This design comes from an exercise in tuning for small area and a short achievable clock period on the open sky130 flow, not from production work.
In this exercise RTL edits were held to simulation tests only and were not proved equivalent to the original.
Not every run is shown, and edits may drop behaviour that the tests do not exercise.

run_1/class_map.png
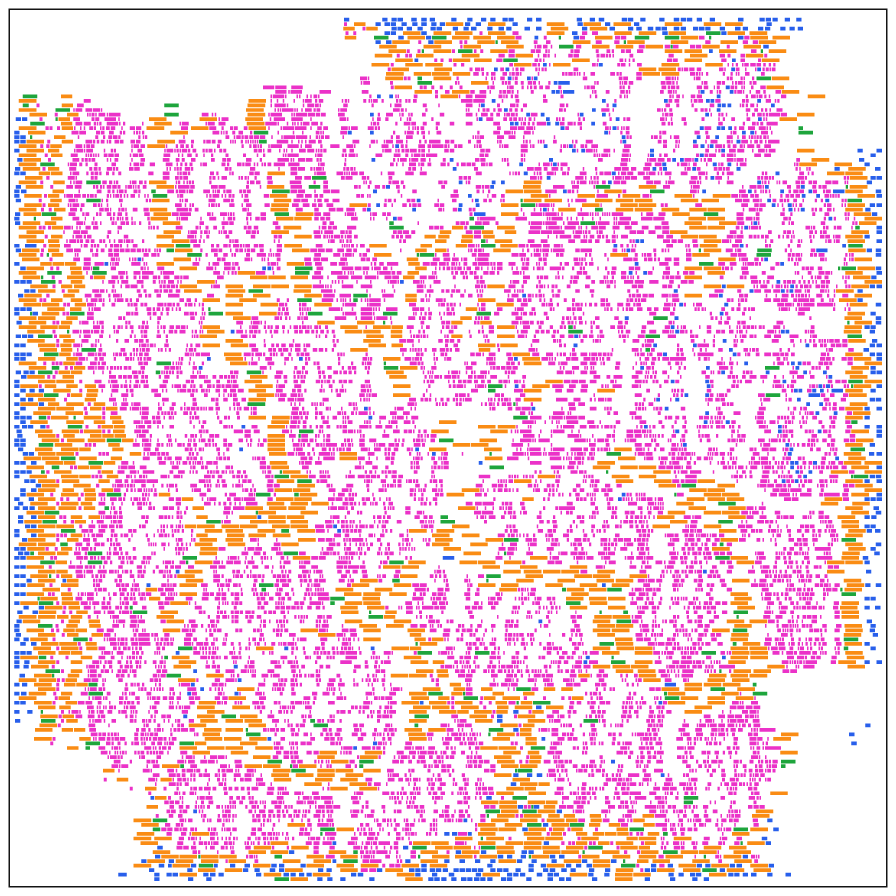
run_1/sizing.png
The bar under the picture is 200 microns long.
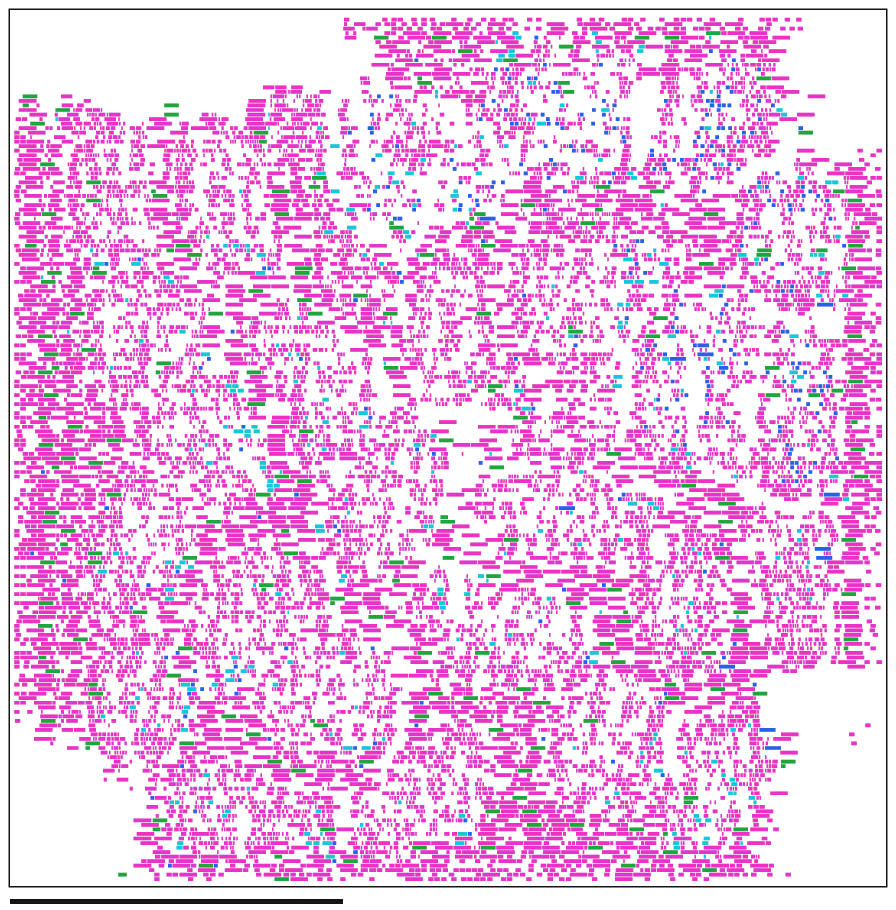
run_1/top_view.png
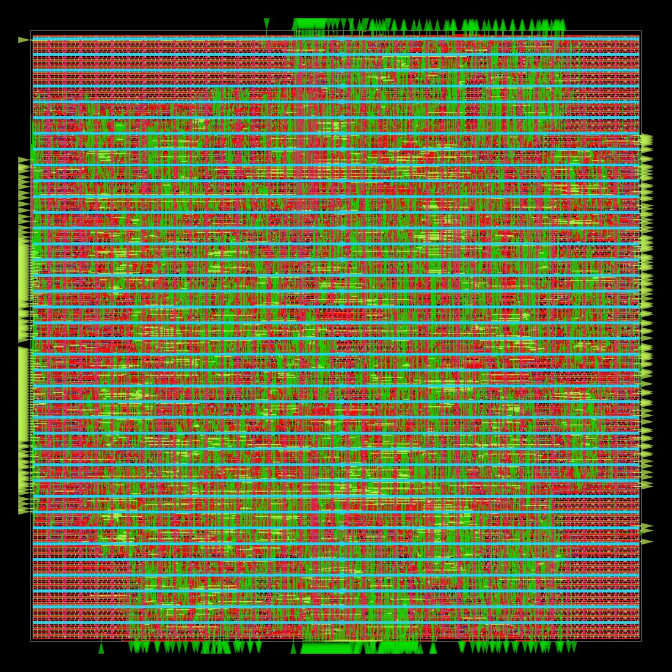
run_1/pinout.png
Pins as bars across the die edge, other pins in gray.
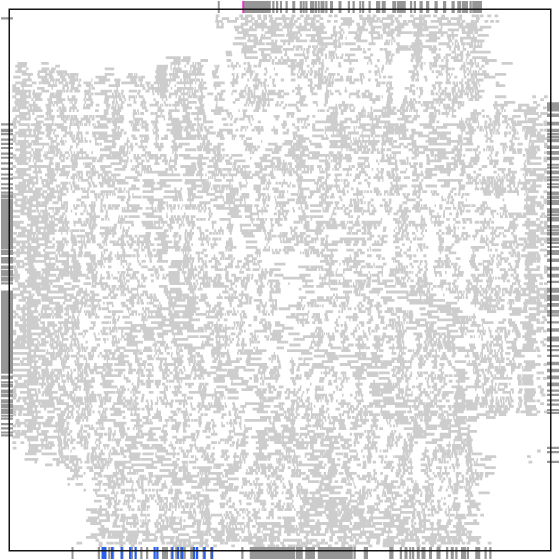
**flow/run.sh**
```bash
#!/bin/bash
# synth_recipe.tcl (not shown) runs the flow's synth.tcl, then flattens the netlist and writes it again
# the make line also repeats each setting of config.mk as NAME=value (left out here)
make -C /OpenROAD-flow-scripts/flow DESIGN_CONFIG=/design/flow/config.mk WORK_HOME=/design/flow/orfs CLKGATE_MAP_FILE= SYNTH_SCRIPT=/design/flow/synth_recipe.tcl finish
```
**flow/config.mk**
```make
export PLATFORM = sky130hd
export DESIGN_NAME = dit_fft_8
export DESIGN_NICKNAME = dit_fft_8
export VERILOG_FILES = /design/flow/design.v
export SDC_FILE = /design/flow/constraint.sdc
export NUM_CORES = 4
export LEC_CHECK = 0
export CAP_MARGIN = 20
export CORE_MARGIN = 2
export CORE_UTILIZATION = 40
export PLACE_DENSITY = 0.6
export SLEW_MARGIN = 20
```
**flow/constraint.sdc**
```tcl
create_clock -name core_clock -period 10.0 [get_ports {clk}]
set_input_delay 2.0000 -clock core_clock [delete_from_list [all_inputs] [get_ports {clk}]]
set_output_delay 2.0000 -clock core_clock [all_outputs]
set_load 0.01 [all_outputs]
```
**flow/design.v**
```verilog
`timescale 1ns/1ps
module dit_fft_8 (
    input [15:0] in0_r, in1_r, in2_r, in3_r, in4_r, in5_r, in6_r, in7_r,             
    input [15:0] in0_i, in1_i, in2_i, in3_i, in4_i, in5_i, in6_i, in7_i,             
    input clk, RST_N, write, start,                                                  
    output [15:0] out0_r, out1_r, out2_r, out3_r, out4_r, out5_r, out6_r, out7_r,    
    output [15:0] out0_i, out1_i, out2_i, out3_i, out4_i, out5_i, out6_i, out7_i,    
    output ready                                                                     
);
    reg [15:0] input_r[0:7];
    reg [15:0] input_i[0:7];
    reg [15:0] in_r[0:7];
    reg [15:0] in_i[0:7];
    wire [15:0] pp1o_r[0:7];
    wire [15:0] pp1o_i[0:7];
    reg [15:0] pp2i_r[0:7];
    reg [15:0] pp2i_i[0:7];
    wire [15:0] pp2o_r[0:7];
    wire [15:0] pp2o_i[0:7];
    reg [15:0] pp3i_r[0:7];
    reg [15:0] pp3i_i[0:7];
    reg ready_stage0, ready_stage1, ready_stage2, ready_stage3;
    wire [15:0] w_r[0:7];
    wire [15:0] w_i[0:7];
    reg [15:0] out_r[0:7];
    reg [15:0] out_i[0:7];
    wire [15:0] tmp_r1[0:7];
    wire [15:0] tmp_i1[0:7];
    wire [15:0] tmp_r2[0:7];
    wire [15:0] tmp_i2[0:7];
    integer i;
    always @(posedge clk) begin
      if (RST_N == 1'b0) begin
        ready_stage0 <= 0;
        ready_stage1 <= 0;
        ready_stage2 <= 0;
        ready_stage3 <= 0;
        for (i = 0; i < 8; i = i + 1) begin      
          in_r[i] <= 0;
          in_i[i] <= 0;
        end
      end 
      else begin                                       
        if (write == 1'b1) begin
          input_r[0] <= in0_r;
          input_r[1] <= in1_r;
          input_r[2] <= in2_r;
          input_r[3] <= in3_r;
          input_r[4] <= in4_r;
          input_r[5] <= in5_r;
          input_r[6] <= in6_r;
          input_r[7] <= in7_r;
          input_i[0] <= in0_i;
          input_i[1] <= in1_i;
          input_i[2] <= in2_i;
          input_i[3] <= in3_i;
          input_i[4] <= in4_i;
          input_i[5] <= in5_i;
          input_i[6] <= in6_i;
          input_i[7] <= in7_i;
        end
        if (start == 1'b0) begin
          ready_stage0 <= 0;
        end  
        else begin
          ready_stage0 <= 1;
        end
        ready_stage1 <= ready_stage0;
        ready_stage2 <= ready_stage1;
        ready_stage3 <= ready_stage2;
        for (i = 0; i < 8; i = i + 1) begin      
          in_r[i] <= input_r[i];
          in_i[i] <= input_i[i];
          pp2i_r[i] <= pp1o_r[i];
          pp2i_i[i] <= pp1o_i[i];
          pp3i_r[i] <= pp2o_r[i];
          pp3i_i[i] <= pp2o_i[i];
          out_r[i] <= w_r[i];
          out_i[i] <= w_i[i];
        end
      end
    end 
    assign out0_r = out_r[0];
    assign out1_r = out_r[1];
    assign out2_r = out_r[2];
    assign out3_r = out_r[3];
    assign out4_r = out_r[4];
    assign out5_r = out_r[5];
    assign out6_r = out_r[6];
    assign out7_r = out_r[7];
    assign out0_i = out_i[0];
    assign out1_i = out_i[1];
    assign out2_i = out_i[2];
    assign out3_i = out_i[3];
    assign out4_i = out_i[4];
    assign out5_i = out_i[5];
    assign out6_i = out_i[6];
    assign out7_i = out_i[7];
    assign ready = ready_stage3;
        butterfly_stage_1 B1(.in_r0(in_r[0]), .in_r1(in_r[4]), .in_r2(in_r[2]), .in_r3(in_r[6]), .in_r4(in_r[1]), .in_r5(in_r[5]), .in_r6(in_r[3]), .in_r7(in_r[7]), 
                          .in_i0(in_i[0]), .in_i1(in_i[4]), .in_i2(in_i[2]), .in_i3(in_i[6]), .in_i4(in_i[1]), .in_i5(in_i[5]), .in_i6(in_i[3]), .in_i7(in_i[7]), 
                          .out_r0(pp1o_r[0]), .out_r1(pp1o_r[1]), .out_r2(pp1o_r[2]), .out_r3(pp1o_r[3]), .out_r4(pp1o_r[4]), .out_r5(pp1o_r[5]), .out_r6(pp1o_r[6]), .out_r7(pp1o_r[7]),  
                          .out_i0(pp1o_i[0]), .out_i1(pp1o_i[1]), .out_i2(pp1o_i[2]), .out_i3(pp1o_i[3]), .out_i4(pp1o_i[4]), .out_i5(pp1o_i[5]), .out_i6(pp1o_i[6]), .out_i7(pp1o_i[7]));
        butterfly_stage_2 B2(.in_r0(pp2i_r[0]), .in_r1(pp2i_r[1]), .in_r2(pp2i_r[2]), .in_r3(pp2i_r[3]), .in_r4(pp2i_r[4]), .in_r5(pp2i_r[5]), .in_r6(pp2i_r[6]), .in_r7(pp2i_r[7]), 
                          .in_i0(pp2i_i[0]), .in_i1(pp2i_i[1]), .in_i2(pp2i_i[2]), .in_i3(pp2i_i[3]), .in_i4(pp2i_i[4]), .in_i5(pp2i_i[5]), .in_i6(pp2i_i[6]), .in_i7(pp2i_i[7]), 
                          .out_r0(pp2o_r[0]), .out_r1(pp2o_r[1]), .out_r2(pp2o_r[2]), .out_r3(pp2o_r[3]), .out_r4(pp2o_r[4]), .out_r5(pp2o_r[5]), .out_r6(pp2o_r[6]), .out_r7(pp2o_r[7]),  
                          .out_i0(pp2o_i[0]), .out_i1(pp2o_i[1]), .out_i2(pp2o_i[2]), .out_i3(pp2o_i[3]), .out_i4(pp2o_i[4]), .out_i5(pp2o_i[5]), .out_i6(pp2o_i[6]), .out_i7(pp2o_i[7]));
        butterfly_stage_3 B3(.in_r0(pp3i_r[0]), .in_r1(pp3i_r[1]), .in_r2(pp3i_r[2]), .in_r3(pp3i_r[3]), .in_r4(pp3i_r[4]), .in_r5(pp3i_r[5]), .in_r6(pp3i_r[6]), .in_r7(pp3i_r[7]), 
                          .in_i0(pp3i_i[0]), .in_i1(pp3i_i[1]), .in_i2(pp3i_i[2]), .in_i3(pp3i_i[3]), .in_i4(pp3i_i[4]), .in_i5(pp3i_i[5]), .in_i6(pp3i_i[6]), .in_i7(pp3i_i[7]), 
                          .out_r0(w_r[0]), .out_r1(w_r[1]), .out_r2(w_r[2]), .out_r3(w_r[3]), .out_r4(w_r[4]), .out_r5(w_r[5]), .out_r6(w_r[6]), .out_r7(w_r[7]),  
                          .out_i0(w_i[0]), .out_i1(w_i[1]), .out_i2(w_i[2]), .out_i3(w_i[3]), .out_i4(w_i[4]), .out_i5(w_i[5]), .out_i6(w_i[6]), .out_i7(w_i[7]));       
endmodule
module butterfly_stage_3(input [15:0] in_r0, in_r1, in_r2, in_r3, in_r4, in_r5, in_r6, in_r7, 
                         input [15:0] in_i0, in_i1, in_i2, in_i3, in_i4, in_i5, in_i6, in_i7, 
                         output [15:0] out_r0, out_r1, out_r2, out_r3, out_r4, out_r5, out_r6, out_r7,  
                         output [15:0] out_i0, out_i1, out_i2, out_i3, out_i4, out_i5, out_i6, out_i7);
    butterfly_8_ip B8(.a_r0(in_r0), .b_r1(in_r1), .c_r2(in_r2), .d_r3(in_r3), .e_r4(in_r4), .f_r5(in_r5), .g_r6(in_r6), .h_r7(in_r7), 
                   .a_i0(in_i0), .b_i1(in_i1), .c_i2(in_i2), .d_i3(in_i3), .e_i4(in_i4), .f_i5(in_i5), .g_i6(in_i6), .h_i7(in_i7), 
                   .A_r0(out_r0), .B_r1(out_r1), .C_r2(out_r2), .D_r3(out_r3), .E_r4(out_r4), .F_r5(out_r5), .G_r6(out_r6), .H_r7(out_r7), 
                   .A_i0(out_i0), .B_i1(out_i1), .C_i2(out_i2), .D_i3(out_i3), .E_i4(out_i4), .F_i5(out_i5), .G_i6(out_i6), .H_i7(out_i7));
endmodule
module butterfly_8_ip(input [15:0] a_r0, b_r1, c_r2, d_r3, e_r4, f_r5, g_r6, h_r7 
                                        , a_i0, b_i1, c_i2, d_i3, e_i4, f_i5, g_i6, h_i7, 
                      output [15:0] A_r0, B_r1, C_r2, D_r3, E_r4, F_r5, G_r6, H_r7, 
                                           A_i0, B_i1, C_i2, D_i3, E_i4, F_i5, G_i6, H_i7);
  wire [15:0] f_tmp_r, f_tmp_i, h_tmp_r, h_tmp_i;
  adder add0(.in0(a_r0), .in1(e_r4), .out(A_r0));
  adder add1(.in0(a_i0), .in1(e_i4), .out(A_i0));
  complex_multiplier_pn mult0(.in_r1(f_r5), .in_i1(f_i5), .out_r(f_tmp_r), .out_i(f_tmp_i));
  adder add2(.in0(b_r1), .in1(f_tmp_r), .out(B_r1));
  adder add3(.in0(b_i1), .in1(f_tmp_i), .out(B_i1));
  adder add4(.in0(c_r2), .in1(g_i6), .out(C_r2));
  subtractor sub0(.in0(c_i2), .in1(g_r6), .out(C_i2));
  complex_multiplier_nn mult1(.in_r1(h_r7), .in_i1(h_i7), .out_r(h_tmp_r), .out_i(h_tmp_i));
  adder add5(.in0(d_r3), .in1(h_tmp_r), .out(D_r3));
  adder add6(.in0(d_i3), .in1(h_tmp_i), .out(D_i3));
  subtractor sub1(.in0(a_r0), .in1(e_r4), .out(E_r4));
  subtractor sub2(.in0(a_i0), .in1(e_i4), .out(E_i4));
  subtractor sub3(.in0(b_r1), .in1(f_tmp_r), .out(F_r5));
  subtractor sub4(.in0(b_i1), .in1(f_tmp_i), .out(F_i5));
  subtractor sub5(.in0(c_r2), .in1(g_i6), .out(G_i6));
  adder add7(.in0(c_i2), .in1(g_r6), .out(G_r6));
  subtractor sub6(.in0(d_r3), .in1(h_tmp_r), .out(H_r7));
  subtractor sub7(.in0(d_i3), .in1(h_tmp_i), .out(H_i7));
endmodule
module butterfly_stage_2(input [15:0] in_r0, in_r1, in_r2, in_r3, in_r4, in_r5, in_r6, in_r7, 
                         input [15:0] in_i0, in_i1, in_i2, in_i3, in_i4, in_i5, in_i6, in_i7, 
                         output [15:0] out_r0, out_r1, out_r2, out_r3, out_r4, out_r5, out_r6, out_r7,  
                         output [15:0] out_i0, out_i1, out_i2, out_i3, out_i4, out_i5, out_i6, out_i7);
  butterfly_4_ip b0(.in_r0(in_r0), .in_r1(in_r1), .in_r2(in_r2), .in_r3(in_r3), .in_i0(in_i0), .in_i1(in_i1), .in_i2(in_i2), .in_i3(in_i3), .out_r0(out_r0), .out_r1(out_r1), .out_r2(out_r2), .out_r3(out_r3), .out_i0(out_i0), .out_i1(out_i1), .out_i2(out_i2), .out_i3(out_i3));
  butterfly_4_ip b1(.in_r0(in_r4), .in_r1(in_r5), .in_r2(in_r6), .in_r3(in_r7), .in_i0(in_i4), .in_i1(in_i5), .in_i2(in_i6), .in_i3(in_i7), .out_r0(out_r4), .out_r1(out_r5), .out_r2(out_r6), .out_r3(out_r7), .out_i0(out_i4), .out_i1(out_i5), .out_i2(out_i6), .out_i3(out_i7));
endmodule
module butterfly_4_ip(input [15:0] in_r0, in_r1, in_r2, in_r3, in_i0, in_i1, in_i2, in_i3, 
                      output [15:0] out_r0, out_r1, out_r2, out_r3, out_i0, out_i1, out_i2, out_i3);
  adder add0(.in0(in_r0), .in1(in_r2), .out(out_r0));
  adder add1(.in0(in_i0), .in1(in_i2), .out(out_i0));
  adder add2(.in0(in_r1), .in1(in_i3), .out(out_r1));
  subtractor sub0(.in0(in_i1), .in1(in_r3), .out(out_i1));
  subtractor sub1(.in0(in_r0), .in1(in_r2), .out(out_r2));
  subtractor sub2(.in0(in_i0), .in1(in_i2), .out(out_i2));
  subtractor sub3(.in0(in_r1), .in1(in_i3), .out(out_r3));
  adder add3(.in0(in_i1), .in1(in_r3), .out(out_i3));
endmodule
module butterfly_stage_1(input [15:0] in_r0, in_r1, in_r2, in_r3, in_r4, in_r5, in_r6, in_r7, 
                         input [15:0] in_i0, in_i1, in_i2, in_i3, in_i4, in_i5, in_i6, in_i7, 
                         output [15:0] out_r0, out_r1, out_r2, out_r3, out_r4, out_r5, out_r6, out_r7,  
                         output [15:0] out_i0, out_i1, out_i2, out_i3, out_i4, out_i5, out_i6, out_i7);
  butterfly_2_ip b0(.in_r0(in_r0), .in_r1(in_r1), .in_i0(in_i0), .in_i1(in_i1), .out_r0(out_r0), .out_r1(out_r1), .out_i0(out_i0), .out_i1(out_i1));
  butterfly_2_ip b1(.in_r0(in_r2), .in_r1(in_r3), .in_i0(in_i2), .in_i1(in_i3), .out_r0(out_r2), .out_r1(out_r3), .out_i0(out_i2), .out_i1(out_i3));
  butterfly_2_ip b2(.in_r0(in_r4), .in_r1(in_r5), .in_i0(in_i4), .in_i1(in_i5), .out_r0(out_r4), .out_r1(out_r5), .out_i0(out_i4), .out_i1(out_i5));
  butterfly_2_ip b3(.in_r0(in_r6), .in_r1(in_r7), .in_i0(in_i6), .in_i1(in_i7), .out_r0(out_r6), .out_r1(out_r7), .out_i0(out_i6), .out_i1(out_i7));
endmodule
module butterfly_2_ip(input [15:0] in_r0, in_r1, in_i0, in_i1, output [15:0] out_r0, out_r1, out_i0, out_i1);
  adder add0(.in0(in_r0), .in1(in_r1), .out(out_r0));
  adder add1(.in0(in_i0), .in1(in_i1), .out(out_i0));
  subtractor sub0(.in0(in_r0), .in1(in_r1), .out(out_r1));
  subtractor sub1(.in0(in_i0), .in1(in_i1), .out(out_i1));
endmodule
module complex_multiplier_pn(input [15:0] in_r1, in_i1, output [15:0] out_r, out_i);
  wire [15:0] tmp_A, tmp_B, tmp_C, tmp_D;
  mult_pos mp0(.in(in_r1) ,.out(tmp_A));
  mult_pos mp1(.in(in_i1) ,.out(tmp_B));
  mult_neg mp2(.in(in_r1) ,.out(tmp_C));
  mult_pos mp3(.in(in_i1) ,.out(tmp_D));
  adder add0(.in0(tmp_A), .in1(tmp_B), .out(out_r));
  adder add1(.in0(tmp_C), .in1(tmp_D), .out(out_i));
endmodule
module complex_multiplier_nn(input [15:0] in_r1, in_i1, output [15:0] out_r, out_i);
  wire [15:0] tmp_A, tmp_B, tmp_C, tmp_D;
  mult_pos mp0(.in(in_i1) ,.out(tmp_B));   
  mult_neg mp1(.in(in_r1) ,.out(tmp_A));
  mult_neg mp2(.in(in_i1) ,.out(tmp_C));
  mult_neg mp3(.in(in_r1) ,.out(tmp_D));
  adder add0(.in0(tmp_A), .in1(tmp_B), .out(out_r));
  adder add1(.in0(tmp_C), .in1(tmp_D), .out(out_i));
endmodule
module adder(input [15:0] in0, in1, output [15:0] out);
  wire [15:0] temp1, temp2;
  reg [15:0] temp_out;
  always @* begin
      if(in0[15] == in1[15]) 
          begin       
            temp_out = in0[15]==0 ? {(in0[14:0] + in1[14:0])& 16'h7fff}: {16'h8000 | ((in0[14:0] + in1[14:0])& 16'h7fff)};
            end
        else  
            begin
                if(in0[14:0]>in1[14:0])      
                    begin
                        temp_out = in0[15]==0 ? {(in0[14:0] - in1[14:0])& 16'h7fff} : {16'h8000 | ((in0[14:0] - in1[14:0])& 16'h7fff)};
                    end
                else if (in1[14:0]>in0[14:0])
                    begin
                        temp_out = in1[15]==0 ? {(in1[14:0] - in0[14:0])& 16'h7fff} : {16'h8000 | ((in1[14:0] - in0[14:0])& 16'h7fff)};
                    end
                else 
                    begin
                        temp_out = 16'h0000;
                    end
            end
  end
  assign out = temp_out;  
endmodule
module subtractor(input [15:0] in0, in1, output [15:0] out);
  wire [15:0] temp1, temp2;
  reg [15:0] temp_out;
  adder a1(.in0(in0), .in1({~in1[15], in1[14:0]}), .out(out)); 
endmodule
module mult_pos(input [15:0] in, output [15:0] out);
    assign out[15] = in[15];
    assign out[14:0] = (in[14:0]>>1)+(in[14:0]>>3)+(in[14:0]>>4)+(in[14:0]>>6)+(in[14:0]>>8)+ (in[14:0]>>14);
endmodule
module mult_neg(input [15:0] in, output [15:0] out);
    assign out[15] = ~in[15];
    assign out[14:0] = (in[14:0]>>1)+(in[14:0]>>3)+(in[14:0]>>4)+(in[14:0]>>6)+(in[14:0]>>8) + (in[14:0]>>14);
endmodule
```
==> results by group, run 1 <==
Outcome
  • Run status: finished clean

Layout
  • Inverters, non-clock: 1431
  • Final std cells w/o fill: 16300
  • Sequential cells: 1280
  • Layout cells sized above 1: 6.80%
  • Sequential share of cell area: 28.7%
  • Most frequent cells in the layout: inv_1 (1420), ha_1 (1247), a21oi_1 (1035)
  • NonClk Buf Share: 6.04%
  • Clkbuf count: 216

Global routing
  • Met2 usage: 40.8%
  • Total gr overflow: 0

Floorplan
  • Core ar.: 0.271 sq mm
  • Initial Util: between 40% and 50%

Worst setup path
  • Crit Path Category: reg2reg
  • Crit. End Element: register
  • Bufs and invs on worst path: 9
  • R2R Path Start: pp3i_i[7][4]

Placement
  • Dpl ws: 0.208 ns

Detailed routing
  • Routed len/inst: 22.1 microns
  • Met1 wire length: 161000 microns

Logic synthesis
  • Post-Synth Adder-Cell Area: 17.7%
  • Post-synth top cells: inv_1 (1422), ha_1 (1252), a21oi_1 (1043)
  • EDFF count, synth: 1020
  • Post-synthesis register bit count: 1280

Clock network
  • Clk buf depth: 4
  • Clock-pin transition on the worst setup and hold timing paths: ~0.06 ns

STA
  • WHS: 0.421 ns
  • Skew final: 0.0351 ns
  • Final WS setup: between 0.5 and 0.6 ns

Flow run
  • Max cap viols: 0

Hold path
  • Hold Path Class: reg2reg
-- class_map.png (at the start) --
legend:
  clock drivers and dummy loads:
    color: green
    cells: 288
    share_of_their_area: 4.2%
  remaining logic cells:
    color: magenta
    cells: 10297
    share_of_their_area: 60%
  remaining buffers and delay cells:
    color: blue
    cells: 815
    share_of_their_area: 6.3%
  registers:
    color: orange
    cells: 1280
    share_of_their_area: 30%

-- sizing.png (at the start) --
legend:
  x1 and smaller:
    color: magenta
    cells: 11818
    share: 93%
    most_used: inv_1
  x2:
    color: cyan
    cells: 321
    share: 2.5%
    most_used: or2_2
  x6 and larger:
    color: green
    cells: 216
    share: 1.7%
    most_used: clkbuf_16
  x3 and x4:
    color: blue
    cells: 325
    share: 2.6%
    most_used: buf_4

-- top_view.png (at the start) --
die area: 0.277 sq mm
height of the die: 527 microns
Die W: 527 microns

-- pinout.png (at the start) --
legend:
  out4_i:
    color: blue
    pins: 16
    direction: output
    edge: bottom
  ready:
    color: magenta
    pins: 1
    direction: output
    edge: top
all pins by edge: 166 bottom, 154 left, 101 right, 96 top

--- run 2 (changed files replaced; the others as in run 1) ---
==> flow/design.v <==
`timescale 1ns/1ps
module dit_fft_8 (
    input [15:0] in0_r, in1_r, in2_r, in3_r, in4_r, in5_r, in6_r, in7_r,
    input [15:0] in0_i, in1_i, in2_i, in3_i, in4_i, in5_i, in6_i, in7_i,
    input clk, RST_N, write, start,
    output [15:0] out0_r, out1_r, out2_r, out3_r, out4_r, out5_r, out6_r, out7_r,
    output [15:0] out0_i, out1_i, out2_i, out3_i, out4_i, out5_i, out6_i, out7_i,
    output ready
);
    reg  [15:0] x_r [0:7];
    reg  [15:0] x_i [0:7];
    reg         w1;
    reg  [15:0] a_r [0:7];      
    reg  [15:0] a_i [0:7];
    reg  [15:0] b_r [0:7];      
    reg  [15:0] b_i [0:7];
    reg  [15:0] c_r [0:7];      
    reg  [15:0] c_i [0:7];
    reg  [15:0] o_r [0:7];      
    reg  [15:0] o_i [0:7];
    reg  [3:0]  rdy;
    wire [15:0] s1_r [0:7];
    wire [15:0] s1_i [0:7];
    wire [15:0] s2_r [0:7];
    wire [15:0] s2_i [0:7];
    wire [15:0] tw_r [0:7];
    wire [15:0] tw_i [0:7];
    wire [15:0] s3_r [0:7];
    wire [15:0] s3_i [0:7];
    integer k;
    always @(posedge clk) begin
        x_r[0] <= in0_r; x_r[1] <= in1_r; x_r[2] <= in2_r; x_r[3] <= in3_r;
        x_r[4] <= in4_r; x_r[5] <= in5_r; x_r[6] <= in6_r; x_r[7] <= in7_r;
        x_i[0] <= in0_i; x_i[1] <= in1_i; x_i[2] <= in2_i; x_i[3] <= in3_i;
        x_i[4] <= in4_i; x_i[5] <= in5_i; x_i[6] <= in6_i; x_i[7] <= in7_i;
        w1 <= write & RST_N;
        for (k = 0; k < 8; k = k + 1) begin
            if (w1) begin
                a_r[k] <= s1_r[k];
                a_i[k] <= s1_i[k];
            end
            b_r[k] <= s2_r[k];
            b_i[k] <= s2_i[k];
            c_r[k] <= tw_r[k];
            c_i[k] <= tw_i[k];
            o_r[k] <= s3_r[k];
            o_i[k] <= s3_i[k];
        end
        if (RST_N == 1'b0)
            rdy <= 4'b0000;
        else
            rdy <= {rdy[2:0], start};
    end
    assign ready = rdy[3];
    bfly u10r (x_r[0], x_r[4], s1_r[0], s1_r[1]);
    bfly u10i (x_i[0], x_i[4], s1_i[0], s1_i[1]);
    bfly u11r (x_r[2], x_r[6], s1_r[2], s1_r[3]);
    bfly u11i (x_i[2], x_i[6], s1_i[2], s1_i[3]);
    bfly u12r (x_r[1], x_r[5], s1_r[4], s1_r[5]);
    bfly u12i (x_i[1], x_i[5], s1_i[4], s1_i[5]);
    bfly u13r (x_r[3], x_r[7], s1_r[6], s1_r[7]);
    bfly u13i (x_i[3], x_i[7], s1_i[6], s1_i[7]);
    bfly u20a (a_r[0], a_r[2], s2_r[0], s2_r[2]);
    bfly u20b (a_i[0], a_i[2], s2_i[0], s2_i[2]);
    bfly u20c (a_r[1], a_i[3], s2_r[1], s2_r[3]);
    bfly u20d (a_i[1], a_r[3], s2_i[3], s2_i[1]);
    bfly u21a (a_r[4], a_r[6], s2_r[4], s2_r[6]);
    bfly u21b (a_i[4], a_i[6], s2_i[4], s2_i[6]);
    bfly u21c (a_r[5], a_i[7], s2_r[5], s2_r[7]);
    bfly u21d (a_i[5], a_r[7], s2_i[7], s2_i[5]);
    wire [14:0] kfr, kfi, khr, khi;
    twk ukfr (b_r[5][14:0], kfr);
    twk ukfi (b_i[5][14:0], kfi);
    twk ukhr (b_r[7][14:0], khr);
    twk ukhi (b_i[7][14:0], khi);
    bfly ucf ({b_i[5][15], kfi}, {b_r[5][15], kfr}, tw_r[5], tw_i[5]);
    bfly uch ({~b_r[7][15], khr}, {b_i[7][15], khi}, tw_r[7], tw_i[7]);
    genvar g;
    generate
        for (g = 0; g < 8; g = g + 1) begin : pass
            if (g != 5 && g != 7) begin : p
                assign tw_r[g] = b_r[g];
                assign tw_i[g] = b_i[g];
            end
        end
    endgenerate
    bfly u30r (c_r[0], c_r[4], s3_r[0], s3_r[4]);
    bfly u30i (c_i[0], c_i[4], s3_i[0], s3_i[4]);
    bfly u31r (c_r[1], c_r[5], s3_r[1], s3_r[5]);
    bfly u31i (c_i[1], c_i[5], s3_i[1], s3_i[5]);
    bfly u32r (c_r[2], c_i[6], s3_r[2], s3_i[6]);
    bfly u32i (c_i[2], c_r[6], s3_r[6], s3_i[2]);
    bfly u33r (c_r[3], c_r[7], s3_r[3], s3_r[7]);
    bfly u33i (c_i[3], c_i[7], s3_i[3], s3_i[7]);
    assign out0_r = o_r[0]; assign out1_r = o_r[1]; assign out2_r = o_r[2]; assign out3_r = o_r[3];
    assign out4_r = o_r[4]; assign out5_r = o_r[5]; assign out6_r = o_r[6]; assign out7_r = o_r[7];
    assign out0_i = o_i[0]; assign out1_i = o_i[1]; assign out2_i = o_i[2]; assign out3_i = o_i[3];
    assign out4_i = o_i[4]; assign out5_i = o_i[5]; assign out6_i = o_i[6]; assign out7_i = o_i[7];
endmodule
module bfly (input [15:0] x, input [15:0] y, output [15:0] p, output [15:0] m);
    wire        sx = x[15];
    wire        sy = y[15];
    wire [14:0] mx = x[14:0];
    wire [14:0] my = y[14:0];
    wire [14:0] sum = mx + my;
    wire [14:0] pp = ~(mx ^ my);
    wire [14:0] gg = mx & ~my;
    wire [14:0] G, P;            
    prefix15 upf (gg, pp, G, P);
    wire [14:0] cin0 = {G[13:0], 1'b0};             
    wire [14:0] cin1 = {G[13:0] | P[13:0], 1'b1};   
    wire        gt  = G[14];
    wire        lt  = ~G[14] & ~P[14];
    wire [14:0] dif = gt ? (pp ^ cin1) : ~(pp ^ cin0);
    wire        ds  = (gt & sx) | (lt & ~sx);
    wire eq = ~(sx ^ sy);
    assign p = eq ? {sx, sum} : {ds, dif};
    assign m = eq ? {ds, dif} : {sx, sum};
endmodule
module prefix15 (input [14:0] g, input [14:0] p, output [14:0] G, output [14:0] P);
    wire [14:0] g1, p1, g2, p2, g3, p3, g4, p4;
    genvar i;
    generate
        for (i = 0; i < 15; i = i + 1) begin : l1
            if (i % 2 == 1) begin : c
                assign g1[i] = g[i] | (p[i] & g[i-1]);
                assign p1[i] = p[i] & p[i-1];
            end else begin : n
                assign g1[i] = g[i];
                assign p1[i] = p[i];
            end
        end
        for (i = 0; i < 15; i = i + 1) begin : l2
            if (i % 4 >= 2) begin : c
                assign g2[i] = g1[i] | (p1[i] & g1[(i/4)*4+1]);
                assign p2[i] = p1[i] & p1[(i/4)*4+1];
            end else begin : n
                assign g2[i] = g1[i];
                assign p2[i] = p1[i];
            end
        end
        for (i = 0; i < 15; i = i + 1) begin : l3
            if (i % 8 >= 4) begin : c
                assign g3[i] = g2[i] | (p2[i] & g2[(i/8)*8+3]);
                assign p3[i] = p2[i] & p2[(i/8)*8+3];
            end else begin : n
                assign g3[i] = g2[i];
                assign p3[i] = p2[i];
            end
        end
        for (i = 0; i < 15; i = i + 1) begin : l4
            if (i >= 8) begin : c
                assign g4[i] = g3[i] | (p3[i] & g3[7]);
                assign p4[i] = p3[i] & p3[7];
            end else begin : n
                assign g4[i] = g3[i];
                assign p4[i] = p3[i];
            end
        end
    endgenerate
    assign G = g4;
    assign P = p4;
endmodule
module twk (input [14:0] m, output [14:0] q);
    wire [14:0] a = m >> 1;
    wire [14:0] b = m >> 3;
    wire [14:0] c = m >> 4;
    wire [14:0] d = m >> 6;
    wire [14:0] e = m >> 8;
    wire [14:0] f = m >> 14;
    wire [14:0] s1 = a ^ b ^ c;
    wire [14:0] c1 = ((a & b) | (a & c) | (b & c)) << 1;
    wire [14:0] s2 = d ^ e ^ f;
    wire [14:0] c2 = ((d & e) | (d & f) | (e & f)) << 1;
    wire [14:0] s3 = s1 ^ c1 ^ s2;
    wire [14:0] c3 = ((s1 & c1) | (s1 & s2) | (c1 & s2)) << 1;
    wire [14:0] s4 = s3 ^ c3 ^ c2;
    wire [14:0] c4 = ((s3 & c3) | (s3 & c2) | (c3 & c2)) << 1;
    assign q = s4 + c4;
endmodule
run_2/top_view.png
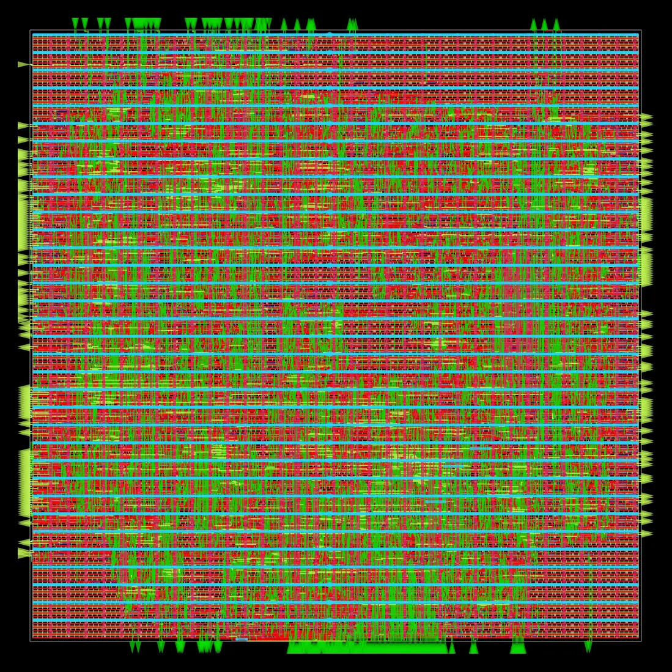
final std cells w/o fill: 12900
row count: 170

==> results by group, run 2 <==
Worst setup path
  • R2R Path Start: b_i[5][6] (was pp3i_i[7][4])
  • Most frequent CP cell: a21oi_1 (was inv_1)
  • Bufs and invs on worst path: 3 (was 9)
  • Crit Path Category: reg2reg (unchanged)
  • Critical Path Sink: c_r[5][1] (was out_r[3][14])
  • Crit. End Element: register (unchanged)

Floorplan
  • Die area: 0.220 sq mm (was 0.277 sq mm)
  • Initial Util: 40.3% (about the same)
  • Well Taps: 2838 (was 3570)
  • Core ar.: 0.215 sq mm (was 0.271 sq mm)
  • Height of the die: 469 microns (was 527 microns)
  • Die W: 469 microns (was 527 microns)

Global routing
  • Met3 usage: 2.99% (was 2.38%)
  • Total gr overflow: 0 (unchanged)
  • Met2 usage: 38.5% (was 40.8%)

Detailed routing
  • Routed len/inst: 20.8 microns (was 22.1 microns)
  • # DRC: 0 (unchanged)
  • Via-to-Cell Ratio: 5.48 (was 5.64)
  • Met1 wire length: 120000 microns (was 161000 microns)

Layout
  • Sequential share of cell area: 27.8% (was 28.7%)
  • Regs by FF count: x_i (128), x_r (128)
  • Clkbuf count: 178 (was 216)
  • Inverters, non-clock: 1027 (was 1431)
  • Commonest non-fill, non-tap cell in the layout: inv_1 (unchanged)
  • Area Overhead vs Synth: 14.8% (was 14.2%)
  • Sequential cells: 1251 (was 1280)
  • NonClk Buf Share: 5.71% (was 6.04%)
  • Layout cells sized above 1: 4.53% (was 6.80%)
  • Clock-cell share: 4.90% (was 4.09%)
  • Multi-input combinational area share: 54.1% (was 53.3%)
  • Most frequent cells in the layout: inv_1 (1020), dfxtp_1 (1002), ha_1 (893) (was inv_1 (1420), ha_1 (1247), a21oi_1 (1035))

Logic synthesis
  • EDFF count, synth: 248 (was 1020)
  • Post-synth top cells: inv_1 (1020), dfxtp_1 (1003), ha_1 (893) (was inv_1 (1422), ha_1 (1252), a21oi_1 (1043))
  • Post-Synth Adder-Cell Area: 18.5% (was 17.7%)
  • Post-synthesis register bit count: 1251 (was 1280)
  • Register area share after synthesis: 31.9% (was 32.8%)
  • Largest family of logic cells by synthesized area: compound AO/OA/AOI/OAI gates (unchanged)

Clock network
  • Post-CTS Hold Buffers: 0 (unchanged)
  • Clock-pin transition on the worst setup and hold timing paths: 0.06 ns (about the same)
  • H-tree depth: 4 (unchanged)
  • Clk buf depth: 3 (was 4)
  • Sink Count: 1251 (was 1280)

Flow run
  • Max cap viols: 0 (unchanged)

STA
  • Skew final: 0.0390 ns (was 0.0351 ns)
  • WHS: 0.295 ns (was 0.421 ns)
  • Final WS setup: 3.27 ns (was 0.571 ns)
  • Final period util: 67.3% (was 94.3%)

Outcome
  • Run status: finished clean (unchanged)

Placement
  • Dpl ws: 3.29 ns (was 0.208 ns)

Hold path
  • Hold Path Class: reg2reg (unchanged)
run_2/class_map.png
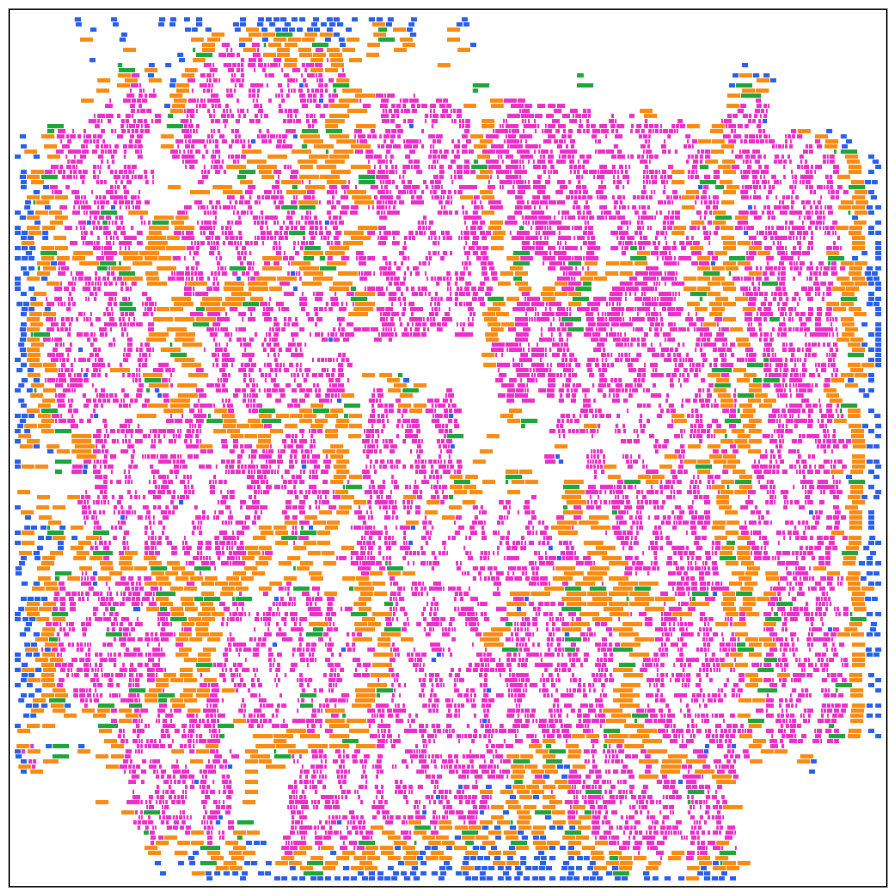
legend:
  clock drivers and dummy loads:
    color: green
    cells: 257
    share_of_their_area: 5.1%
  remaining buffers and delay cells:
    color: blue
    cells: 582
    share_of_their_area: 5.9%
  registers:
    color: orange
    cells: 1251
    share_of_their_area: 29%
  remaining logic cells:
    color: magenta
    cells: 7946
    share_of_their_area: 60%

==> run 3: a larger rewrite; changed files in full <==
==> flow/design.v <==
`timescale 1ns/1ps
module dit_fft_8 (
    input [15:0] in0_r, in1_r, in2_r, in3_r, in4_r, in5_r, in6_r, in7_r,
    input [15:0] in0_i, in1_i, in2_i, in3_i, in4_i, in5_i, in6_i, in7_i,
    input clk, RST_N, write, start,
    output [15:0] out0_r, out1_r, out2_r, out3_r, out4_r, out5_r, out6_r, out7_r,
    output [15:0] out0_i, out1_i, out2_i, out3_i, out4_i, out5_i, out6_i, out7_i,
    output ready
);
    reg  [15:0] a_r [0:7];      
    reg  [15:0] a_i [0:7];
    reg  [2:0]  w;              
    reg  [15:0] b_r [0:7];      
    reg  [15:0] b_i [0:7];
    reg  [15:0] c_r [0:7];      
    reg  [15:0] c_i [0:7];
    reg  [15:0] d_r [0:7];      
    reg  [15:0] d_i [0:7];
    reg  [15:0] o_r [0:7];      
    reg  [15:0] o_i [0:7];
    reg  [3:0]  rdy;
    wire [15:0] x_r [0:7];
    wire [15:0] x_i [0:7];
    wire [15:0] s1_r [0:7];
    wire [15:0] s1_i [0:7];
    wire [15:0] s2_r [0:7];
    wire [15:0] s2_i [0:7];
    wire [15:0] k_r [0:7];
    wire [15:0] k_i [0:7];
    wire [15:0] tw_r [0:7];
    wire [15:0] tw_i [0:7];
    wire [15:0] s3_r [0:7];
    wire [15:0] s3_i [0:7];
    assign x_r[0] = in0_r; assign x_r[1] = in1_r; assign x_r[2] = in2_r; assign x_r[3] = in3_r;
    assign x_r[4] = in4_r; assign x_r[5] = in5_r; assign x_r[6] = in6_r; assign x_r[7] = in7_r;
    assign x_i[0] = in0_i; assign x_i[1] = in1_i; assign x_i[2] = in2_i; assign x_i[3] = in3_i;
    assign x_i[4] = in4_i; assign x_i[5] = in5_i; assign x_i[6] = in6_i; assign x_i[7] = in7_i;
    integer k;
    always @(posedge clk) begin
        w <= {w[1:0], write & RST_N};
        for (k = 0; k < 8; k = k + 1) begin
            a_r[k] <= s1_r[k];
            a_i[k] <= s1_i[k];
            b_r[k] <= s2_r[k];
            b_i[k] <= s2_i[k];
            c_r[k] <= k_r[k];
            c_i[k] <= k_i[k];
            if (w[2]) begin
                d_r[k] <= tw_r[k];
                d_i[k] <= tw_i[k];
            end
            o_r[k] <= s3_r[k];
            o_i[k] <= s3_i[k];
        end
        if (RST_N == 1'b0)
            rdy <= 4'b0000;
        else
            rdy <= {rdy[2:0], start};
    end
    assign ready = rdy[3];
    bfly u10r (x_r[0], x_r[4], s1_r[0], s1_r[1]);
    bfly u10i (x_i[0], x_i[4], s1_i[0], s1_i[1]);
    bfly u11r (x_r[2], x_r[6], s1_r[2], s1_r[3]);
    bfly u11i (x_i[2], x_i[6], s1_i[2], s1_i[3]);
    bfly u12r (x_r[1], x_r[5], s1_r[4], s1_r[5]);
    bfly u12i (x_i[1], x_i[5], s1_i[4], s1_i[5]);
    bfly u13r (x_r[3], x_r[7], s1_r[6], s1_r[7]);
    bfly u13i (x_i[3], x_i[7], s1_i[6], s1_i[7]);
    bfly u20a (a_r[0], a_r[2], s2_r[0], s2_r[2]);
    bfly u20b (a_i[0], a_i[2], s2_i[0], s2_i[2]);
    bfly u20c (a_r[1], a_i[3], s2_r[1], s2_r[3]);
    bfly u20d (a_i[1], a_r[3], s2_i[3], s2_i[1]);
    bfly u21a (a_r[4], a_r[6], s2_r[4], s2_r[6]);
    bfly u21b (a_i[4], a_i[6], s2_i[4], s2_i[6]);
    bfly u21c (a_r[5], a_i[7], s2_r[5], s2_r[7]);
    bfly u21d (a_i[5], a_r[7], s2_i[7], s2_i[5]);
    twk ukfr (b_r[5][14:0], k_r[5][14:0]);
    twk ukfi (b_i[5][14:0], k_i[5][14:0]);
    twk ukhr (b_r[7][14:0], k_r[7][14:0]);
    twk ukhi (b_i[7][14:0], k_i[7][14:0]);
    assign k_r[5][15] = b_r[5][15];
    assign k_i[5][15] = b_i[5][15];
    assign k_r[7][15] = b_r[7][15];
    assign k_i[7][15] = b_i[7][15];
    bfly ucf (c_i[5], c_r[5], tw_r[5], tw_i[5]);
    bfly uch ({~c_r[7][15], c_r[7][14:0]}, c_i[7], tw_r[7], tw_i[7]);
    genvar g;
    generate
        for (g = 0; g < 8; g = g + 1) begin : pass
            if (g != 5 && g != 7) begin : p
                assign k_r[g] = b_r[g];
                assign k_i[g] = b_i[g];
                assign tw_r[g] = c_r[g];
                assign tw_i[g] = c_i[g];
            end
        end
    endgenerate
    bfly u30r (d_r[0], d_r[4], s3_r[0], s3_r[4]);
    bfly u30i (d_i[0], d_i[4], s3_i[0], s3_i[4]);
    bfly u31r (d_r[1], d_r[5], s3_r[1], s3_r[5]);
    bfly u31i (d_i[1], d_i[5], s3_i[1], s3_i[5]);
    bfly u32r (d_r[2], d_i[6], s3_r[2], s3_i[6]);
    bfly u32i (d_i[2], d_r[6], s3_r[6], s3_i[2]);
    bfly u33r (d_r[3], d_r[7], s3_r[3], s3_r[7]);
    bfly u33i (d_i[3], d_i[7], s3_i[3], s3_i[7]);
    assign out0_r = o_r[0]; assign out1_r = o_r[1]; assign out2_r = o_r[2]; assign out3_r = o_r[3];
    assign out4_r = o_r[4]; assign out5_r = o_r[5]; assign out6_r = o_r[6]; assign out7_r = o_r[7];
    assign out0_i = o_i[0]; assign out1_i = o_i[1]; assign out2_i = o_i[2]; assign out3_i = o_i[3];
    assign out4_i = o_i[4]; assign out5_i = o_i[5]; assign out6_i = o_i[6]; assign out7_i = o_i[7];
endmodule
module bfly (input [15:0] x, input [15:0] y, output [15:0] p, output [15:0] m);
    wire        sx = x[15];
    wire        sy = y[15];
    wire [14:0] mx = x[14:0];
    wire [14:0] my = y[14:0];
    wire [14:0] sum = mx + my;
    wire [14:0] pp = ~(mx ^ my);
    wire [14:0] gg = mx & ~my;
    wire [14:0] G, P;            
    prefix15 upf (gg, pp, G, P);
    wire [14:0] cin0 = {G[13:0], 1'b0};             
    wire [14:0] cin1 = {G[13:0] | P[13:0], 1'b1};   
    wire        gt  = G[14];
    wire        lt  = ~G[14] & ~P[14];
    wire [14:0] dif = gt ? (pp ^ cin1) : ~(pp ^ cin0);
    wire        ds  = (gt & sx) | (lt & ~sx);
    wire eq = ~(sx ^ sy);
    assign p = eq ? {sx, sum} : {ds, dif};
    assign m = eq ? {ds, dif} : {sx, sum};
endmodule
module prefix15 (input [14:0] g, input [14:0] p, output [14:0] G, output [14:0] P);
    wire [14:0] g1, p1, g2, p2, g3, p3, g4, p4;
    genvar i;
    generate
        for (i = 0; i < 15; i = i + 1) begin : l1
            if (i % 2 == 1) begin : c
                assign g1[i] = g[i] | (p[i] & g[i-1]);
                assign p1[i] = p[i] & p[i-1];
            end else begin : n
                assign g1[i] = g[i];
                assign p1[i] = p[i];
            end
        end
        for (i = 0; i < 15; i = i + 1) begin : l2
            if (i % 4 >= 2) begin : c
                assign g2[i] = g1[i] | (p1[i] & g1[(i/4)*4+1]);
                assign p2[i] = p1[i] & p1[(i/4)*4+1];
            end else begin : n
                assign g2[i] = g1[i];
                assign p2[i] = p1[i];
            end
        end
        for (i = 0; i < 15; i = i + 1) begin : l3
            if (i % 8 >= 4) begin : c
                assign g3[i] = g2[i] | (p2[i] & g2[(i/8)*8+3]);
                assign p3[i] = p2[i] & p2[(i/8)*8+3];
            end else begin : n
                assign g3[i] = g2[i];
                assign p3[i] = p2[i];
            end
        end
        for (i = 0; i < 15; i = i + 1) begin : l4
            if (i >= 8) begin : c
                assign g4[i] = g3[i] | (p3[i] & g3[7]);
                assign p4[i] = p3[i] & p3[7];
            end else begin : n
                assign g4[i] = g3[i];
                assign p4[i] = p3[i];
            end
        end
    endgenerate
    assign G = g4;
    assign P = p4;
endmodule
module twk (input [14:0] m, output [14:0] q);
    wire [14:0] a = m >> 1;
    wire [14:0] b = m >> 3;
    wire [14:0] c = m >> 4;
    wire [14:0] d = m >> 6;
    wire [14:0] e = m >> 8;
    wire [14:0] f = m >> 14;
    wire [14:0] s1 = a ^ b ^ c;
    wire [14:0] c1 = ((a & b) | (a & c) | (b & c)) << 1;
    wire [14:0] s2 = d ^ e ^ f;
    wire [14:0] c2 = ((d & e) | (d & f) | (e & f)) << 1;
    wire [14:0] s3 = s1 ^ c1 ^ s2;
    wire [14:0] c3 = ((s1 & c1) | (s1 & s2) | (c1 & s2)) << 1;
    wire [14:0] s4 = s3 ^ c3 ^ c2;
    wire [14:0] c4 = ((s3 & c3) | (s3 & c2) | (c3 & c2)) << 1;
    assign q = s4 + c4;
endmodule
==> flow/config.mk <==
export PLATFORM = sky130hd
export DESIGN_NAME = dit_fft_8
export DESIGN_NICKNAME = dit_fft_8
export VERILOG_FILES = /design/flow/design.v
export SDC_FILE = /design/flow/constraint.sdc
export NUM_CORES = 4
export LEC_CHECK = 0
export CAP_MARGIN = 20
export CORE_MARGIN = 2
export CORE_UTILIZATION = 55
export PLACE_DENSITY = 0.65
export SETUP_SLACK_MARGIN = 5
export SLEW_MARGIN = 20
run_3/class_map.png
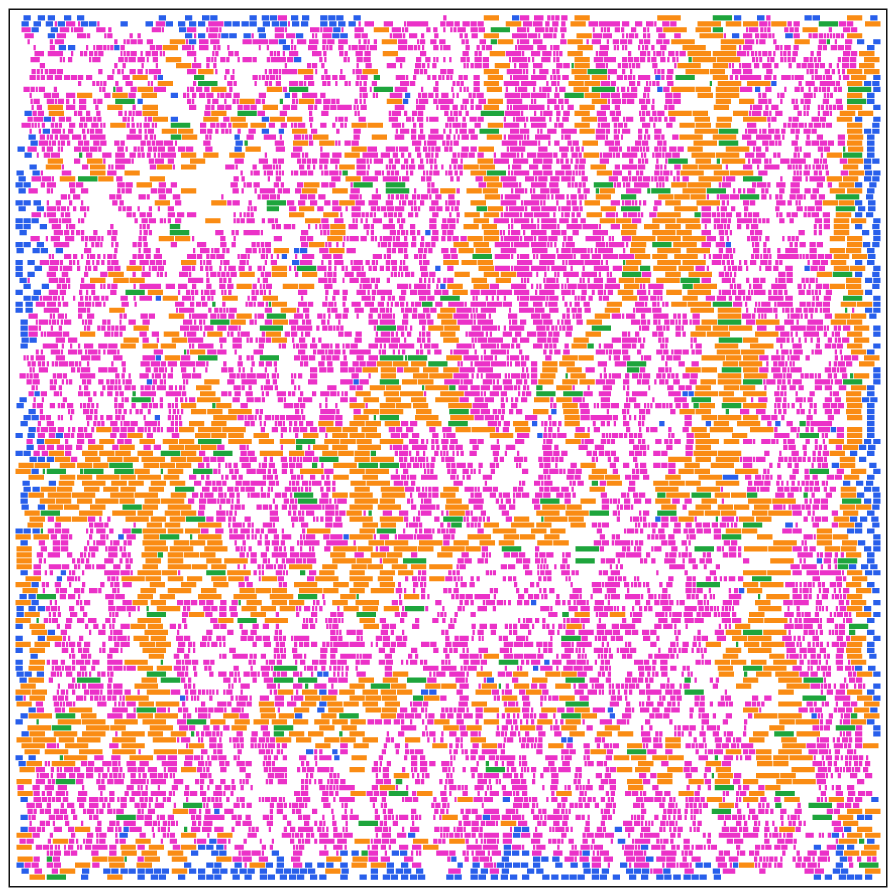
Core ar.: 0.156 sq mm
sequential share of cell area: 28.2%

==> results by group, run 3 <==
Layout
  • Area Overhead vs Synth: 13.4% (was 14.8%)
  • Multi-input combinational area share: 54.7% (was 54.1%)
  • NonClk Buf Share: 5.79% (was 5.71%)
  • Final std cells w/o fill: 11900 (was 12900)
  • Clock-cell share: 4.83% (was 4.90%)
  • Layout cells sized above 1: 5.01% (was 4.53%)
  • Most frequent cells in the layout: dfxtp_1 (998), inv_1 (961), ha_1 (896) (was inv_1 (1020), dfxtp_1 (1002), ha_1 (893))

Logic synthesis
  • Register area share after synthesis: 31.9% (about the same)
  • Post-synth top cells: dfxtp_1 (999), inv_1 (961), ha_1 (896) (was inv_1 (1020), dfxtp_1 (1003), ha_1 (893))

STA
  • Final period util: 47.6% (was 67.3%)
  • Final WS setup: 5.24 ns (was 3.27 ns)

Detailed routing
  • Met1 wire length: 110000 microns (was 120000 microns)
  • Via-to-Cell Ratio: 5.77 (was 5.48)
  • # DRC: 0 (unchanged)

Global routing
  • Met3 usage: 4.61% (was 2.99%)
  • Total gr overflow: 0 (unchanged)

Hold path
  • Hold Path Class: reg2reg (unchanged)

Clock network
  • Clk buf depth: 3 (unchanged)
  • H-tree depth: 4 (unchanged)
  • Sink Count: 1247 (was 1251)

Floorplan
  • Initial Util: 55.2% (was 40.3%)

Worst setup path
  • Most frequent CP cell: inv_1 (was a21oi_1)

Outcome
  • Run status: finished clean (unchanged)

Placement
  • Dpl ws: 4.30 ns (was 3.29 ns)
run_3/pinout.png
Pins as bars across the die edge, other pins in gray.
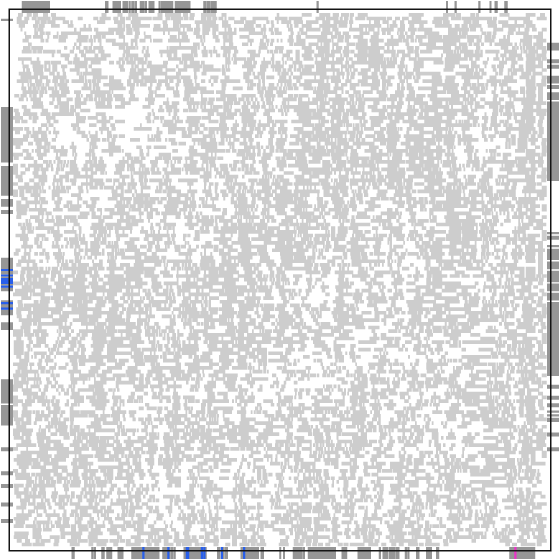
height of the die: 399 microns
Die W: 399 microns

==> inputs of run 4 (changes only) <==
==> flow/flow/run.sh (new file) <==
#!/bin/bash
# Standard layout, with the resizer's setup repair aimed below the clock period
# so that it works on the paths that set the achieved period.
set -euo pipefail
bash standard.sh SETUP_SLACK_MARGIN=6.4 finish > standard.log 2>&1
==> flow/standard.sh (new file) <==
#!/bin/bash
# synth_recipe.tcl (not shown) runs the flow's synth.tcl, then flattens the netlist and writes it again
# the make line also repeats each setting of config.mk as NAME=value (left out here)
make -C /OpenROAD-flow-scripts/flow DESIGN_CONFIG=/design/flow/config.mk WORK_HOME=/design/flow/orfs CLKGATE_MAP_FILE= SYNTH_SCRIPT=/design/flow/synth_recipe.tcl "${@:-finish}"
--- a/flow/config.mk
+++ b/flow/config.mk
@@ -10,4 +10,3 @@
 export CORE_UTILIZATION = 55
 export PLACE_DENSITY = 0.65
-export SETUP_SLACK_MARGIN = 5
 export SLEW_MARGIN = 20
removed: flow/run.sh
run_4/pinout.png
Pins as bars across the die edge, other pins in gray.
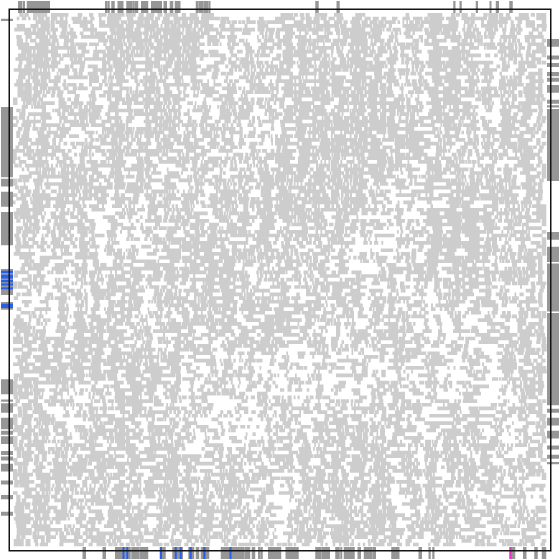
legend:
  ready:
    color: magenta
    pins: 1
    direction: output
    edge: bottom
  out4_i:
    color: blue
    pins: 16
    direction: output
    edge: 8 bottom, 8 left
all pins by edge: 161 right, 151 bottom, 127 left, 78 top

==> results by group, run 4 <==
Logic synthesis
  • EDFF count, synth: 248 (unchanged)
  • Post-synthesis register bit count: 1247 (unchanged)
  • Largest family of logic cells by synthesized area: adder cells (unchanged)
  • Post-synth top cells: dfxtp_1 (999), inv_1 (961), ha_1 (896) (unchanged)

Worst setup path
  • Crit Path Category: reg2reg (was in2reg)
  • R2R Path Start: b_r[5][3] (was a_i[1][0])
  • Bufs and invs on worst path: 2 (was 4)
  • Crit. End Element: register (unchanged)

Layout
  • NonClk Buf Share: 7.62% (was 5.79%)
  • Multi-input combinational area share: 55.2% (was 54.7%)
  • Final std cells w/o fill: 12300 (was 11900)
  • Inverters, non-clock: 966 (unchanged)

Detailed routing
  • Via-to-Cell Ratio: 5.81 (was 5.77)
  • Met1 wire length: 113000 microns (was 110000 microns)
  • # DRC: 0 (unchanged)
  • Routed len/inst: 21.6 microns (was 20.7 microns)

Floorplan
  • Initial Util: 55.2% (unchanged)
  • Die area: 0.159 sq mm (unchanged)
  • Well Taps: 2058 (unchanged)

STA
  • WHS: 0.303 ns (was 0.283 ns)
  • Final WS setup: 6.14 ns (was 5.24 ns)

Clock network
  • Sink Count: 1247 (unchanged)
  • Clk buf depth: 3 (unchanged)
  • Clock-pin transition on the worst setup and hold timing paths: 0.06 ns (about the same)

Flow run
  • Max cap viols: 0 (unchanged)

Global routing
  • Met2 usage: 52.2% (was 48.3%)
  • Total gr overflow: 0 (unchanged)

Hold path
  • Hold Path Class: reg2reg (unchanged)

Outcome
  • Run status: finished clean (unchanged)
run_4/class_map.png
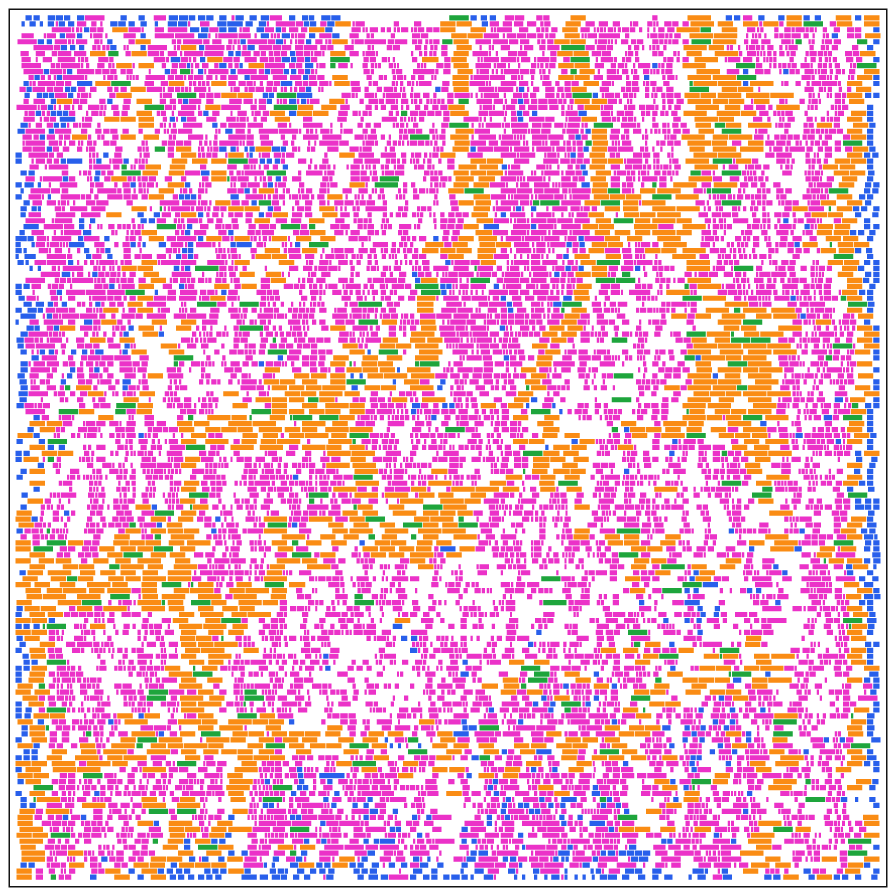
sequential share of cell area: 26.3%
row count: 145
final core utilization: 67.3%

==> inputs of run 5 (changes only) <==
--- a/flow/design.v
+++ b/flow/design.v
@@ -15,4 +15,8 @@
     reg  [15:0] c_r [0:7];      
     reg  [15:0] c_i [0:7];
+    reg  [7:0]  kl [0:3];
+    reg         kc [0:3];
+    reg  [6:0]  kh0 [0:3];
+    reg  [6:0]  kh1 [0:3];
     reg  [15:0] d_r [0:7];      
     reg  [15:0] d_i [0:7];
@@ -26,6 +30,9 @@
     wire [15:0] s2_r [0:7];
     wire [15:0] s2_i [0:7];
-    wire [15:0] k_r [0:7];
-    wire [15:0] k_i [0:7];
+    wire [7:0]  n_kl [0:3];
+    wire        n_kc [0:3];
+    wire [6:0]  n_kh0 [0:3];
+    wire [6:0]  n_kh1 [0:3];
+    wire [14:0] kv [0:3];
     wire [15:0] tw_r [0:7];
     wire [15:0] tw_i [0:7];
@@ -44,6 +51,6 @@
             b_r[k] <= s2_r[k];
             b_i[k] <= s2_i[k];
-            c_r[k] <= k_r[k];
-            c_i[k] <= k_i[k];
+            c_r[k] <= b_r[k];
+            c_i[k] <= b_i[k];
             if (w[2]) begin
                 d_r[k] <= tw_r[k];
@@ -52,4 +59,10 @@
             o_r[k] <= s3_r[k];
             o_i[k] <= s3_i[k];
+        end
+        for (k = 0; k < 4; k = k + 1) begin
+            kl[k]  <= n_kl[k];
+            kc[k]  <= n_kc[k];
+            kh0[k] <= n_kh0[k];
+            kh1[k] <= n_kh1[k];
         end
         if (RST_N == 1'b0)
@@ -75,20 +88,19 @@
     bfly u21c (a_r[5], a_i[7], s2_r[5], s2_r[7]);
     bfly u21d (a_i[5], a_r[7], s2_i[7], s2_i[5]);
-    twk ukfr (b_r[5][14:0], k_r[5][14:0]);
-    twk ukfi (b_i[5][14:0], k_i[5][14:0]);
-    twk ukhr (b_r[7][14:0], k_r[7][14:0]);
-    twk ukhi (b_i[7][14:0], k_i[7][14:0]);
-    assign k_r[5][15] = b_r[5][15];
-    assign k_i[5][15] = b_i[5][15];
-    assign k_r[7][15] = b_r[7][15];
-    assign k_i[7][15] = b_i[7][15];
-    bfly ucf (c_i[5], c_r[5], tw_r[5], tw_i[5]);
-    bfly uch ({~c_r[7][15], c_r[7][14:0]}, c_i[7], tw_r[7], tw_i[7]);
+    twk ukfr (b_r[5][14:0], n_kl[0], n_kc[0], n_kh0[0], n_kh1[0]);
+    twk ukfi (b_i[5][14:0], n_kl[1], n_kc[1], n_kh0[1], n_kh1[1]);
+    twk ukhr (b_r[7][14:0], n_kl[2], n_kc[2], n_kh0[2], n_kh1[2]);
+    twk ukhi (b_i[7][14:0], n_kl[3], n_kc[3], n_kh0[3], n_kh1[3]);
     genvar g;
+    generate
+        for (g = 0; g < 4; g = g + 1) begin : ksel
+            assign kv[g] = {kc[g] ? kh1[g] : kh0[g], kl[g]};
+        end
+    endgenerate
+    bfly ucf ({c_i[5][15], kv[1]}, {c_r[5][15], kv[0]}, tw_r[5], tw_i[5]);
+    bfly uch ({~c_r[7][15], kv[2]}, {c_i[7][15], kv[3]}, tw_r[7], tw_i[7]);
     generate
         for (g = 0; g < 8; g = g + 1) begin : pass
             if (g != 5 && g != 7) begin : p
-                assign k_r[g] = b_r[g];
-                assign k_i[g] = b_i[g];
                 assign tw_r[g] = c_r[g];
                 assign tw_i[g] = c_i[g];
@@ -173,5 +185,5 @@
     assign P = p4;
 endmodule
-module twk (input [14:0] m, output [14:0] q);
+module twk (input [14:0] m, output [7:0] lo, output co, output [6:0] hi0, output [6:0] hi1);
     wire [14:0] a = m >> 1;
     wire [14:0] b = m >> 3;
@@ -188,4 +200,45 @@
     wire [14:0] s4 = s3 ^ c3 ^ c2;
     wire [14:0] c4 = ((s3 & c3) | (s3 & c2) | (c3 & c2)) << 1;
-    assign q = s4 + c4;
-endmodule
+    wire [8:0]  l  = s4[7:0] + c4[7:0];
+    assign lo = l[7:0];
+    assign co = l[8];
+    wire [6:0] hp = s4[14:8] ^ c4[14:8];
+    wire [6:0] hg = s4[14:8] & c4[14:8];
+    wire [6:0] G, P;
+    prefix7 upf (hg, hp, G, P);
+    assign hi0 = hp ^ {G[5:0], 1'b0};
+    assign hi1 = hp ^ {G[5:0] | P[5:0], 1'b1};
+endmodule
+module prefix7 (input [6:0] g, input [6:0] p, output [6:0] G, output [6:0] P);
+    wire [6:0] g1, p1, g2, p2;
+    genvar i;
+    generate
+        for (i = 0; i < 7; i = i + 1) begin : l1
+            if (i % 2 == 1) begin : c
+                assign g1[i] = g[i] | (p[i] & g[i-1]);
+                assign p1[i] = p[i] & p[i-1];
+            end else begin : n
+                assign g1[i] = g[i];
+                assign p1[i] = p[i];
+            end
+        end
+        for (i = 0; i < 7; i = i + 1) begin : l2
+            if (i % 4 >= 2) begin : c
+                assign g2[i] = g1[i] | (p1[i] & g1[(i/4)*4+1]);
+                assign p2[i] = p1[i] & p1[(i/4)*4+1];
+            end else begin : n
+                assign g2[i] = g1[i];
+                assign p2[i] = p1[i];
+            end
+        end
+        for (i = 0; i < 7; i = i + 1) begin : l3
+            if (i >= 4) begin : c
+                assign G[i] = g2[i] | (p2[i] & g2[3]);
+                assign P[i] = p2[i] & p2[3];
+            end else begin : n
+                assign G[i] = g2[i];
+                assign P[i] = p2[i];
+            end
+        end
+    endgenerate
+endmodule
==> flow/flow/run.sh (replaced) <==
#!/bin/bash
# Standard layout, with the resizer's setup repair aimed below the clock period
# so that it works on the paths that set the achieved period.
set -euo pipefail
bash standard.sh SETUP_SLACK_MARGIN=6.8 finish > standard.log 2>&1
run_5/top_view.png
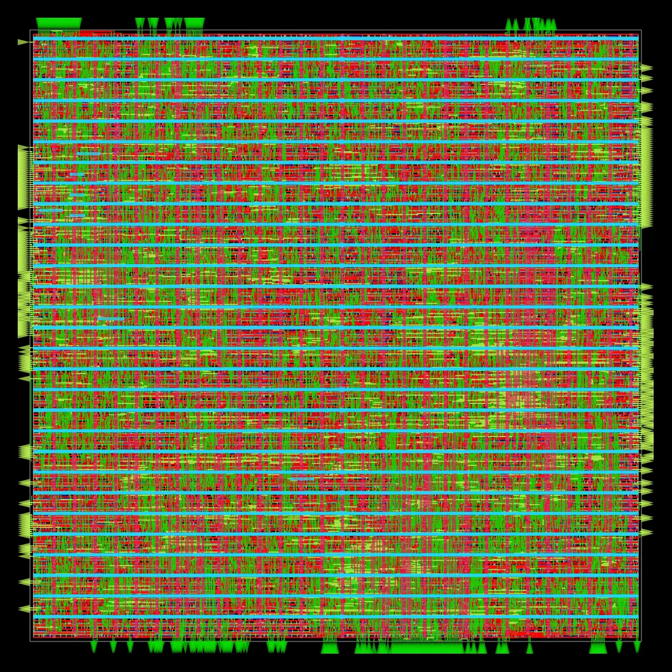
final std cells w/o fill: 12700
height of the die: 403 microns

==> results by group, run 5 <==
STA
  • Final WS setup: 6.24 ns (was 6.14 ns)
  • Skew final: 0.0370 ns (was 0.0453 ns)
  • WHS: 0.300 ns (was 0.303 ns)

Worst setup path
  • R2R Path Start: a_r[1][0] (was b_r[5][3])
  • Crit Path Category: in2reg (was reg2reg)
  • Bufs and invs on worst path: 5 (was 2)
  • Critical Path Sink: a_r[7][3] (was c_r[5][12])

Layout
  • Sequential cells: 1279 (was 1247)
  • NonClk Buf Share: 9.42% (was 7.62%)
  • Clock-cell share: 4.42% (was 4.70%)
  • Clkbuf count: 184 (was 180)
  • Area Overhead vs Synth: 28.9% (was 21.9%)
  • Inverters, non-clock: 1052 (was 966)
  • Final core utilization: 71.3% (was 67.3%)

Floorplan
  • Row count: 146 (was 145)
  • Initial Util: 55.3% (was 55.2%)
  • Die W: 403 microns (was 399 microns)

Logic synthesis
  • Register area share after synthesis: 32.1% (was 31.9%)
  • Post-synthesis register bit count: 1279 (was 1247)

Detailed routing
  • Via-to-Cell Ratio: 5.86 (was 5.81)

Global routing
  • Total gr overflow: 0 (unchanged)

Flow run
  • Max cap viols: 0 (unchanged)

Outcome
  • Run status: finished clean (unchanged)
run_5/class_map.png
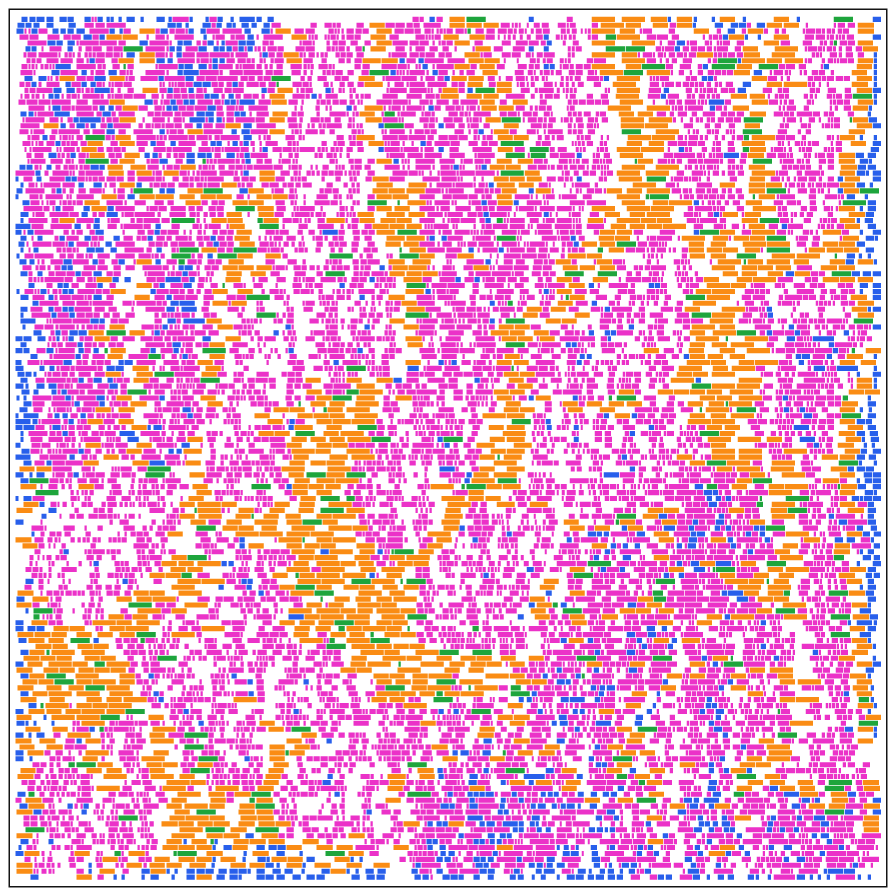
legend:
  remaining logic cells:
    color: magenta
    cells: 7892
    share_of_their_area: 60%
  registers:
    color: orange
    cells: 1279
    share_of_their_area: 26%
  clock drivers and dummy loads:
    color: green
    cells: 260
    share_of_their_area: 4.5%
  remaining buffers and delay cells:
    color: blue
    cells: 1194
    share_of_their_area: 9.6%

==> inputs of run 6 (changes only) <==
--- a/flow/design.v
+++ b/flow/design.v
@@ -8,6 +8,9 @@
     output ready
 );
-    reg  [15:0] a_r [0:7];      
-    reg  [15:0] a_i [0:7];
+    reg  [14:0] as [0:7];
+    reg  [14:0] ad [0:7];
+    reg         asx [0:7];
+    reg         ads [0:7];
+    reg         aeq [0:7];
     reg  [2:0]  w;              
     reg  [15:0] b_r [0:7];      
@@ -26,6 +29,11 @@
     wire [15:0] x_r [0:7];
     wire [15:0] x_i [0:7];
-    wire [15:0] s1_r [0:7];
-    wire [15:0] s1_i [0:7];
+    wire [14:0] n_as [0:7];
+    wire [14:0] n_ad [0:7];
+    wire        n_asx [0:7];
+    wire        n_ads [0:7];
+    wire        n_aeq [0:7];
+    wire [15:0] a_r [0:7];
+    wire [15:0] a_i [0:7];
     wire [15:0] s2_r [0:7];
     wire [15:0] s2_i [0:7];
@@ -47,6 +55,9 @@
         w <= {w[1:0], write & RST_N};
         for (k = 0; k < 8; k = k + 1) begin
-            a_r[k] <= s1_r[k];
-            a_i[k] <= s1_i[k];
+            as[k]  <= n_as[k];
+            ad[k]  <= n_ad[k];
+            asx[k] <= n_asx[k];
+            ads[k] <= n_ads[k];
+            aeq[k] <= n_aeq[k];
             b_r[k] <= s2_r[k];
             b_i[k] <= s2_i[k];
@@ -72,12 +83,20 @@
     end
     assign ready = rdy[3];
-    bfly u10r (x_r[0], x_r[4], s1_r[0], s1_r[1]);
-    bfly u10i (x_i[0], x_i[4], s1_i[0], s1_i[1]);
-    bfly u11r (x_r[2], x_r[6], s1_r[2], s1_r[3]);
-    bfly u11i (x_i[2], x_i[6], s1_i[2], s1_i[3]);
-    bfly u12r (x_r[1], x_r[5], s1_r[4], s1_r[5]);
-    bfly u12i (x_i[1], x_i[5], s1_i[4], s1_i[5]);
-    bfly u13r (x_r[3], x_r[7], s1_r[6], s1_r[7]);
-    bfly u13i (x_i[3], x_i[7], s1_i[6], s1_i[7]);
+    bfly_ops u10r (x_r[0], x_r[4], n_as[0], n_ad[0], n_asx[0], n_ads[0], n_aeq[0]);
+    bfly_ops u10i (x_i[0], x_i[4], n_as[1], n_ad[1], n_asx[1], n_ads[1], n_aeq[1]);
+    bfly_ops u11r (x_r[2], x_r[6], n_as[2], n_ad[2], n_asx[2], n_ads[2], n_aeq[2]);
+    bfly_ops u11i (x_i[2], x_i[6], n_as[3], n_ad[3], n_asx[3], n_ads[3], n_aeq[3]);
+    bfly_ops u12r (x_r[1], x_r[5], n_as[4], n_ad[4], n_asx[4], n_ads[4], n_aeq[4]);
+    bfly_ops u12i (x_i[1], x_i[5], n_as[5], n_ad[5], n_asx[5], n_ads[5], n_aeq[5]);
+    bfly_ops u13r (x_r[3], x_r[7], n_as[6], n_ad[6], n_asx[6], n_ads[6], n_aeq[6]);
+    bfly_ops u13i (x_i[3], x_i[7], n_as[7], n_ad[7], n_asx[7], n_ads[7], n_aeq[7]);
+    bfly_swap v10r (as[0], ad[0], asx[0], ads[0], aeq[0], a_r[0], a_r[1]);
+    bfly_swap v10i (as[1], ad[1], asx[1], ads[1], aeq[1], a_i[0], a_i[1]);
+    bfly_swap v11r (as[2], ad[2], asx[2], ads[2], aeq[2], a_r[2], a_r[3]);
+    bfly_swap v11i (as[3], ad[3], asx[3], ads[3], aeq[3], a_i[2], a_i[3]);
+    bfly_swap v12r (as[4], ad[4], asx[4], ads[4], aeq[4], a_r[4], a_r[5]);
+    bfly_swap v12i (as[5], ad[5], asx[5], ads[5], aeq[5], a_i[4], a_i[5]);
+    bfly_swap v13r (as[6], ad[6], asx[6], ads[6], aeq[6], a_r[6], a_r[7]);
+    bfly_swap v13i (as[7], ad[7], asx[7], ads[7], aeq[7], a_i[6], a_i[7]);
     bfly u20a (a_r[0], a_r[2], s2_r[0], s2_r[2]);
     bfly u20b (a_i[0], a_i[2], s2_i[0], s2_i[2]);
@@ -122,9 +141,20 @@
 endmodule
 module bfly (input [15:0] x, input [15:0] y, output [15:0] p, output [15:0] m);
-    wire        sx = x[15];
+    wire [14:0] sum, dif;
+    wire        sx, ds, eq;
+    bfly_ops  uo (x, y, sum, dif, sx, ds, eq);
+    bfly_swap us (sum, dif, sx, ds, eq, p, m);
+endmodule
+module bfly_ops (input [15:0] x, input [15:0] y, output [14:0] sum, output [14:0] dif,
+                 output sx, output ds, output eq);
     wire        sy = y[15];
     wire [14:0] mx = x[14:0];
     wire [14:0] my = y[14:0];
-    wire [14:0] sum = mx + my;
+    assign sx = x[15];
+    wire [14:0] hp = mx ^ my;
+    wire [14:0] hg = mx & my;
+    wire [14:0] HG, HP;
+    prefix15 ups (hg, hp, HG, HP);
+    assign sum = hp ^ {HG[13:0], 1'b0};
     wire [14:0] pp = ~(mx ^ my);
     wire [14:0] gg = mx & ~my;
@@ -135,7 +165,10 @@
     wire        gt  = G[14];
     wire        lt  = ~G[14] & ~P[14];
-    wire [14:0] dif = gt ? (pp ^ cin1) : ~(pp ^ cin0);
-    wire        ds  = (gt & sx) | (lt & ~sx);
-    wire eq = ~(sx ^ sy);
+    assign dif = gt ? (pp ^ cin1) : ~(pp ^ cin0);
+    assign ds  = (gt & sx) | (lt & ~sx);
+    assign eq  = ~(sx ^ sy);
+endmodule
+module bfly_swap (input [14:0] sum, input [14:0] dif, input sx, input ds, input eq,
+                  output [15:0] p, output [15:0] m);
     assign p = eq ? {sx, sum} : {ds, dif};
     assign m = eq ? {ds, dif} : {sx, sum};
==> flow/flow/run.sh (replaced) <==
#!/bin/bash
# Standard layout, with the resizer's setup repair aimed below the clock period
# so that it works on the paths that set the achieved period, and plain
# buffers on the ports.
set -euo pipefail
bash standard.sh SETUP_SLACK_MARGIN=6.6 "BUFFER_PORTS_ARGS=-buffer_cell sky130_fd_sc_hd__buf_2" finish > standard.log 2>&1
run_6/pinout.png
Pins as bars across the die edge, other pins in gray.
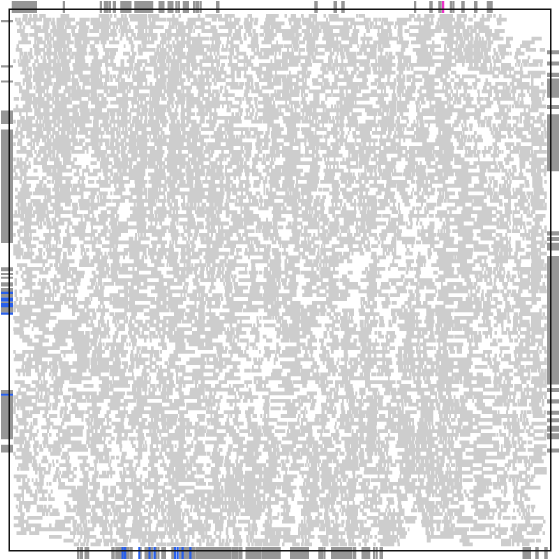
legend:
  ready:
    color: magenta
    pins: 1
    direction: output
    edge: top
  out4_i:
    color: blue
    pins: 16
    direction: output
    edge: 9 bottom, 7 left

==> results by group, run 6 <==
Detailed routing
  • Via-to-Cell Ratio: 5.52 (was 5.86)
  • Routed len/inst: 20.8 microns (was 21.4 microns)

Layout
  • Sequential cells: 1287 (was 1279)
  • Clkbuf count: 190 (was 184)
  • Layout cells sized above 1: 25.2% (was 27.3%)
  • Final std cells w/o fill: 11200 (was 12700)
  • Sequential share of cell area: 28.3% (was 25.3%)
  • Inverters, non-clock: 989 (was 1052)
  • Most frequent cells in the layout: dfxtp_1 (985), inv_1 (926), ha_1 (737) (was inv_1 (894), dfxtp_1 (821), ha_1 (709))

Logic synthesis
  • Post-synth top cells: dfxtp_1 (1039), inv_1 (987), ha_1 (874) (was inv_1 (1047), dfxtp_1 (1031), ha_1 (900))
  • EDFF count, synth: 248 (unchanged)
  • Largest family of logic cells by synthesized area: adder cells (unchanged)
  • Register area share after synthesis: 34.6% (was 32.1%)
  • Post-Synth Adder-Cell Area: 21.6% (was 18.7%)

STA
  • Final WS setup: 6.26 ns (was 6.24 ns)
  • WHS: 0.306 ns (was 0.300 ns)
  • Final period util: 37.4% (was 37.6%)
  • Skew final: 0.0387 ns (was 0.0370 ns)

Global routing
  • Met3 usage: 3.87% (was 4.27%)
  • Met2 usage: 49.0% (was 51.1%)
  • Total gr overflow: 0 (unchanged)

Outcome
  • Run status: finished clean (unchanged)

Clock network
  • Sink Count: 1287 (was 1279)
  • Clk buf depth: 3 (unchanged)
  • Clock-pin transition on the worst setup and hold timing paths: 0.06 ns (about the same)
  • Post-CTS Hold Buffers: 0 (unchanged)

Floorplan
  • Initial Util: 55.3% (about the same)
  • Core ar.: 0.147 sq mm (was 0.158 sq mm)
  • Height of the die: 389 microns (was 403 microns)
  • Well Taps: 1930 (was 2072)
  • Die W: 389 microns (was 403 microns)
  • Die area: 0.151 sq mm (was 0.162 sq mm)

Worst setup path
  • Bufs and invs on worst path: 4 (was 5)
  • Crit. End Element: register (unchanged)
  • Crit Path Category: in2reg (unchanged)
  • R2R Path Start: aeq[5] (was a_r[1][0])
  • R2R Path End: b_i[4][7] (was b_r[1][4])

Flow run
  • Max cap viols: 0 (unchanged)

Placement
  • Dpl ws: 4.57 ns (was 4.51 ns)
run_6/class_map.png
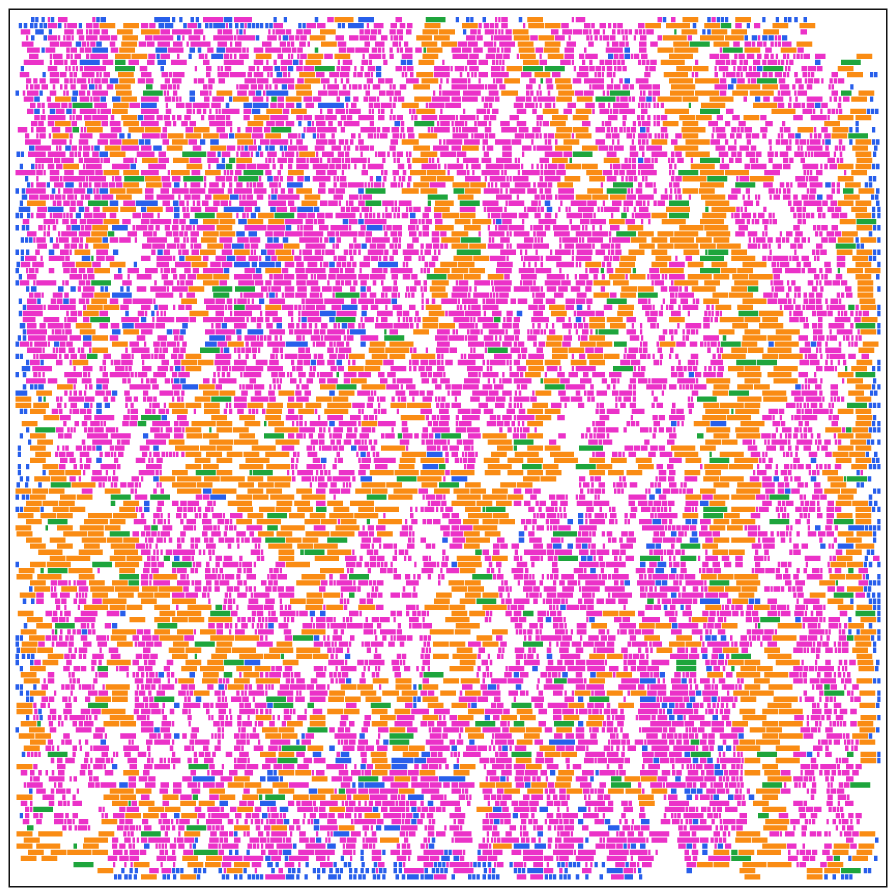
legend:
  registers:
    color: orange
    cells: 1287
    share_of_their_area: 29%
  remaining logic cells:
    color: magenta
    cells: 6789
    share_of_their_area: 59%
  clock drivers and dummy loads:
    color: green
    cells: 257
    share_of_their_area: 4.9%
  remaining buffers and delay cells:
    color: blue
    cells: 924
    share_of_their_area: 6.9%

==> inputs of run 7 (changes only) <==
==> flow/flow/run.sh (replaced) <==
#!/bin/bash
# Standard layout, with the resizer's setup repair aimed below the clock period
# so that it works on the paths that set the achieved period, and plain
# buffers on the ports.
set -euo pipefail
bash standard.sh SETUP_SLACK_MARGIN=6.1 "BUFFER_PORTS_ARGS=-buffer_cell sky130_fd_sc_hd__buf_2" finish > standard.log 2>&1
run_7/pinout.png
Pins as bars across the die edge, other pins in gray.
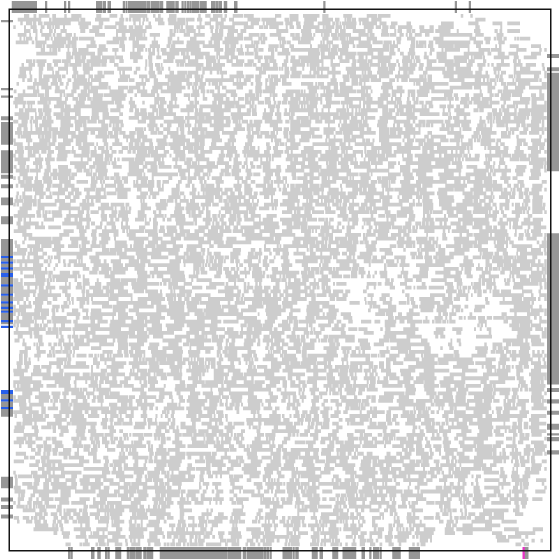
Die W: 389 microns
input/output buffers: 516
height of the die: 389 microns

==> results by group, run 7 <==
Outcome
  • Run status: finished clean (unchanged)

Clock network
  • H-tree depth: 4 (unchanged)
  • Clk buf depth: 3 (unchanged)
  • Sink Count: 1287 (unchanged)
  • Clock-pin transition on the worst setup and hold timing paths: 0.06 ns (about the same)

Logic synthesis
  • Register area share after synthesis: 34.6% (unchanged)
  • Post-synth top cells: dfxtp_1 (1039), inv_1 (987), ha_1 (874) (unchanged)
  • Largest family of logic cells by synthesized area: adder cells (unchanged)

Floorplan
  • Core ar.: 0.147 sq mm (unchanged)
  • Die area: 0.151 sq mm (unchanged)
  • Well Taps: 1930 (unchanged)
  • Initial Util: 55.3% (unchanged)

Detailed routing
  • # DRC: 0 (unchanged)
  • Via-to-Cell Ratio: 5.45 (was 5.52)
  • Routed len/inst: 19.8 microns (was 20.8 microns)
  • Met1 wire length: 96700 microns (was 101000 microns)

Layout
  • Multi-input combinational area share: 54.0% (was 53.9%)
  • Sequential share of cell area: 30.6% (was 28.3%)
  • Inverters, non-clock: 989 (unchanged)
  • Final core utilization: 62.6% (was 68.0%)
  • NonClk Buf Share: 3.62% (was 6.75%)
  • Clock-cell share: 4.93% (was 4.81%)
  • Most frequent cells in the layout: dfxtp_1 (1035), inv_1 (959), ha_1 (847) (was dfxtp_1 (985), inv_1 (926), ha_1 (737))
  • Commonest non-fill, non-tap cell in the layout: dfxtp_1 (unchanged)

Worst setup path
  • Crit Path Category: reg2reg (was in2reg)
  • R2R Path Start: d_i[4][0] (was aeq[5])
  • Critical Path Sink: o_r[2][11] (was ad[2][5])
  • Bufs and invs on worst path: 3 (was 4)
  • Crit. End Element: register (unchanged)
  • R2R Path End: o_r[2][11] (was b_i[4][7])

Placement
  • Dpl ws: 4.71 ns (was 4.57 ns)

Global routing
  • Met2 usage: 46.3% (was 49.0%)
  • Total gr overflow: 0 (unchanged)

STA
  • Final WS setup: 6.08 ns (was 6.26 ns)
  • WHS: 0.318 ns (was 0.306 ns)
  • Skew final: 0.0246 ns (was 0.0387 ns)

Flow run
  • Max cap viols: 0 (unchanged)

Hold path
  • Hold Path Class: reg2reg (unchanged)
run_7/ff_map.png
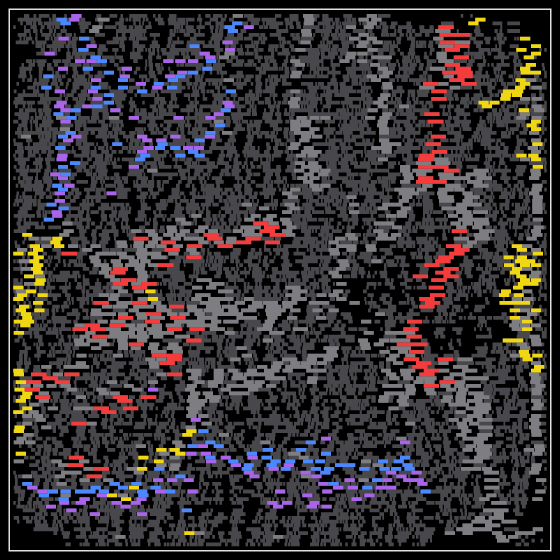
legend:
  d_i:
    color: red
    flops: 123
  ad:
    color: purple
    flops: 120
  as:
    color: blue
    flops: 112
  o_i:
    color: yellow
    flops: 125
    where: all over the die
not colored: 807

==> inputs of run 8 (changes only) <==
--- a/flow/config.mk
+++ b/flow/config.mk
@@ -9,4 +9,5 @@
 export CORE_MARGIN = 2
 export CORE_UTILIZATION = 55
+export CTS_BUF_LIST = sky130_fd_sc_hd__clkbuf_8
 export PLACE_DENSITY = 0.65
 export SLEW_MARGIN = 20
run_8/pinout.png
Pins as bars across the die edge, other pins in gray.
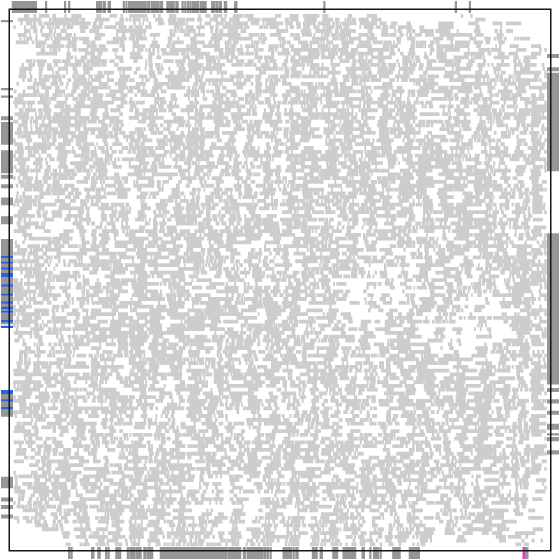
legend:
  ready:
    color: magenta
    pins: 1
    direction: output
    edge: bottom
  out4_i:
    color: blue
    pins: 16
    direction: output
    edge: left

==> results by group, run 8 <==
Layout
  • Multi-input combinational area share: 53.9% (was 54.0%)
  • Inverters, non-clock: 989 (unchanged)
  • Clock-cell share: 5.13% (was 4.93%)
  • Layout cells sized above 1: 15.7% (was 15.1%)
  • NonClk Buf Share: 3.52% (was 3.62%)
  • Sequential cells: 1287 (unchanged)
  • Final std cells w/o fill: 11000 (was 10900)
  • Regs by FF count: d_r (125), o_i (125) (unchanged)
  • Most frequent cells in the layout: dfxtp_1 (1035), inv_1 (1021), ha_1 (847) (was dfxtp_1 (1035), inv_1 (959), ha_1 (847))
  • Fill cells: 12300 (about the same)
  • Area Overhead vs Synth: 13.0% (was 13.2%)
  • Final core utilization: 62.5% (was 62.6%)
  • Clkbuf count: 244 (was 176)

STA
  • Skew final: 0.0486 ns (was 0.0246 ns)
  • WHS: 0.321 ns (was 0.318 ns)
  • Final WS setup: 6.18 ns (was 6.08 ns)
  • Final period util: 38.2% (was 39.2%)

Placement
  • Dpl ws: 4.71 ns (unchanged)

Logic synthesis
  • Xor/xnor cell area share of the yosys netlist: 7.56% (unchanged)
  • Post-Synth Adder-Cell Area: 21.6% (unchanged)
  • EDFF count, synth: 248 (unchanged)
  • Post-synth top cells: dfxtp_1 (1039), inv_1 (987), ha_1 (874) (unchanged)
  • Post-synthesis register bit count: 1287 (unchanged)
  • Register area share after synthesis: 34.6% (unchanged)
  • Largest family of logic cells by synthesized area: adder cells (unchanged)

Global routing
  • Met3 usage: 3.76% (was 3.35%)
  • Met2 usage: 46.2% (was 46.3%)
  • Total gr overflow: 0 (unchanged)

Hold path
  • Hold Path Class: reg2reg (unchanged)

Detailed routing
  • DRT iter0 DRCs: 3580 (was 3578)
  • # DRC: 0 (unchanged)
  • Met1 wire length: 96100 microns (was 96700 microns)
  • Routed len/inst: 19.5 microns (was 19.8 microns)

Worst setup path
  • Crit Path Category: reg2reg (unchanged)
  • R2R Path Start: aeq[3] (was d_i[4][0])
  • R2R Path End: b_r[3][13] (was o_r[2][11])
  • Critical Path Sink: b_r[3][13] (was o_r[2][11])
  • Crit. End Element: register (unchanged)
  • Bufs and invs on worst path: 2 (was 3)

Floorplan
  • Die W: 389 microns (unchanged)
  • I/O pin count: 517 (unchanged)
  • Well Taps: 1930 (unchanged)
  • Core ar.: 0.147 sq mm (unchanged)
  • Die area: 0.151 sq mm (unchanged)

Clock network
  • Post-CTS Hold Buffers: 0 (unchanged)
  • Sink Count: 1287 (unchanged)
  • H-tree depth: 4 (unchanged)
  • Clock-pin transition on the worst setup and hold timing paths: 0.07 ns (was 0.06 ns)
  • Clk buf depth: 3 (unchanged)

Outcome
  • Run status: finished clean (unchanged)

Flow run
  • Max cap viols: 0 (unchanged)
run_8/class_map.png
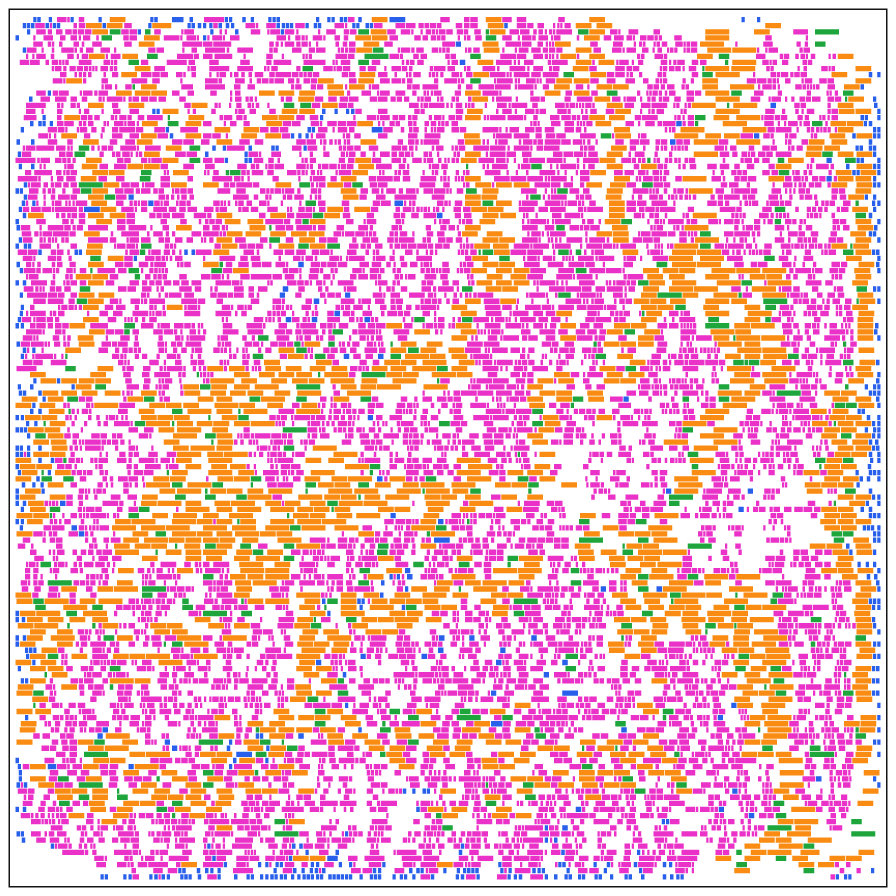
legend:
  registers:
    color: orange
    cells: 1287
    share_of_their_area: 31%
  clock drivers and dummy loads:
    color: green
    cells: 387
    share_of_their_area: 5.3%
  remaining buffers and delay cells:
    color: blue
    cells: 591
    share_of_their_area: 3.6%
  remaining logic cells:
    color: magenta
    cells: 6771
    share_of_their_area: 60%

==> inputs of run 9 (changes only) <==
--- a/flow/config.mk
+++ b/flow/config.mk
@@ -8,6 +8,7 @@
 export CAP_MARGIN = 20
 export CORE_MARGIN = 2
-export CORE_UTILIZATION = 55
-export CTS_BUF_LIST = sky130_fd_sc_hd__clkbuf_8
-export PLACE_DENSITY = 0.65
+export CORE_UTILIZATION = 60
+export CTS_CLUSTER_DIAMETER = 100
+export CTS_CLUSTER_SIZE = 30
+export PLACE_DENSITY = 0.7
 export SLEW_MARGIN = 20
run_9/top_view.png
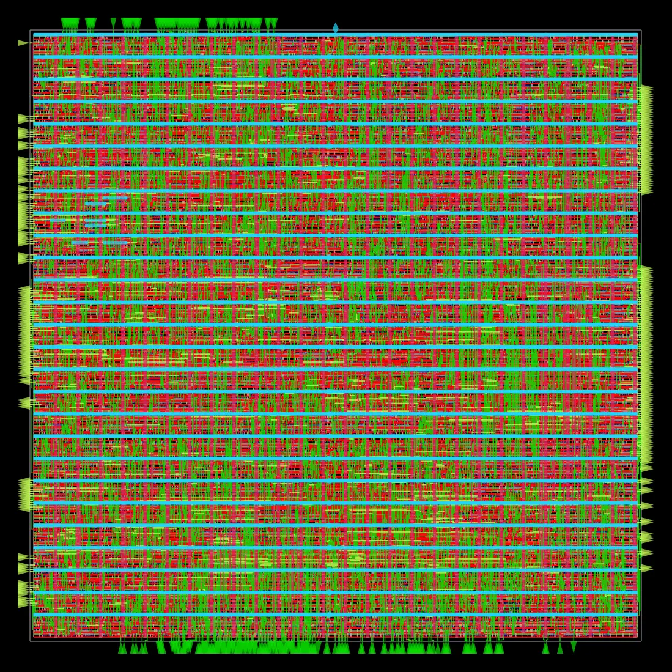
Die W: 373 microns
height of the die: 373 microns
die area: 0.139 sq mm

==> results by group, run 9 <==
Logic synthesis
  • Largest family of logic cells by synthesized area: adder cells (unchanged)
  • EDFF count, synth: 248 (unchanged)
  • Post-synthesis register bit count: 1287 (unchanged)
  • Xor/xnor cell area share of the yosys netlist: 7.56% (unchanged)
  • Register area share after synthesis: 34.6% (unchanged)

Layout
  • Sequential cells: 1287 (unchanged)
  • NonClk Buf Share: 4.12% (was 3.52%)
  • Commonest non-fill, non-tap cell in the layout: dfxtp_1 (unchanged)
  • Inverters, non-clock: 989 (unchanged)
  • Clock-cell share: 1.98% (was 5.13%)
  • Final core utilization: 66.4% (was 62.5%)
  • Area Overhead vs Synth: 9.97% (was 13.0%)
  • Regs by FF count: d_r (125), o_i (125) (unchanged)
  • Clkbuf count: 80 (was 244)
  • Fill cells: 11000 (was 12300)

STA
  • WHS: 0.317 ns (was 0.321 ns)
  • Final WS setup: 6.07 ns (was 6.18 ns)
  • Skew final: 0.0396 ns (was 0.0486 ns)
  • Final period util: 39.3% (was 38.2%)

Worst setup path
  • R2R Path End: o_r[2][9] (was b_r[3][13])
  • Most frequent CP cell: buf_4
  • R2R Path Start: d_i[4][0] (was aeq[3])
  • Critical Path Sink: ad[1][1] (was b_r[3][13])

Hold path
  • Hold Path Class: reg2reg (unchanged)

Placement
  • Dpl ws: 4.72 ns (was 4.71 ns)
  • Input/output buffers: 516 (unchanged)

Detailed routing
  • Routed len/inst: 19.9 microns (was 19.5 microns)
  • Met1 wire length: 94200 microns (was 96100 microns)

Clock network
  • Sink Count: 1287 (unchanged)

Outcome
  • Run status: finished clean (unchanged)

Floorplan
  • Initial Util: 60.4% (was 55.3%)
  • I/O pin count: 517 (unchanged)
  • Well Taps: 1781 (was 1930)
  • Core ar.: 0.135 sq mm (was 0.147 sq mm)

Global routing
  • Total gr overflow: 0 (unchanged)
  • Met2 usage: 49.8% (was 46.2%)
run_9/class_map.png
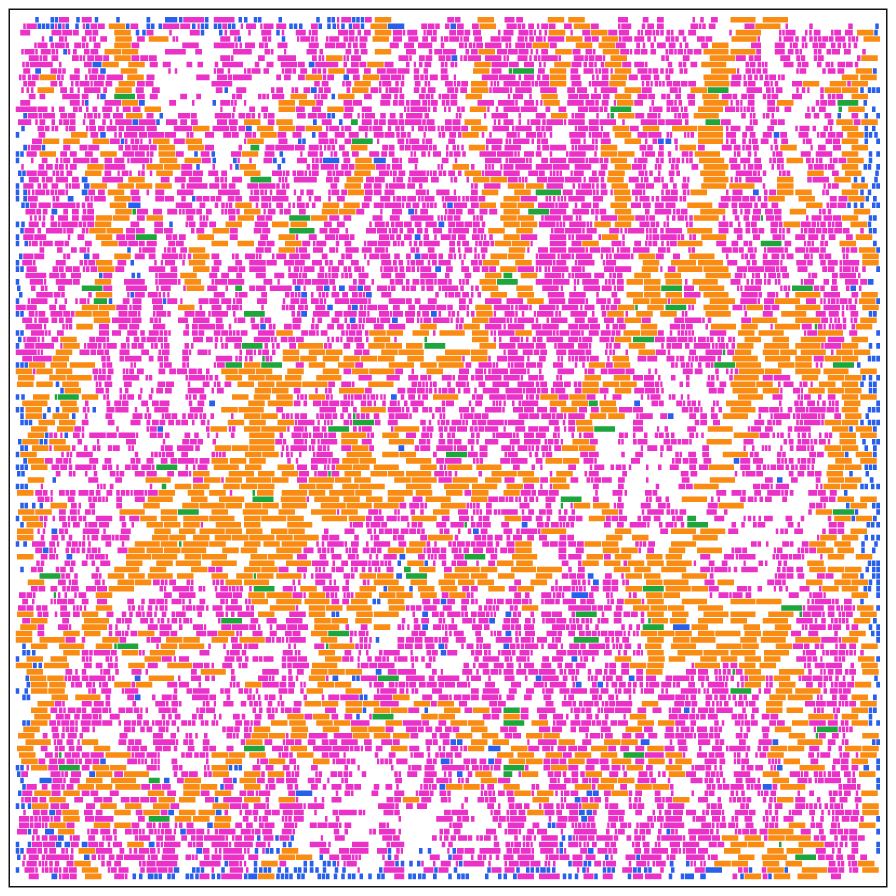
legend:
  remaining buffers and delay cells:
    color: blue
    cells: 645
    share_of_their_area: 4.2%
  clock drivers and dummy loads:
    color: green
    cells: 100
    share_of_their_area: 2.0%
  registers:
    color: orange
    cells: 1287
    share_of_their_area: 32%
  remaining logic cells:
    color: magenta
    cells: 6777
    share_of_their_area: 61%

==> inputs of run 10 (changes only) <==
==> flow/flow/run.sh (replaced) <==
#!/bin/bash
# Standard layout, with the resizer's setup repair aimed below the clock period
# so that it works on the paths that set the achieved period, and plain
# buffers on the ports.
set -euo pipefail
bash standard.sh SETUP_SLACK_MARGIN=6.3 "BUFFER_PORTS_ARGS=-buffer_cell sky130_fd_sc_hd__buf_2" finish > standard.log 2>&1
--- a/flow/config.mk
+++ b/flow/config.mk
@@ -8,7 +8,6 @@
 export CAP_MARGIN = 20
 export CORE_MARGIN = 2
-export CORE_UTILIZATION = 60
-export CTS_CLUSTER_DIAMETER = 100
-export CTS_CLUSTER_SIZE = 30
-export PLACE_DENSITY = 0.7
+export CORE_UTILIZATION = 55
+export CTS_BUF_LIST = sky130_fd_sc_hd__clkbuf_8
+export PLACE_DENSITY = 0.65
 export SLEW_MARGIN = 20
run_10/top_view.png
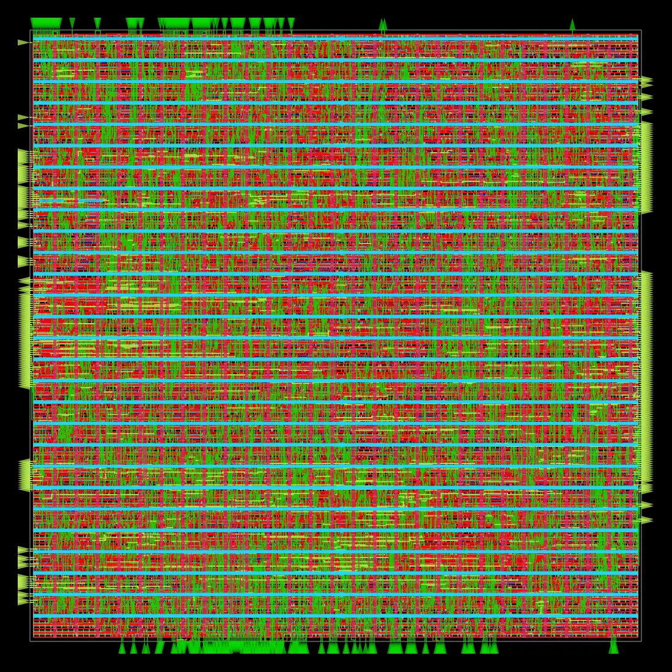
I/O pin count: 517
height of the die: 389 microns
die area: 0.151 sq mm
Routed WL: 216000 microns
row count: 141

==> results by group, run 10 <==
Layout
  • Regs by FF count: d_r (125), o_i (125) (unchanged)
  • Fill cells: 12300 (was 11000)
  • Sequential cells: 1287 (unchanged)
  • Area Overhead vs Synth: 14.6% (was 9.97%)
  • Clock-cell share: 5.15% (was 1.98%)
  • Commonest non-fill, non-tap cell in the layout: dfxtp_1 (unchanged)
  • Inverters, non-clock: 989 (unchanged)
  • Most frequent cells in the layout: dfxtp_1 (1011), inv_1 (996), ha_1 (830) (was dfxtp_1 (1029), inv_1 (959), ha_1 (839))
  • Multi-input combinational area share: 54.0% (was 55.6%)
  • Clkbuf count: 257 (was 80)
  • Final std cells w/o fill: 11000 (was 10600)

Clock network
  • Sink Count: 1287 (unchanged)
  • Clock-pin transition on the worst setup and hold timing paths: 0.07 ns (was 0.12 ns)
  • H-tree depth: 4 (was 2)

Logic synthesis
  • EDFF count, synth: 248 (unchanged)
  • Post-synthesis register bit count: 1287 (unchanged)
  • Register area share after synthesis: 34.6% (unchanged)
  • Post-synth top cells: dfxtp_1 (1039), inv_1 (987), ha_1 (874) (unchanged)
  • Largest family of logic cells by synthesized area: adder cells (unchanged)

Outcome
  • Run status: finished clean (unchanged)

STA
  • Skew final: 0.0529 ns (was 0.0396 ns)

Global routing
  • Total gr overflow: 0 (unchanged)
  • Met2 usage: 46.3% (was 49.8%)

Detailed routing
  • # DRC: 0 (unchanged)
  • Met1 wire length: 98000 microns (was 94200 microns)
  • Via-to-Cell Ratio: 5.43 (was 5.61)

Worst setup path
  • Crit Path Category: in2reg (unchanged)
  • R2R Path Start: aeq[6] (was d_i[4][0])
  • Most frequent CP cell: a21o_1 (was buf_4)
  • Critical Path Sink: ad[7][13] (was ad[1][1])
  • R2R Path End: b_r[4][10] (was o_r[2][9])

Placement
  • Input/output buffers: 516 (unchanged)

Floorplan
  • Well Taps: 1930 (was 1781)
  • Core ar.: 0.147 sq mm (was 0.135 sq mm)

Hold path
  • Hold Path Class: reg2reg (unchanged)
run_10/pinout.png
Pins as bars across the die edge, other pins in gray.
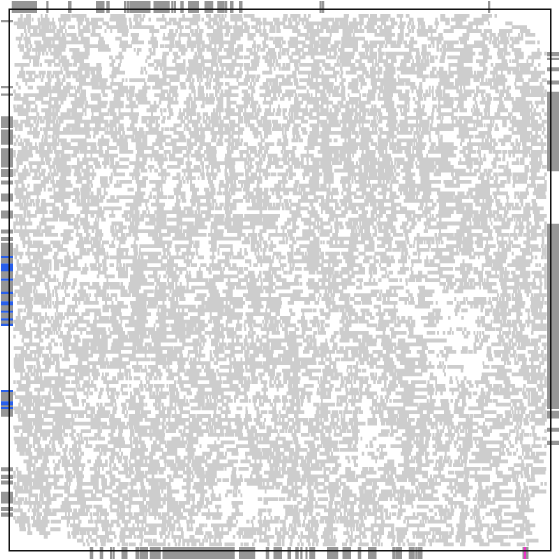
Die W: 389 microns

==> inputs of run 11 (changes only) <==
--- a/flow/design.v
+++ b/flow/design.v
@@ -8,11 +8,13 @@
     output ready
 );
-    reg  [14:0] as [0:7];
-    reg  [14:0] ad [0:7];
-    reg         asx [0:7];
-    reg         ads [0:7];
-    reg         aeq [0:7];
+    reg  [15:0] xa_r [0:3];
+    reg  [15:0] xa_i [0:3];
+    reg  [14:0] ps_sum [0:3];
+    reg  [14:0] ps_dif [0:3];
+    reg         ps_sx [0:3];
+    reg         ps_ds [0:3];
+    reg         ps_eq [0:3];
     reg  [2:0]  w;              
-    reg  [15:0] b_r [0:7];      
+    reg  [15:0] b_r [0:7];
     reg  [15:0] b_i [0:7];
     reg  [15:0] c_r [0:7];      
@@ -22,18 +24,18 @@
     reg  [6:0]  kh0 [0:3];
     reg  [6:0]  kh1 [0:3];
-    reg  [15:0] d_r [0:7];      
+    reg  [15:0] d_r [0:7];
     reg  [15:0] d_i [0:7];
-    reg  [15:0] o_r [0:7];      
+    reg  [15:0] o_r [0:7];
     reg  [15:0] o_i [0:7];
     reg  [3:0]  rdy;
-    wire [15:0] x_r [0:7];
-    wire [15:0] x_i [0:7];
-    wire [14:0] n_as [0:7];
-    wire [14:0] n_ad [0:7];
-    wire        n_asx [0:7];
-    wire        n_ads [0:7];
-    wire        n_aeq [0:7];
-    wire [15:0] a_r [0:7];
+    wire [14:0] n_sum [0:3];
+    wire [14:0] n_dif [0:3];
+    wire        n_sx [0:3];
+    wire        n_ds [0:3];
+    wire        n_eq [0:3];
+    wire [15:0] a_r [0:7];      
     wire [15:0] a_i [0:7];
+    wire [15:0] s1_r [0:3];
+    wire [15:0] s1_i [0:3];
     wire [15:0] s2_r [0:7];
     wire [15:0] s2_i [0:7];
@@ -47,21 +49,31 @@
     wire [15:0] s3_r [0:7];
     wire [15:0] s3_i [0:7];
-    assign x_r[0] = in0_r; assign x_r[1] = in1_r; assign x_r[2] = in2_r; assign x_r[3] = in3_r;
-    assign x_r[4] = in4_r; assign x_r[5] = in5_r; assign x_r[6] = in6_r; assign x_r[7] = in7_r;
-    assign x_i[0] = in0_i; assign x_i[1] = in1_i; assign x_i[2] = in2_i; assign x_i[3] = in3_i;
-    assign x_i[4] = in4_i; assign x_i[5] = in5_i; assign x_i[6] = in6_i; assign x_i[7] = in7_i;
     integer k;
     always @(posedge clk) begin
+        xa_r[0] <= in0_r; xa_r[1] <= in4_r; xa_r[2] <= in2_r; xa_r[3] <= in6_r;
+        xa_i[0] <= in0_i; xa_i[1] <= in4_i; xa_i[2] <= in2_i; xa_i[3] <= in6_i;
         w <= {w[1:0], write & RST_N};
-        for (k = 0; k < 8; k = k + 1) begin
-            as[k]  <= n_as[k];
-            ad[k]  <= n_ad[k];
-            asx[k] <= n_asx[k];
-            ads[k] <= n_ads[k];
-            aeq[k] <= n_aeq[k];
-            b_r[k] <= s2_r[k];
-            b_i[k] <= s2_i[k];
+        for (k = 0; k < 4; k = k + 1) begin
+            ps_sum[k]  <= n_sum[k];
+            ps_dif[k]  <= n_dif[k];
+            ps_sx[k]   <= n_sx[k];
+            ps_ds[k]   <= n_ds[k];
+            ps_eq[k]   <= n_eq[k];
+            b_r[k]     <= s1_r[k];
+            b_i[k]     <= s1_i[k];
+            b_r[k+4]   <= s2_r[k+4];
+            b_i[k+4]   <= s2_i[k+4];
+            c_r[k]     <= s2_r[k];
+            c_i[k]     <= s2_i[k];
+            kl[k]      <= n_kl[k];
+            kc[k]      <= n_kc[k];
+            kh0[k]     <= n_kh0[k];
+            kh1[k]     <= n_kh1[k];
+        end
+        for (k = 4; k < 8; k = k + 1) begin
             c_r[k] <= b_r[k];
             c_i[k] <= b_i[k];
+        end
+        for (k = 0; k < 8; k = k + 1) begin
             if (w[2]) begin
                 d_r[k] <= tw_r[k];
@@ -70,10 +82,4 @@
             o_r[k] <= s3_r[k];
             o_i[k] <= s3_i[k];
-        end
-        for (k = 0; k < 4; k = k + 1) begin
-            kl[k]  <= n_kl[k];
-            kc[k]  <= n_kc[k];
-            kh0[k] <= n_kh0[k];
-            kh1[k] <= n_kh1[k];
         end
         if (RST_N == 1'b0)
@@ -83,20 +89,18 @@
     end
     assign ready = rdy[3];
-    bfly_ops u10r (x_r[0], x_r[4], n_as[0], n_ad[0], n_asx[0], n_ads[0], n_aeq[0]);
-    bfly_ops u10i (x_i[0], x_i[4], n_as[1], n_ad[1], n_asx[1], n_ads[1], n_aeq[1]);
-    bfly_ops u11r (x_r[2], x_r[6], n_as[2], n_ad[2], n_asx[2], n_ads[2], n_aeq[2]);
-    bfly_ops u11i (x_i[2], x_i[6], n_as[3], n_ad[3], n_asx[3], n_ads[3], n_aeq[3]);
-    bfly_ops u12r (x_r[1], x_r[5], n_as[4], n_ad[4], n_asx[4], n_ads[4], n_aeq[4]);
-    bfly_ops u12i (x_i[1], x_i[5], n_as[5], n_ad[5], n_asx[5], n_ads[5], n_aeq[5]);
-    bfly_ops u13r (x_r[3], x_r[7], n_as[6], n_ad[6], n_asx[6], n_ads[6], n_aeq[6]);
-    bfly_ops u13i (x_i[3], x_i[7], n_as[7], n_ad[7], n_asx[7], n_ads[7], n_aeq[7]);
-    bfly_swap v10r (as[0], ad[0], asx[0], ads[0], aeq[0], a_r[0], a_r[1]);
-    bfly_swap v10i (as[1], ad[1], asx[1], ads[1], aeq[1], a_i[0], a_i[1]);
-    bfly_swap v11r (as[2], ad[2], asx[2], ads[2], aeq[2], a_r[2], a_r[3]);
-    bfly_swap v11i (as[3], ad[3], asx[3], ads[3], aeq[3], a_i[2], a_i[3]);
-    bfly_swap v12r (as[4], ad[4], asx[4], ads[4], aeq[4], a_r[4], a_r[5]);
-    bfly_swap v12i (as[5], ad[5], asx[5], ads[5], aeq[5], a_i[4], a_i[5]);
-    bfly_swap v13r (as[6], ad[6], asx[6], ads[6], aeq[6], a_r[6], a_r[7]);
-    bfly_swap v13i (as[7], ad[7], asx[7], ads[7], aeq[7], a_i[6], a_i[7]);
+    bfly u10r (xa_r[0], xa_r[1], s1_r[0], s1_r[1]);
+    bfly u10i (xa_i[0], xa_i[1], s1_i[0], s1_i[1]);
+    bfly u11r (xa_r[2], xa_r[3], s1_r[2], s1_r[3]);
+    bfly u11i (xa_i[2], xa_i[3], s1_i[2], s1_i[3]);
+    assign a_r[0] = b_r[0]; assign a_r[1] = b_r[1]; assign a_r[2] = b_r[2]; assign a_r[3] = b_r[3];
+    assign a_i[0] = b_i[0]; assign a_i[1] = b_i[1]; assign a_i[2] = b_i[2]; assign a_i[3] = b_i[3];
+    bfly_ops u12r (in1_r, in5_r, n_sum[0], n_dif[0], n_sx[0], n_ds[0], n_eq[0]);
+    bfly_ops u12i (in1_i, in5_i, n_sum[1], n_dif[1], n_sx[1], n_ds[1], n_eq[1]);
+    bfly_ops u13r (in3_r, in7_r, n_sum[2], n_dif[2], n_sx[2], n_ds[2], n_eq[2]);
+    bfly_ops u13i (in3_i, in7_i, n_sum[3], n_dif[3], n_sx[3], n_ds[3], n_eq[3]);
+    bfly_swap v12r (ps_sum[0], ps_dif[0], ps_sx[0], ps_ds[0], ps_eq[0], a_r[4], a_r[5]);
+    bfly_swap v12i (ps_sum[1], ps_dif[1], ps_sx[1], ps_ds[1], ps_eq[1], a_i[4], a_i[5]);
+    bfly_swap v13r (ps_sum[2], ps_dif[2], ps_sx[2], ps_ds[2], ps_eq[2], a_r[6], a_r[7]);
+    bfly_swap v13i (ps_sum[3], ps_dif[3], ps_sx[3], ps_ds[3], ps_eq[3], a_i[6], a_i[7]);
     bfly u20a (a_r[0], a_r[2], s2_r[0], s2_r[2]);
     bfly u20b (a_i[0], a_i[2], s2_i[0], s2_i[2]);
==> flow/flow/run.sh (replaced) <==
#!/bin/bash
# Standard layout, with the resizer's setup repair aimed below the clock period
# so that it works on the paths that set the achieved period, and plain
# buffers on the ports.
set -euo pipefail
bash standard.sh SETUP_SLACK_MARGIN=6.1 "BUFFER_PORTS_ARGS=-buffer_cell sky130_fd_sc_hd__buf_2" finish > standard.log 2>&1
run_11/ff_map.png
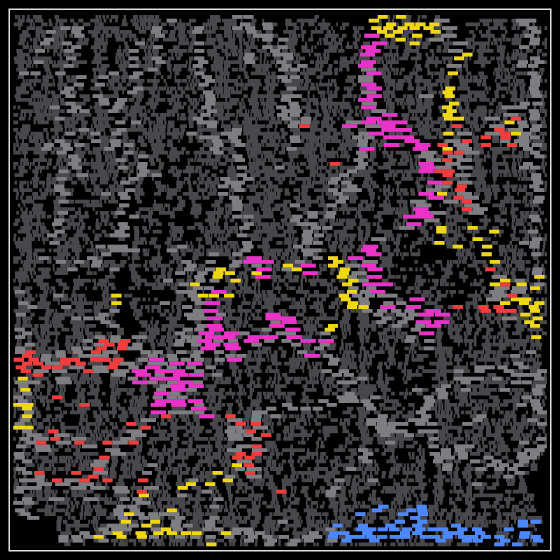
legend:
  d_i:
    color: magenta
    flops: 123
  xa_r:
    color: blue
    flops: 64
    where: bottom right
  o_i:
    color: yellow
    flops: 125
    where: all over the die
  c_r:
    color: red
    flops: 95
    where: all over the die
not colored: 880

==> results by group, run 11 <==
Outcome
  • Run status: finished clean (unchanged)

Logic synthesis
  • Register area share after synthesis: 34.5% (was 34.6%)
  • Post-synth top cells: dfxtp_1 (1039), inv_1 (1012), ha_1 (874) (was dfxtp_1 (1039), inv_1 (987), ha_1 (874))
  • Xor/xnor cell area share of the yosys netlist: 7.50% (was 7.56%)
  • EDFF count, synth: 248 (unchanged)
  • Post-Synth Adder-Cell Area: 21.5% (was 21.6%)
  • Largest family of logic cells by synthesized area: adder cells (unchanged)

Worst setup path
  • Critical Path Sink: c_r[0][14] (was ad[7][13])
  • Crit. End Element: register (unchanged)

Detailed routing
  • Via-to-Cell Ratio: 5.42 (was 5.43)

Clock network
  • Clock-pin transition on the worst setup and hold timing paths: 0.07 ns (about the same)
  • Post-CTS Hold Buffers: 0 (unchanged)
  • Clk buf depth: 3 (unchanged)

STA
  • Skew final: 0.0506 ns (was 0.0529 ns)
  • Final period util: 37.5% (was 37.0%)

Layout
  • Clock-cell share: 5.23% (was 5.15%)
  • Fill cells: 12600 (was 12300)
  • Final std cells w/o fill: 11100 (was 11000)
  • Regs by FF count: d_r (125), o_i (125) (unchanged)
  • Final core utilization: 62.1% (was 63.4%)
  • Inverters, non-clock: 1013 (was 989)
  • Layout cells sized above 1: 13.7% (was 17.7%)

Floorplan
  • I/O pin count: 517 (unchanged)
  • Initial Util: 55.4% (was 55.3%)
  • Row count: 141 (unchanged)

Flow run
  • Max cap viols: 0 (unchanged)

Global routing
  • Met2 usage: 46.1% (was 46.3%)
  • Met3 usage: 3.99% (was 3.85%)
run_11/top_view.png
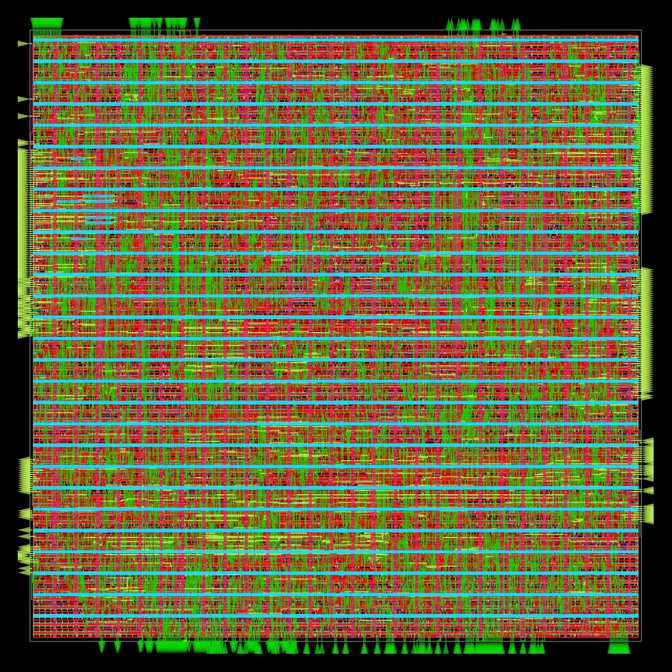
Final Cell Area: 0.0917 sq mm
Die W: 390 microns
die area: 0.152 sq mm

[separate check: timing with driven ports]
No port has a modelled driver above. Below, the same layouts with a new extraction and two added sets of constraints.
Step 1 assumes that a clkbuf_16 drives the clock port and a buf_2 every other input.
Step 2 adds t to the input delays and takes it off the output delays; t is the mean of the earliest and latest rising clock arrival at the registers after step 1. Input paths then give back, and output paths get back, about the clock's delay inside the block.
Slacks: ideal ports / drivers / drivers and shift; pairs: ideal ports / drivers.
| run | t, ns | setup slack, ns | slew at the worst register clock pin (ns) | cell pins on the clock port's net |
|---|---|---|---|---|
| run 1 | 0.935 | 0.571 / 0.571 / 0.571 | 0.07 / 0.07 | 1 |
| run 2 | 0.891 | 3.267 / 3.267 / 3.267 | 0.07 / 0.07 | 1 |
| run 3 | 0.867 | 5.242 / 5.301 / 4.434 | 0.07 / 0.07 | 1 |
| run 4 | 0.867 | 6.136 / 6.136 / 5.490 | 0.08 / 0.08 | 1 |
| run 5 | 0.863 | 6.239 / 6.275 / 5.412 | 0.07 / 0.07 | 1 |
| run 6 | 0.859 | 6.263 / 6.278 / 5.419 | 0.07 / 0.07 | 1 |
| run 7 | 0.851 | 6.077 / 6.077 / 5.387 | 0.07 / 0.07 | 1 |
| run 8 | 0.994 | 6.182 / 6.182 / 5.264 | 0.07 / 0.07 | 1 |
| run 9 | 0.772 | 6.066 / 6.117 / 5.345 | 0.12 / 0.12 | 1 |
| run 10 | 1.002 | 6.299 / 6.308 / 5.312 | 0.07 / 0.07 | 1 |
| run 11 | 1.010 | 6.253 / 6.208 / 5.349 | 0.07 / 0.07 | 1 |
After both steps setup and hold are still met in every run listed. The setup slack of run 10, which loses most, moves by +0.009 ns with the drivers and by -0.987 ns with both steps.
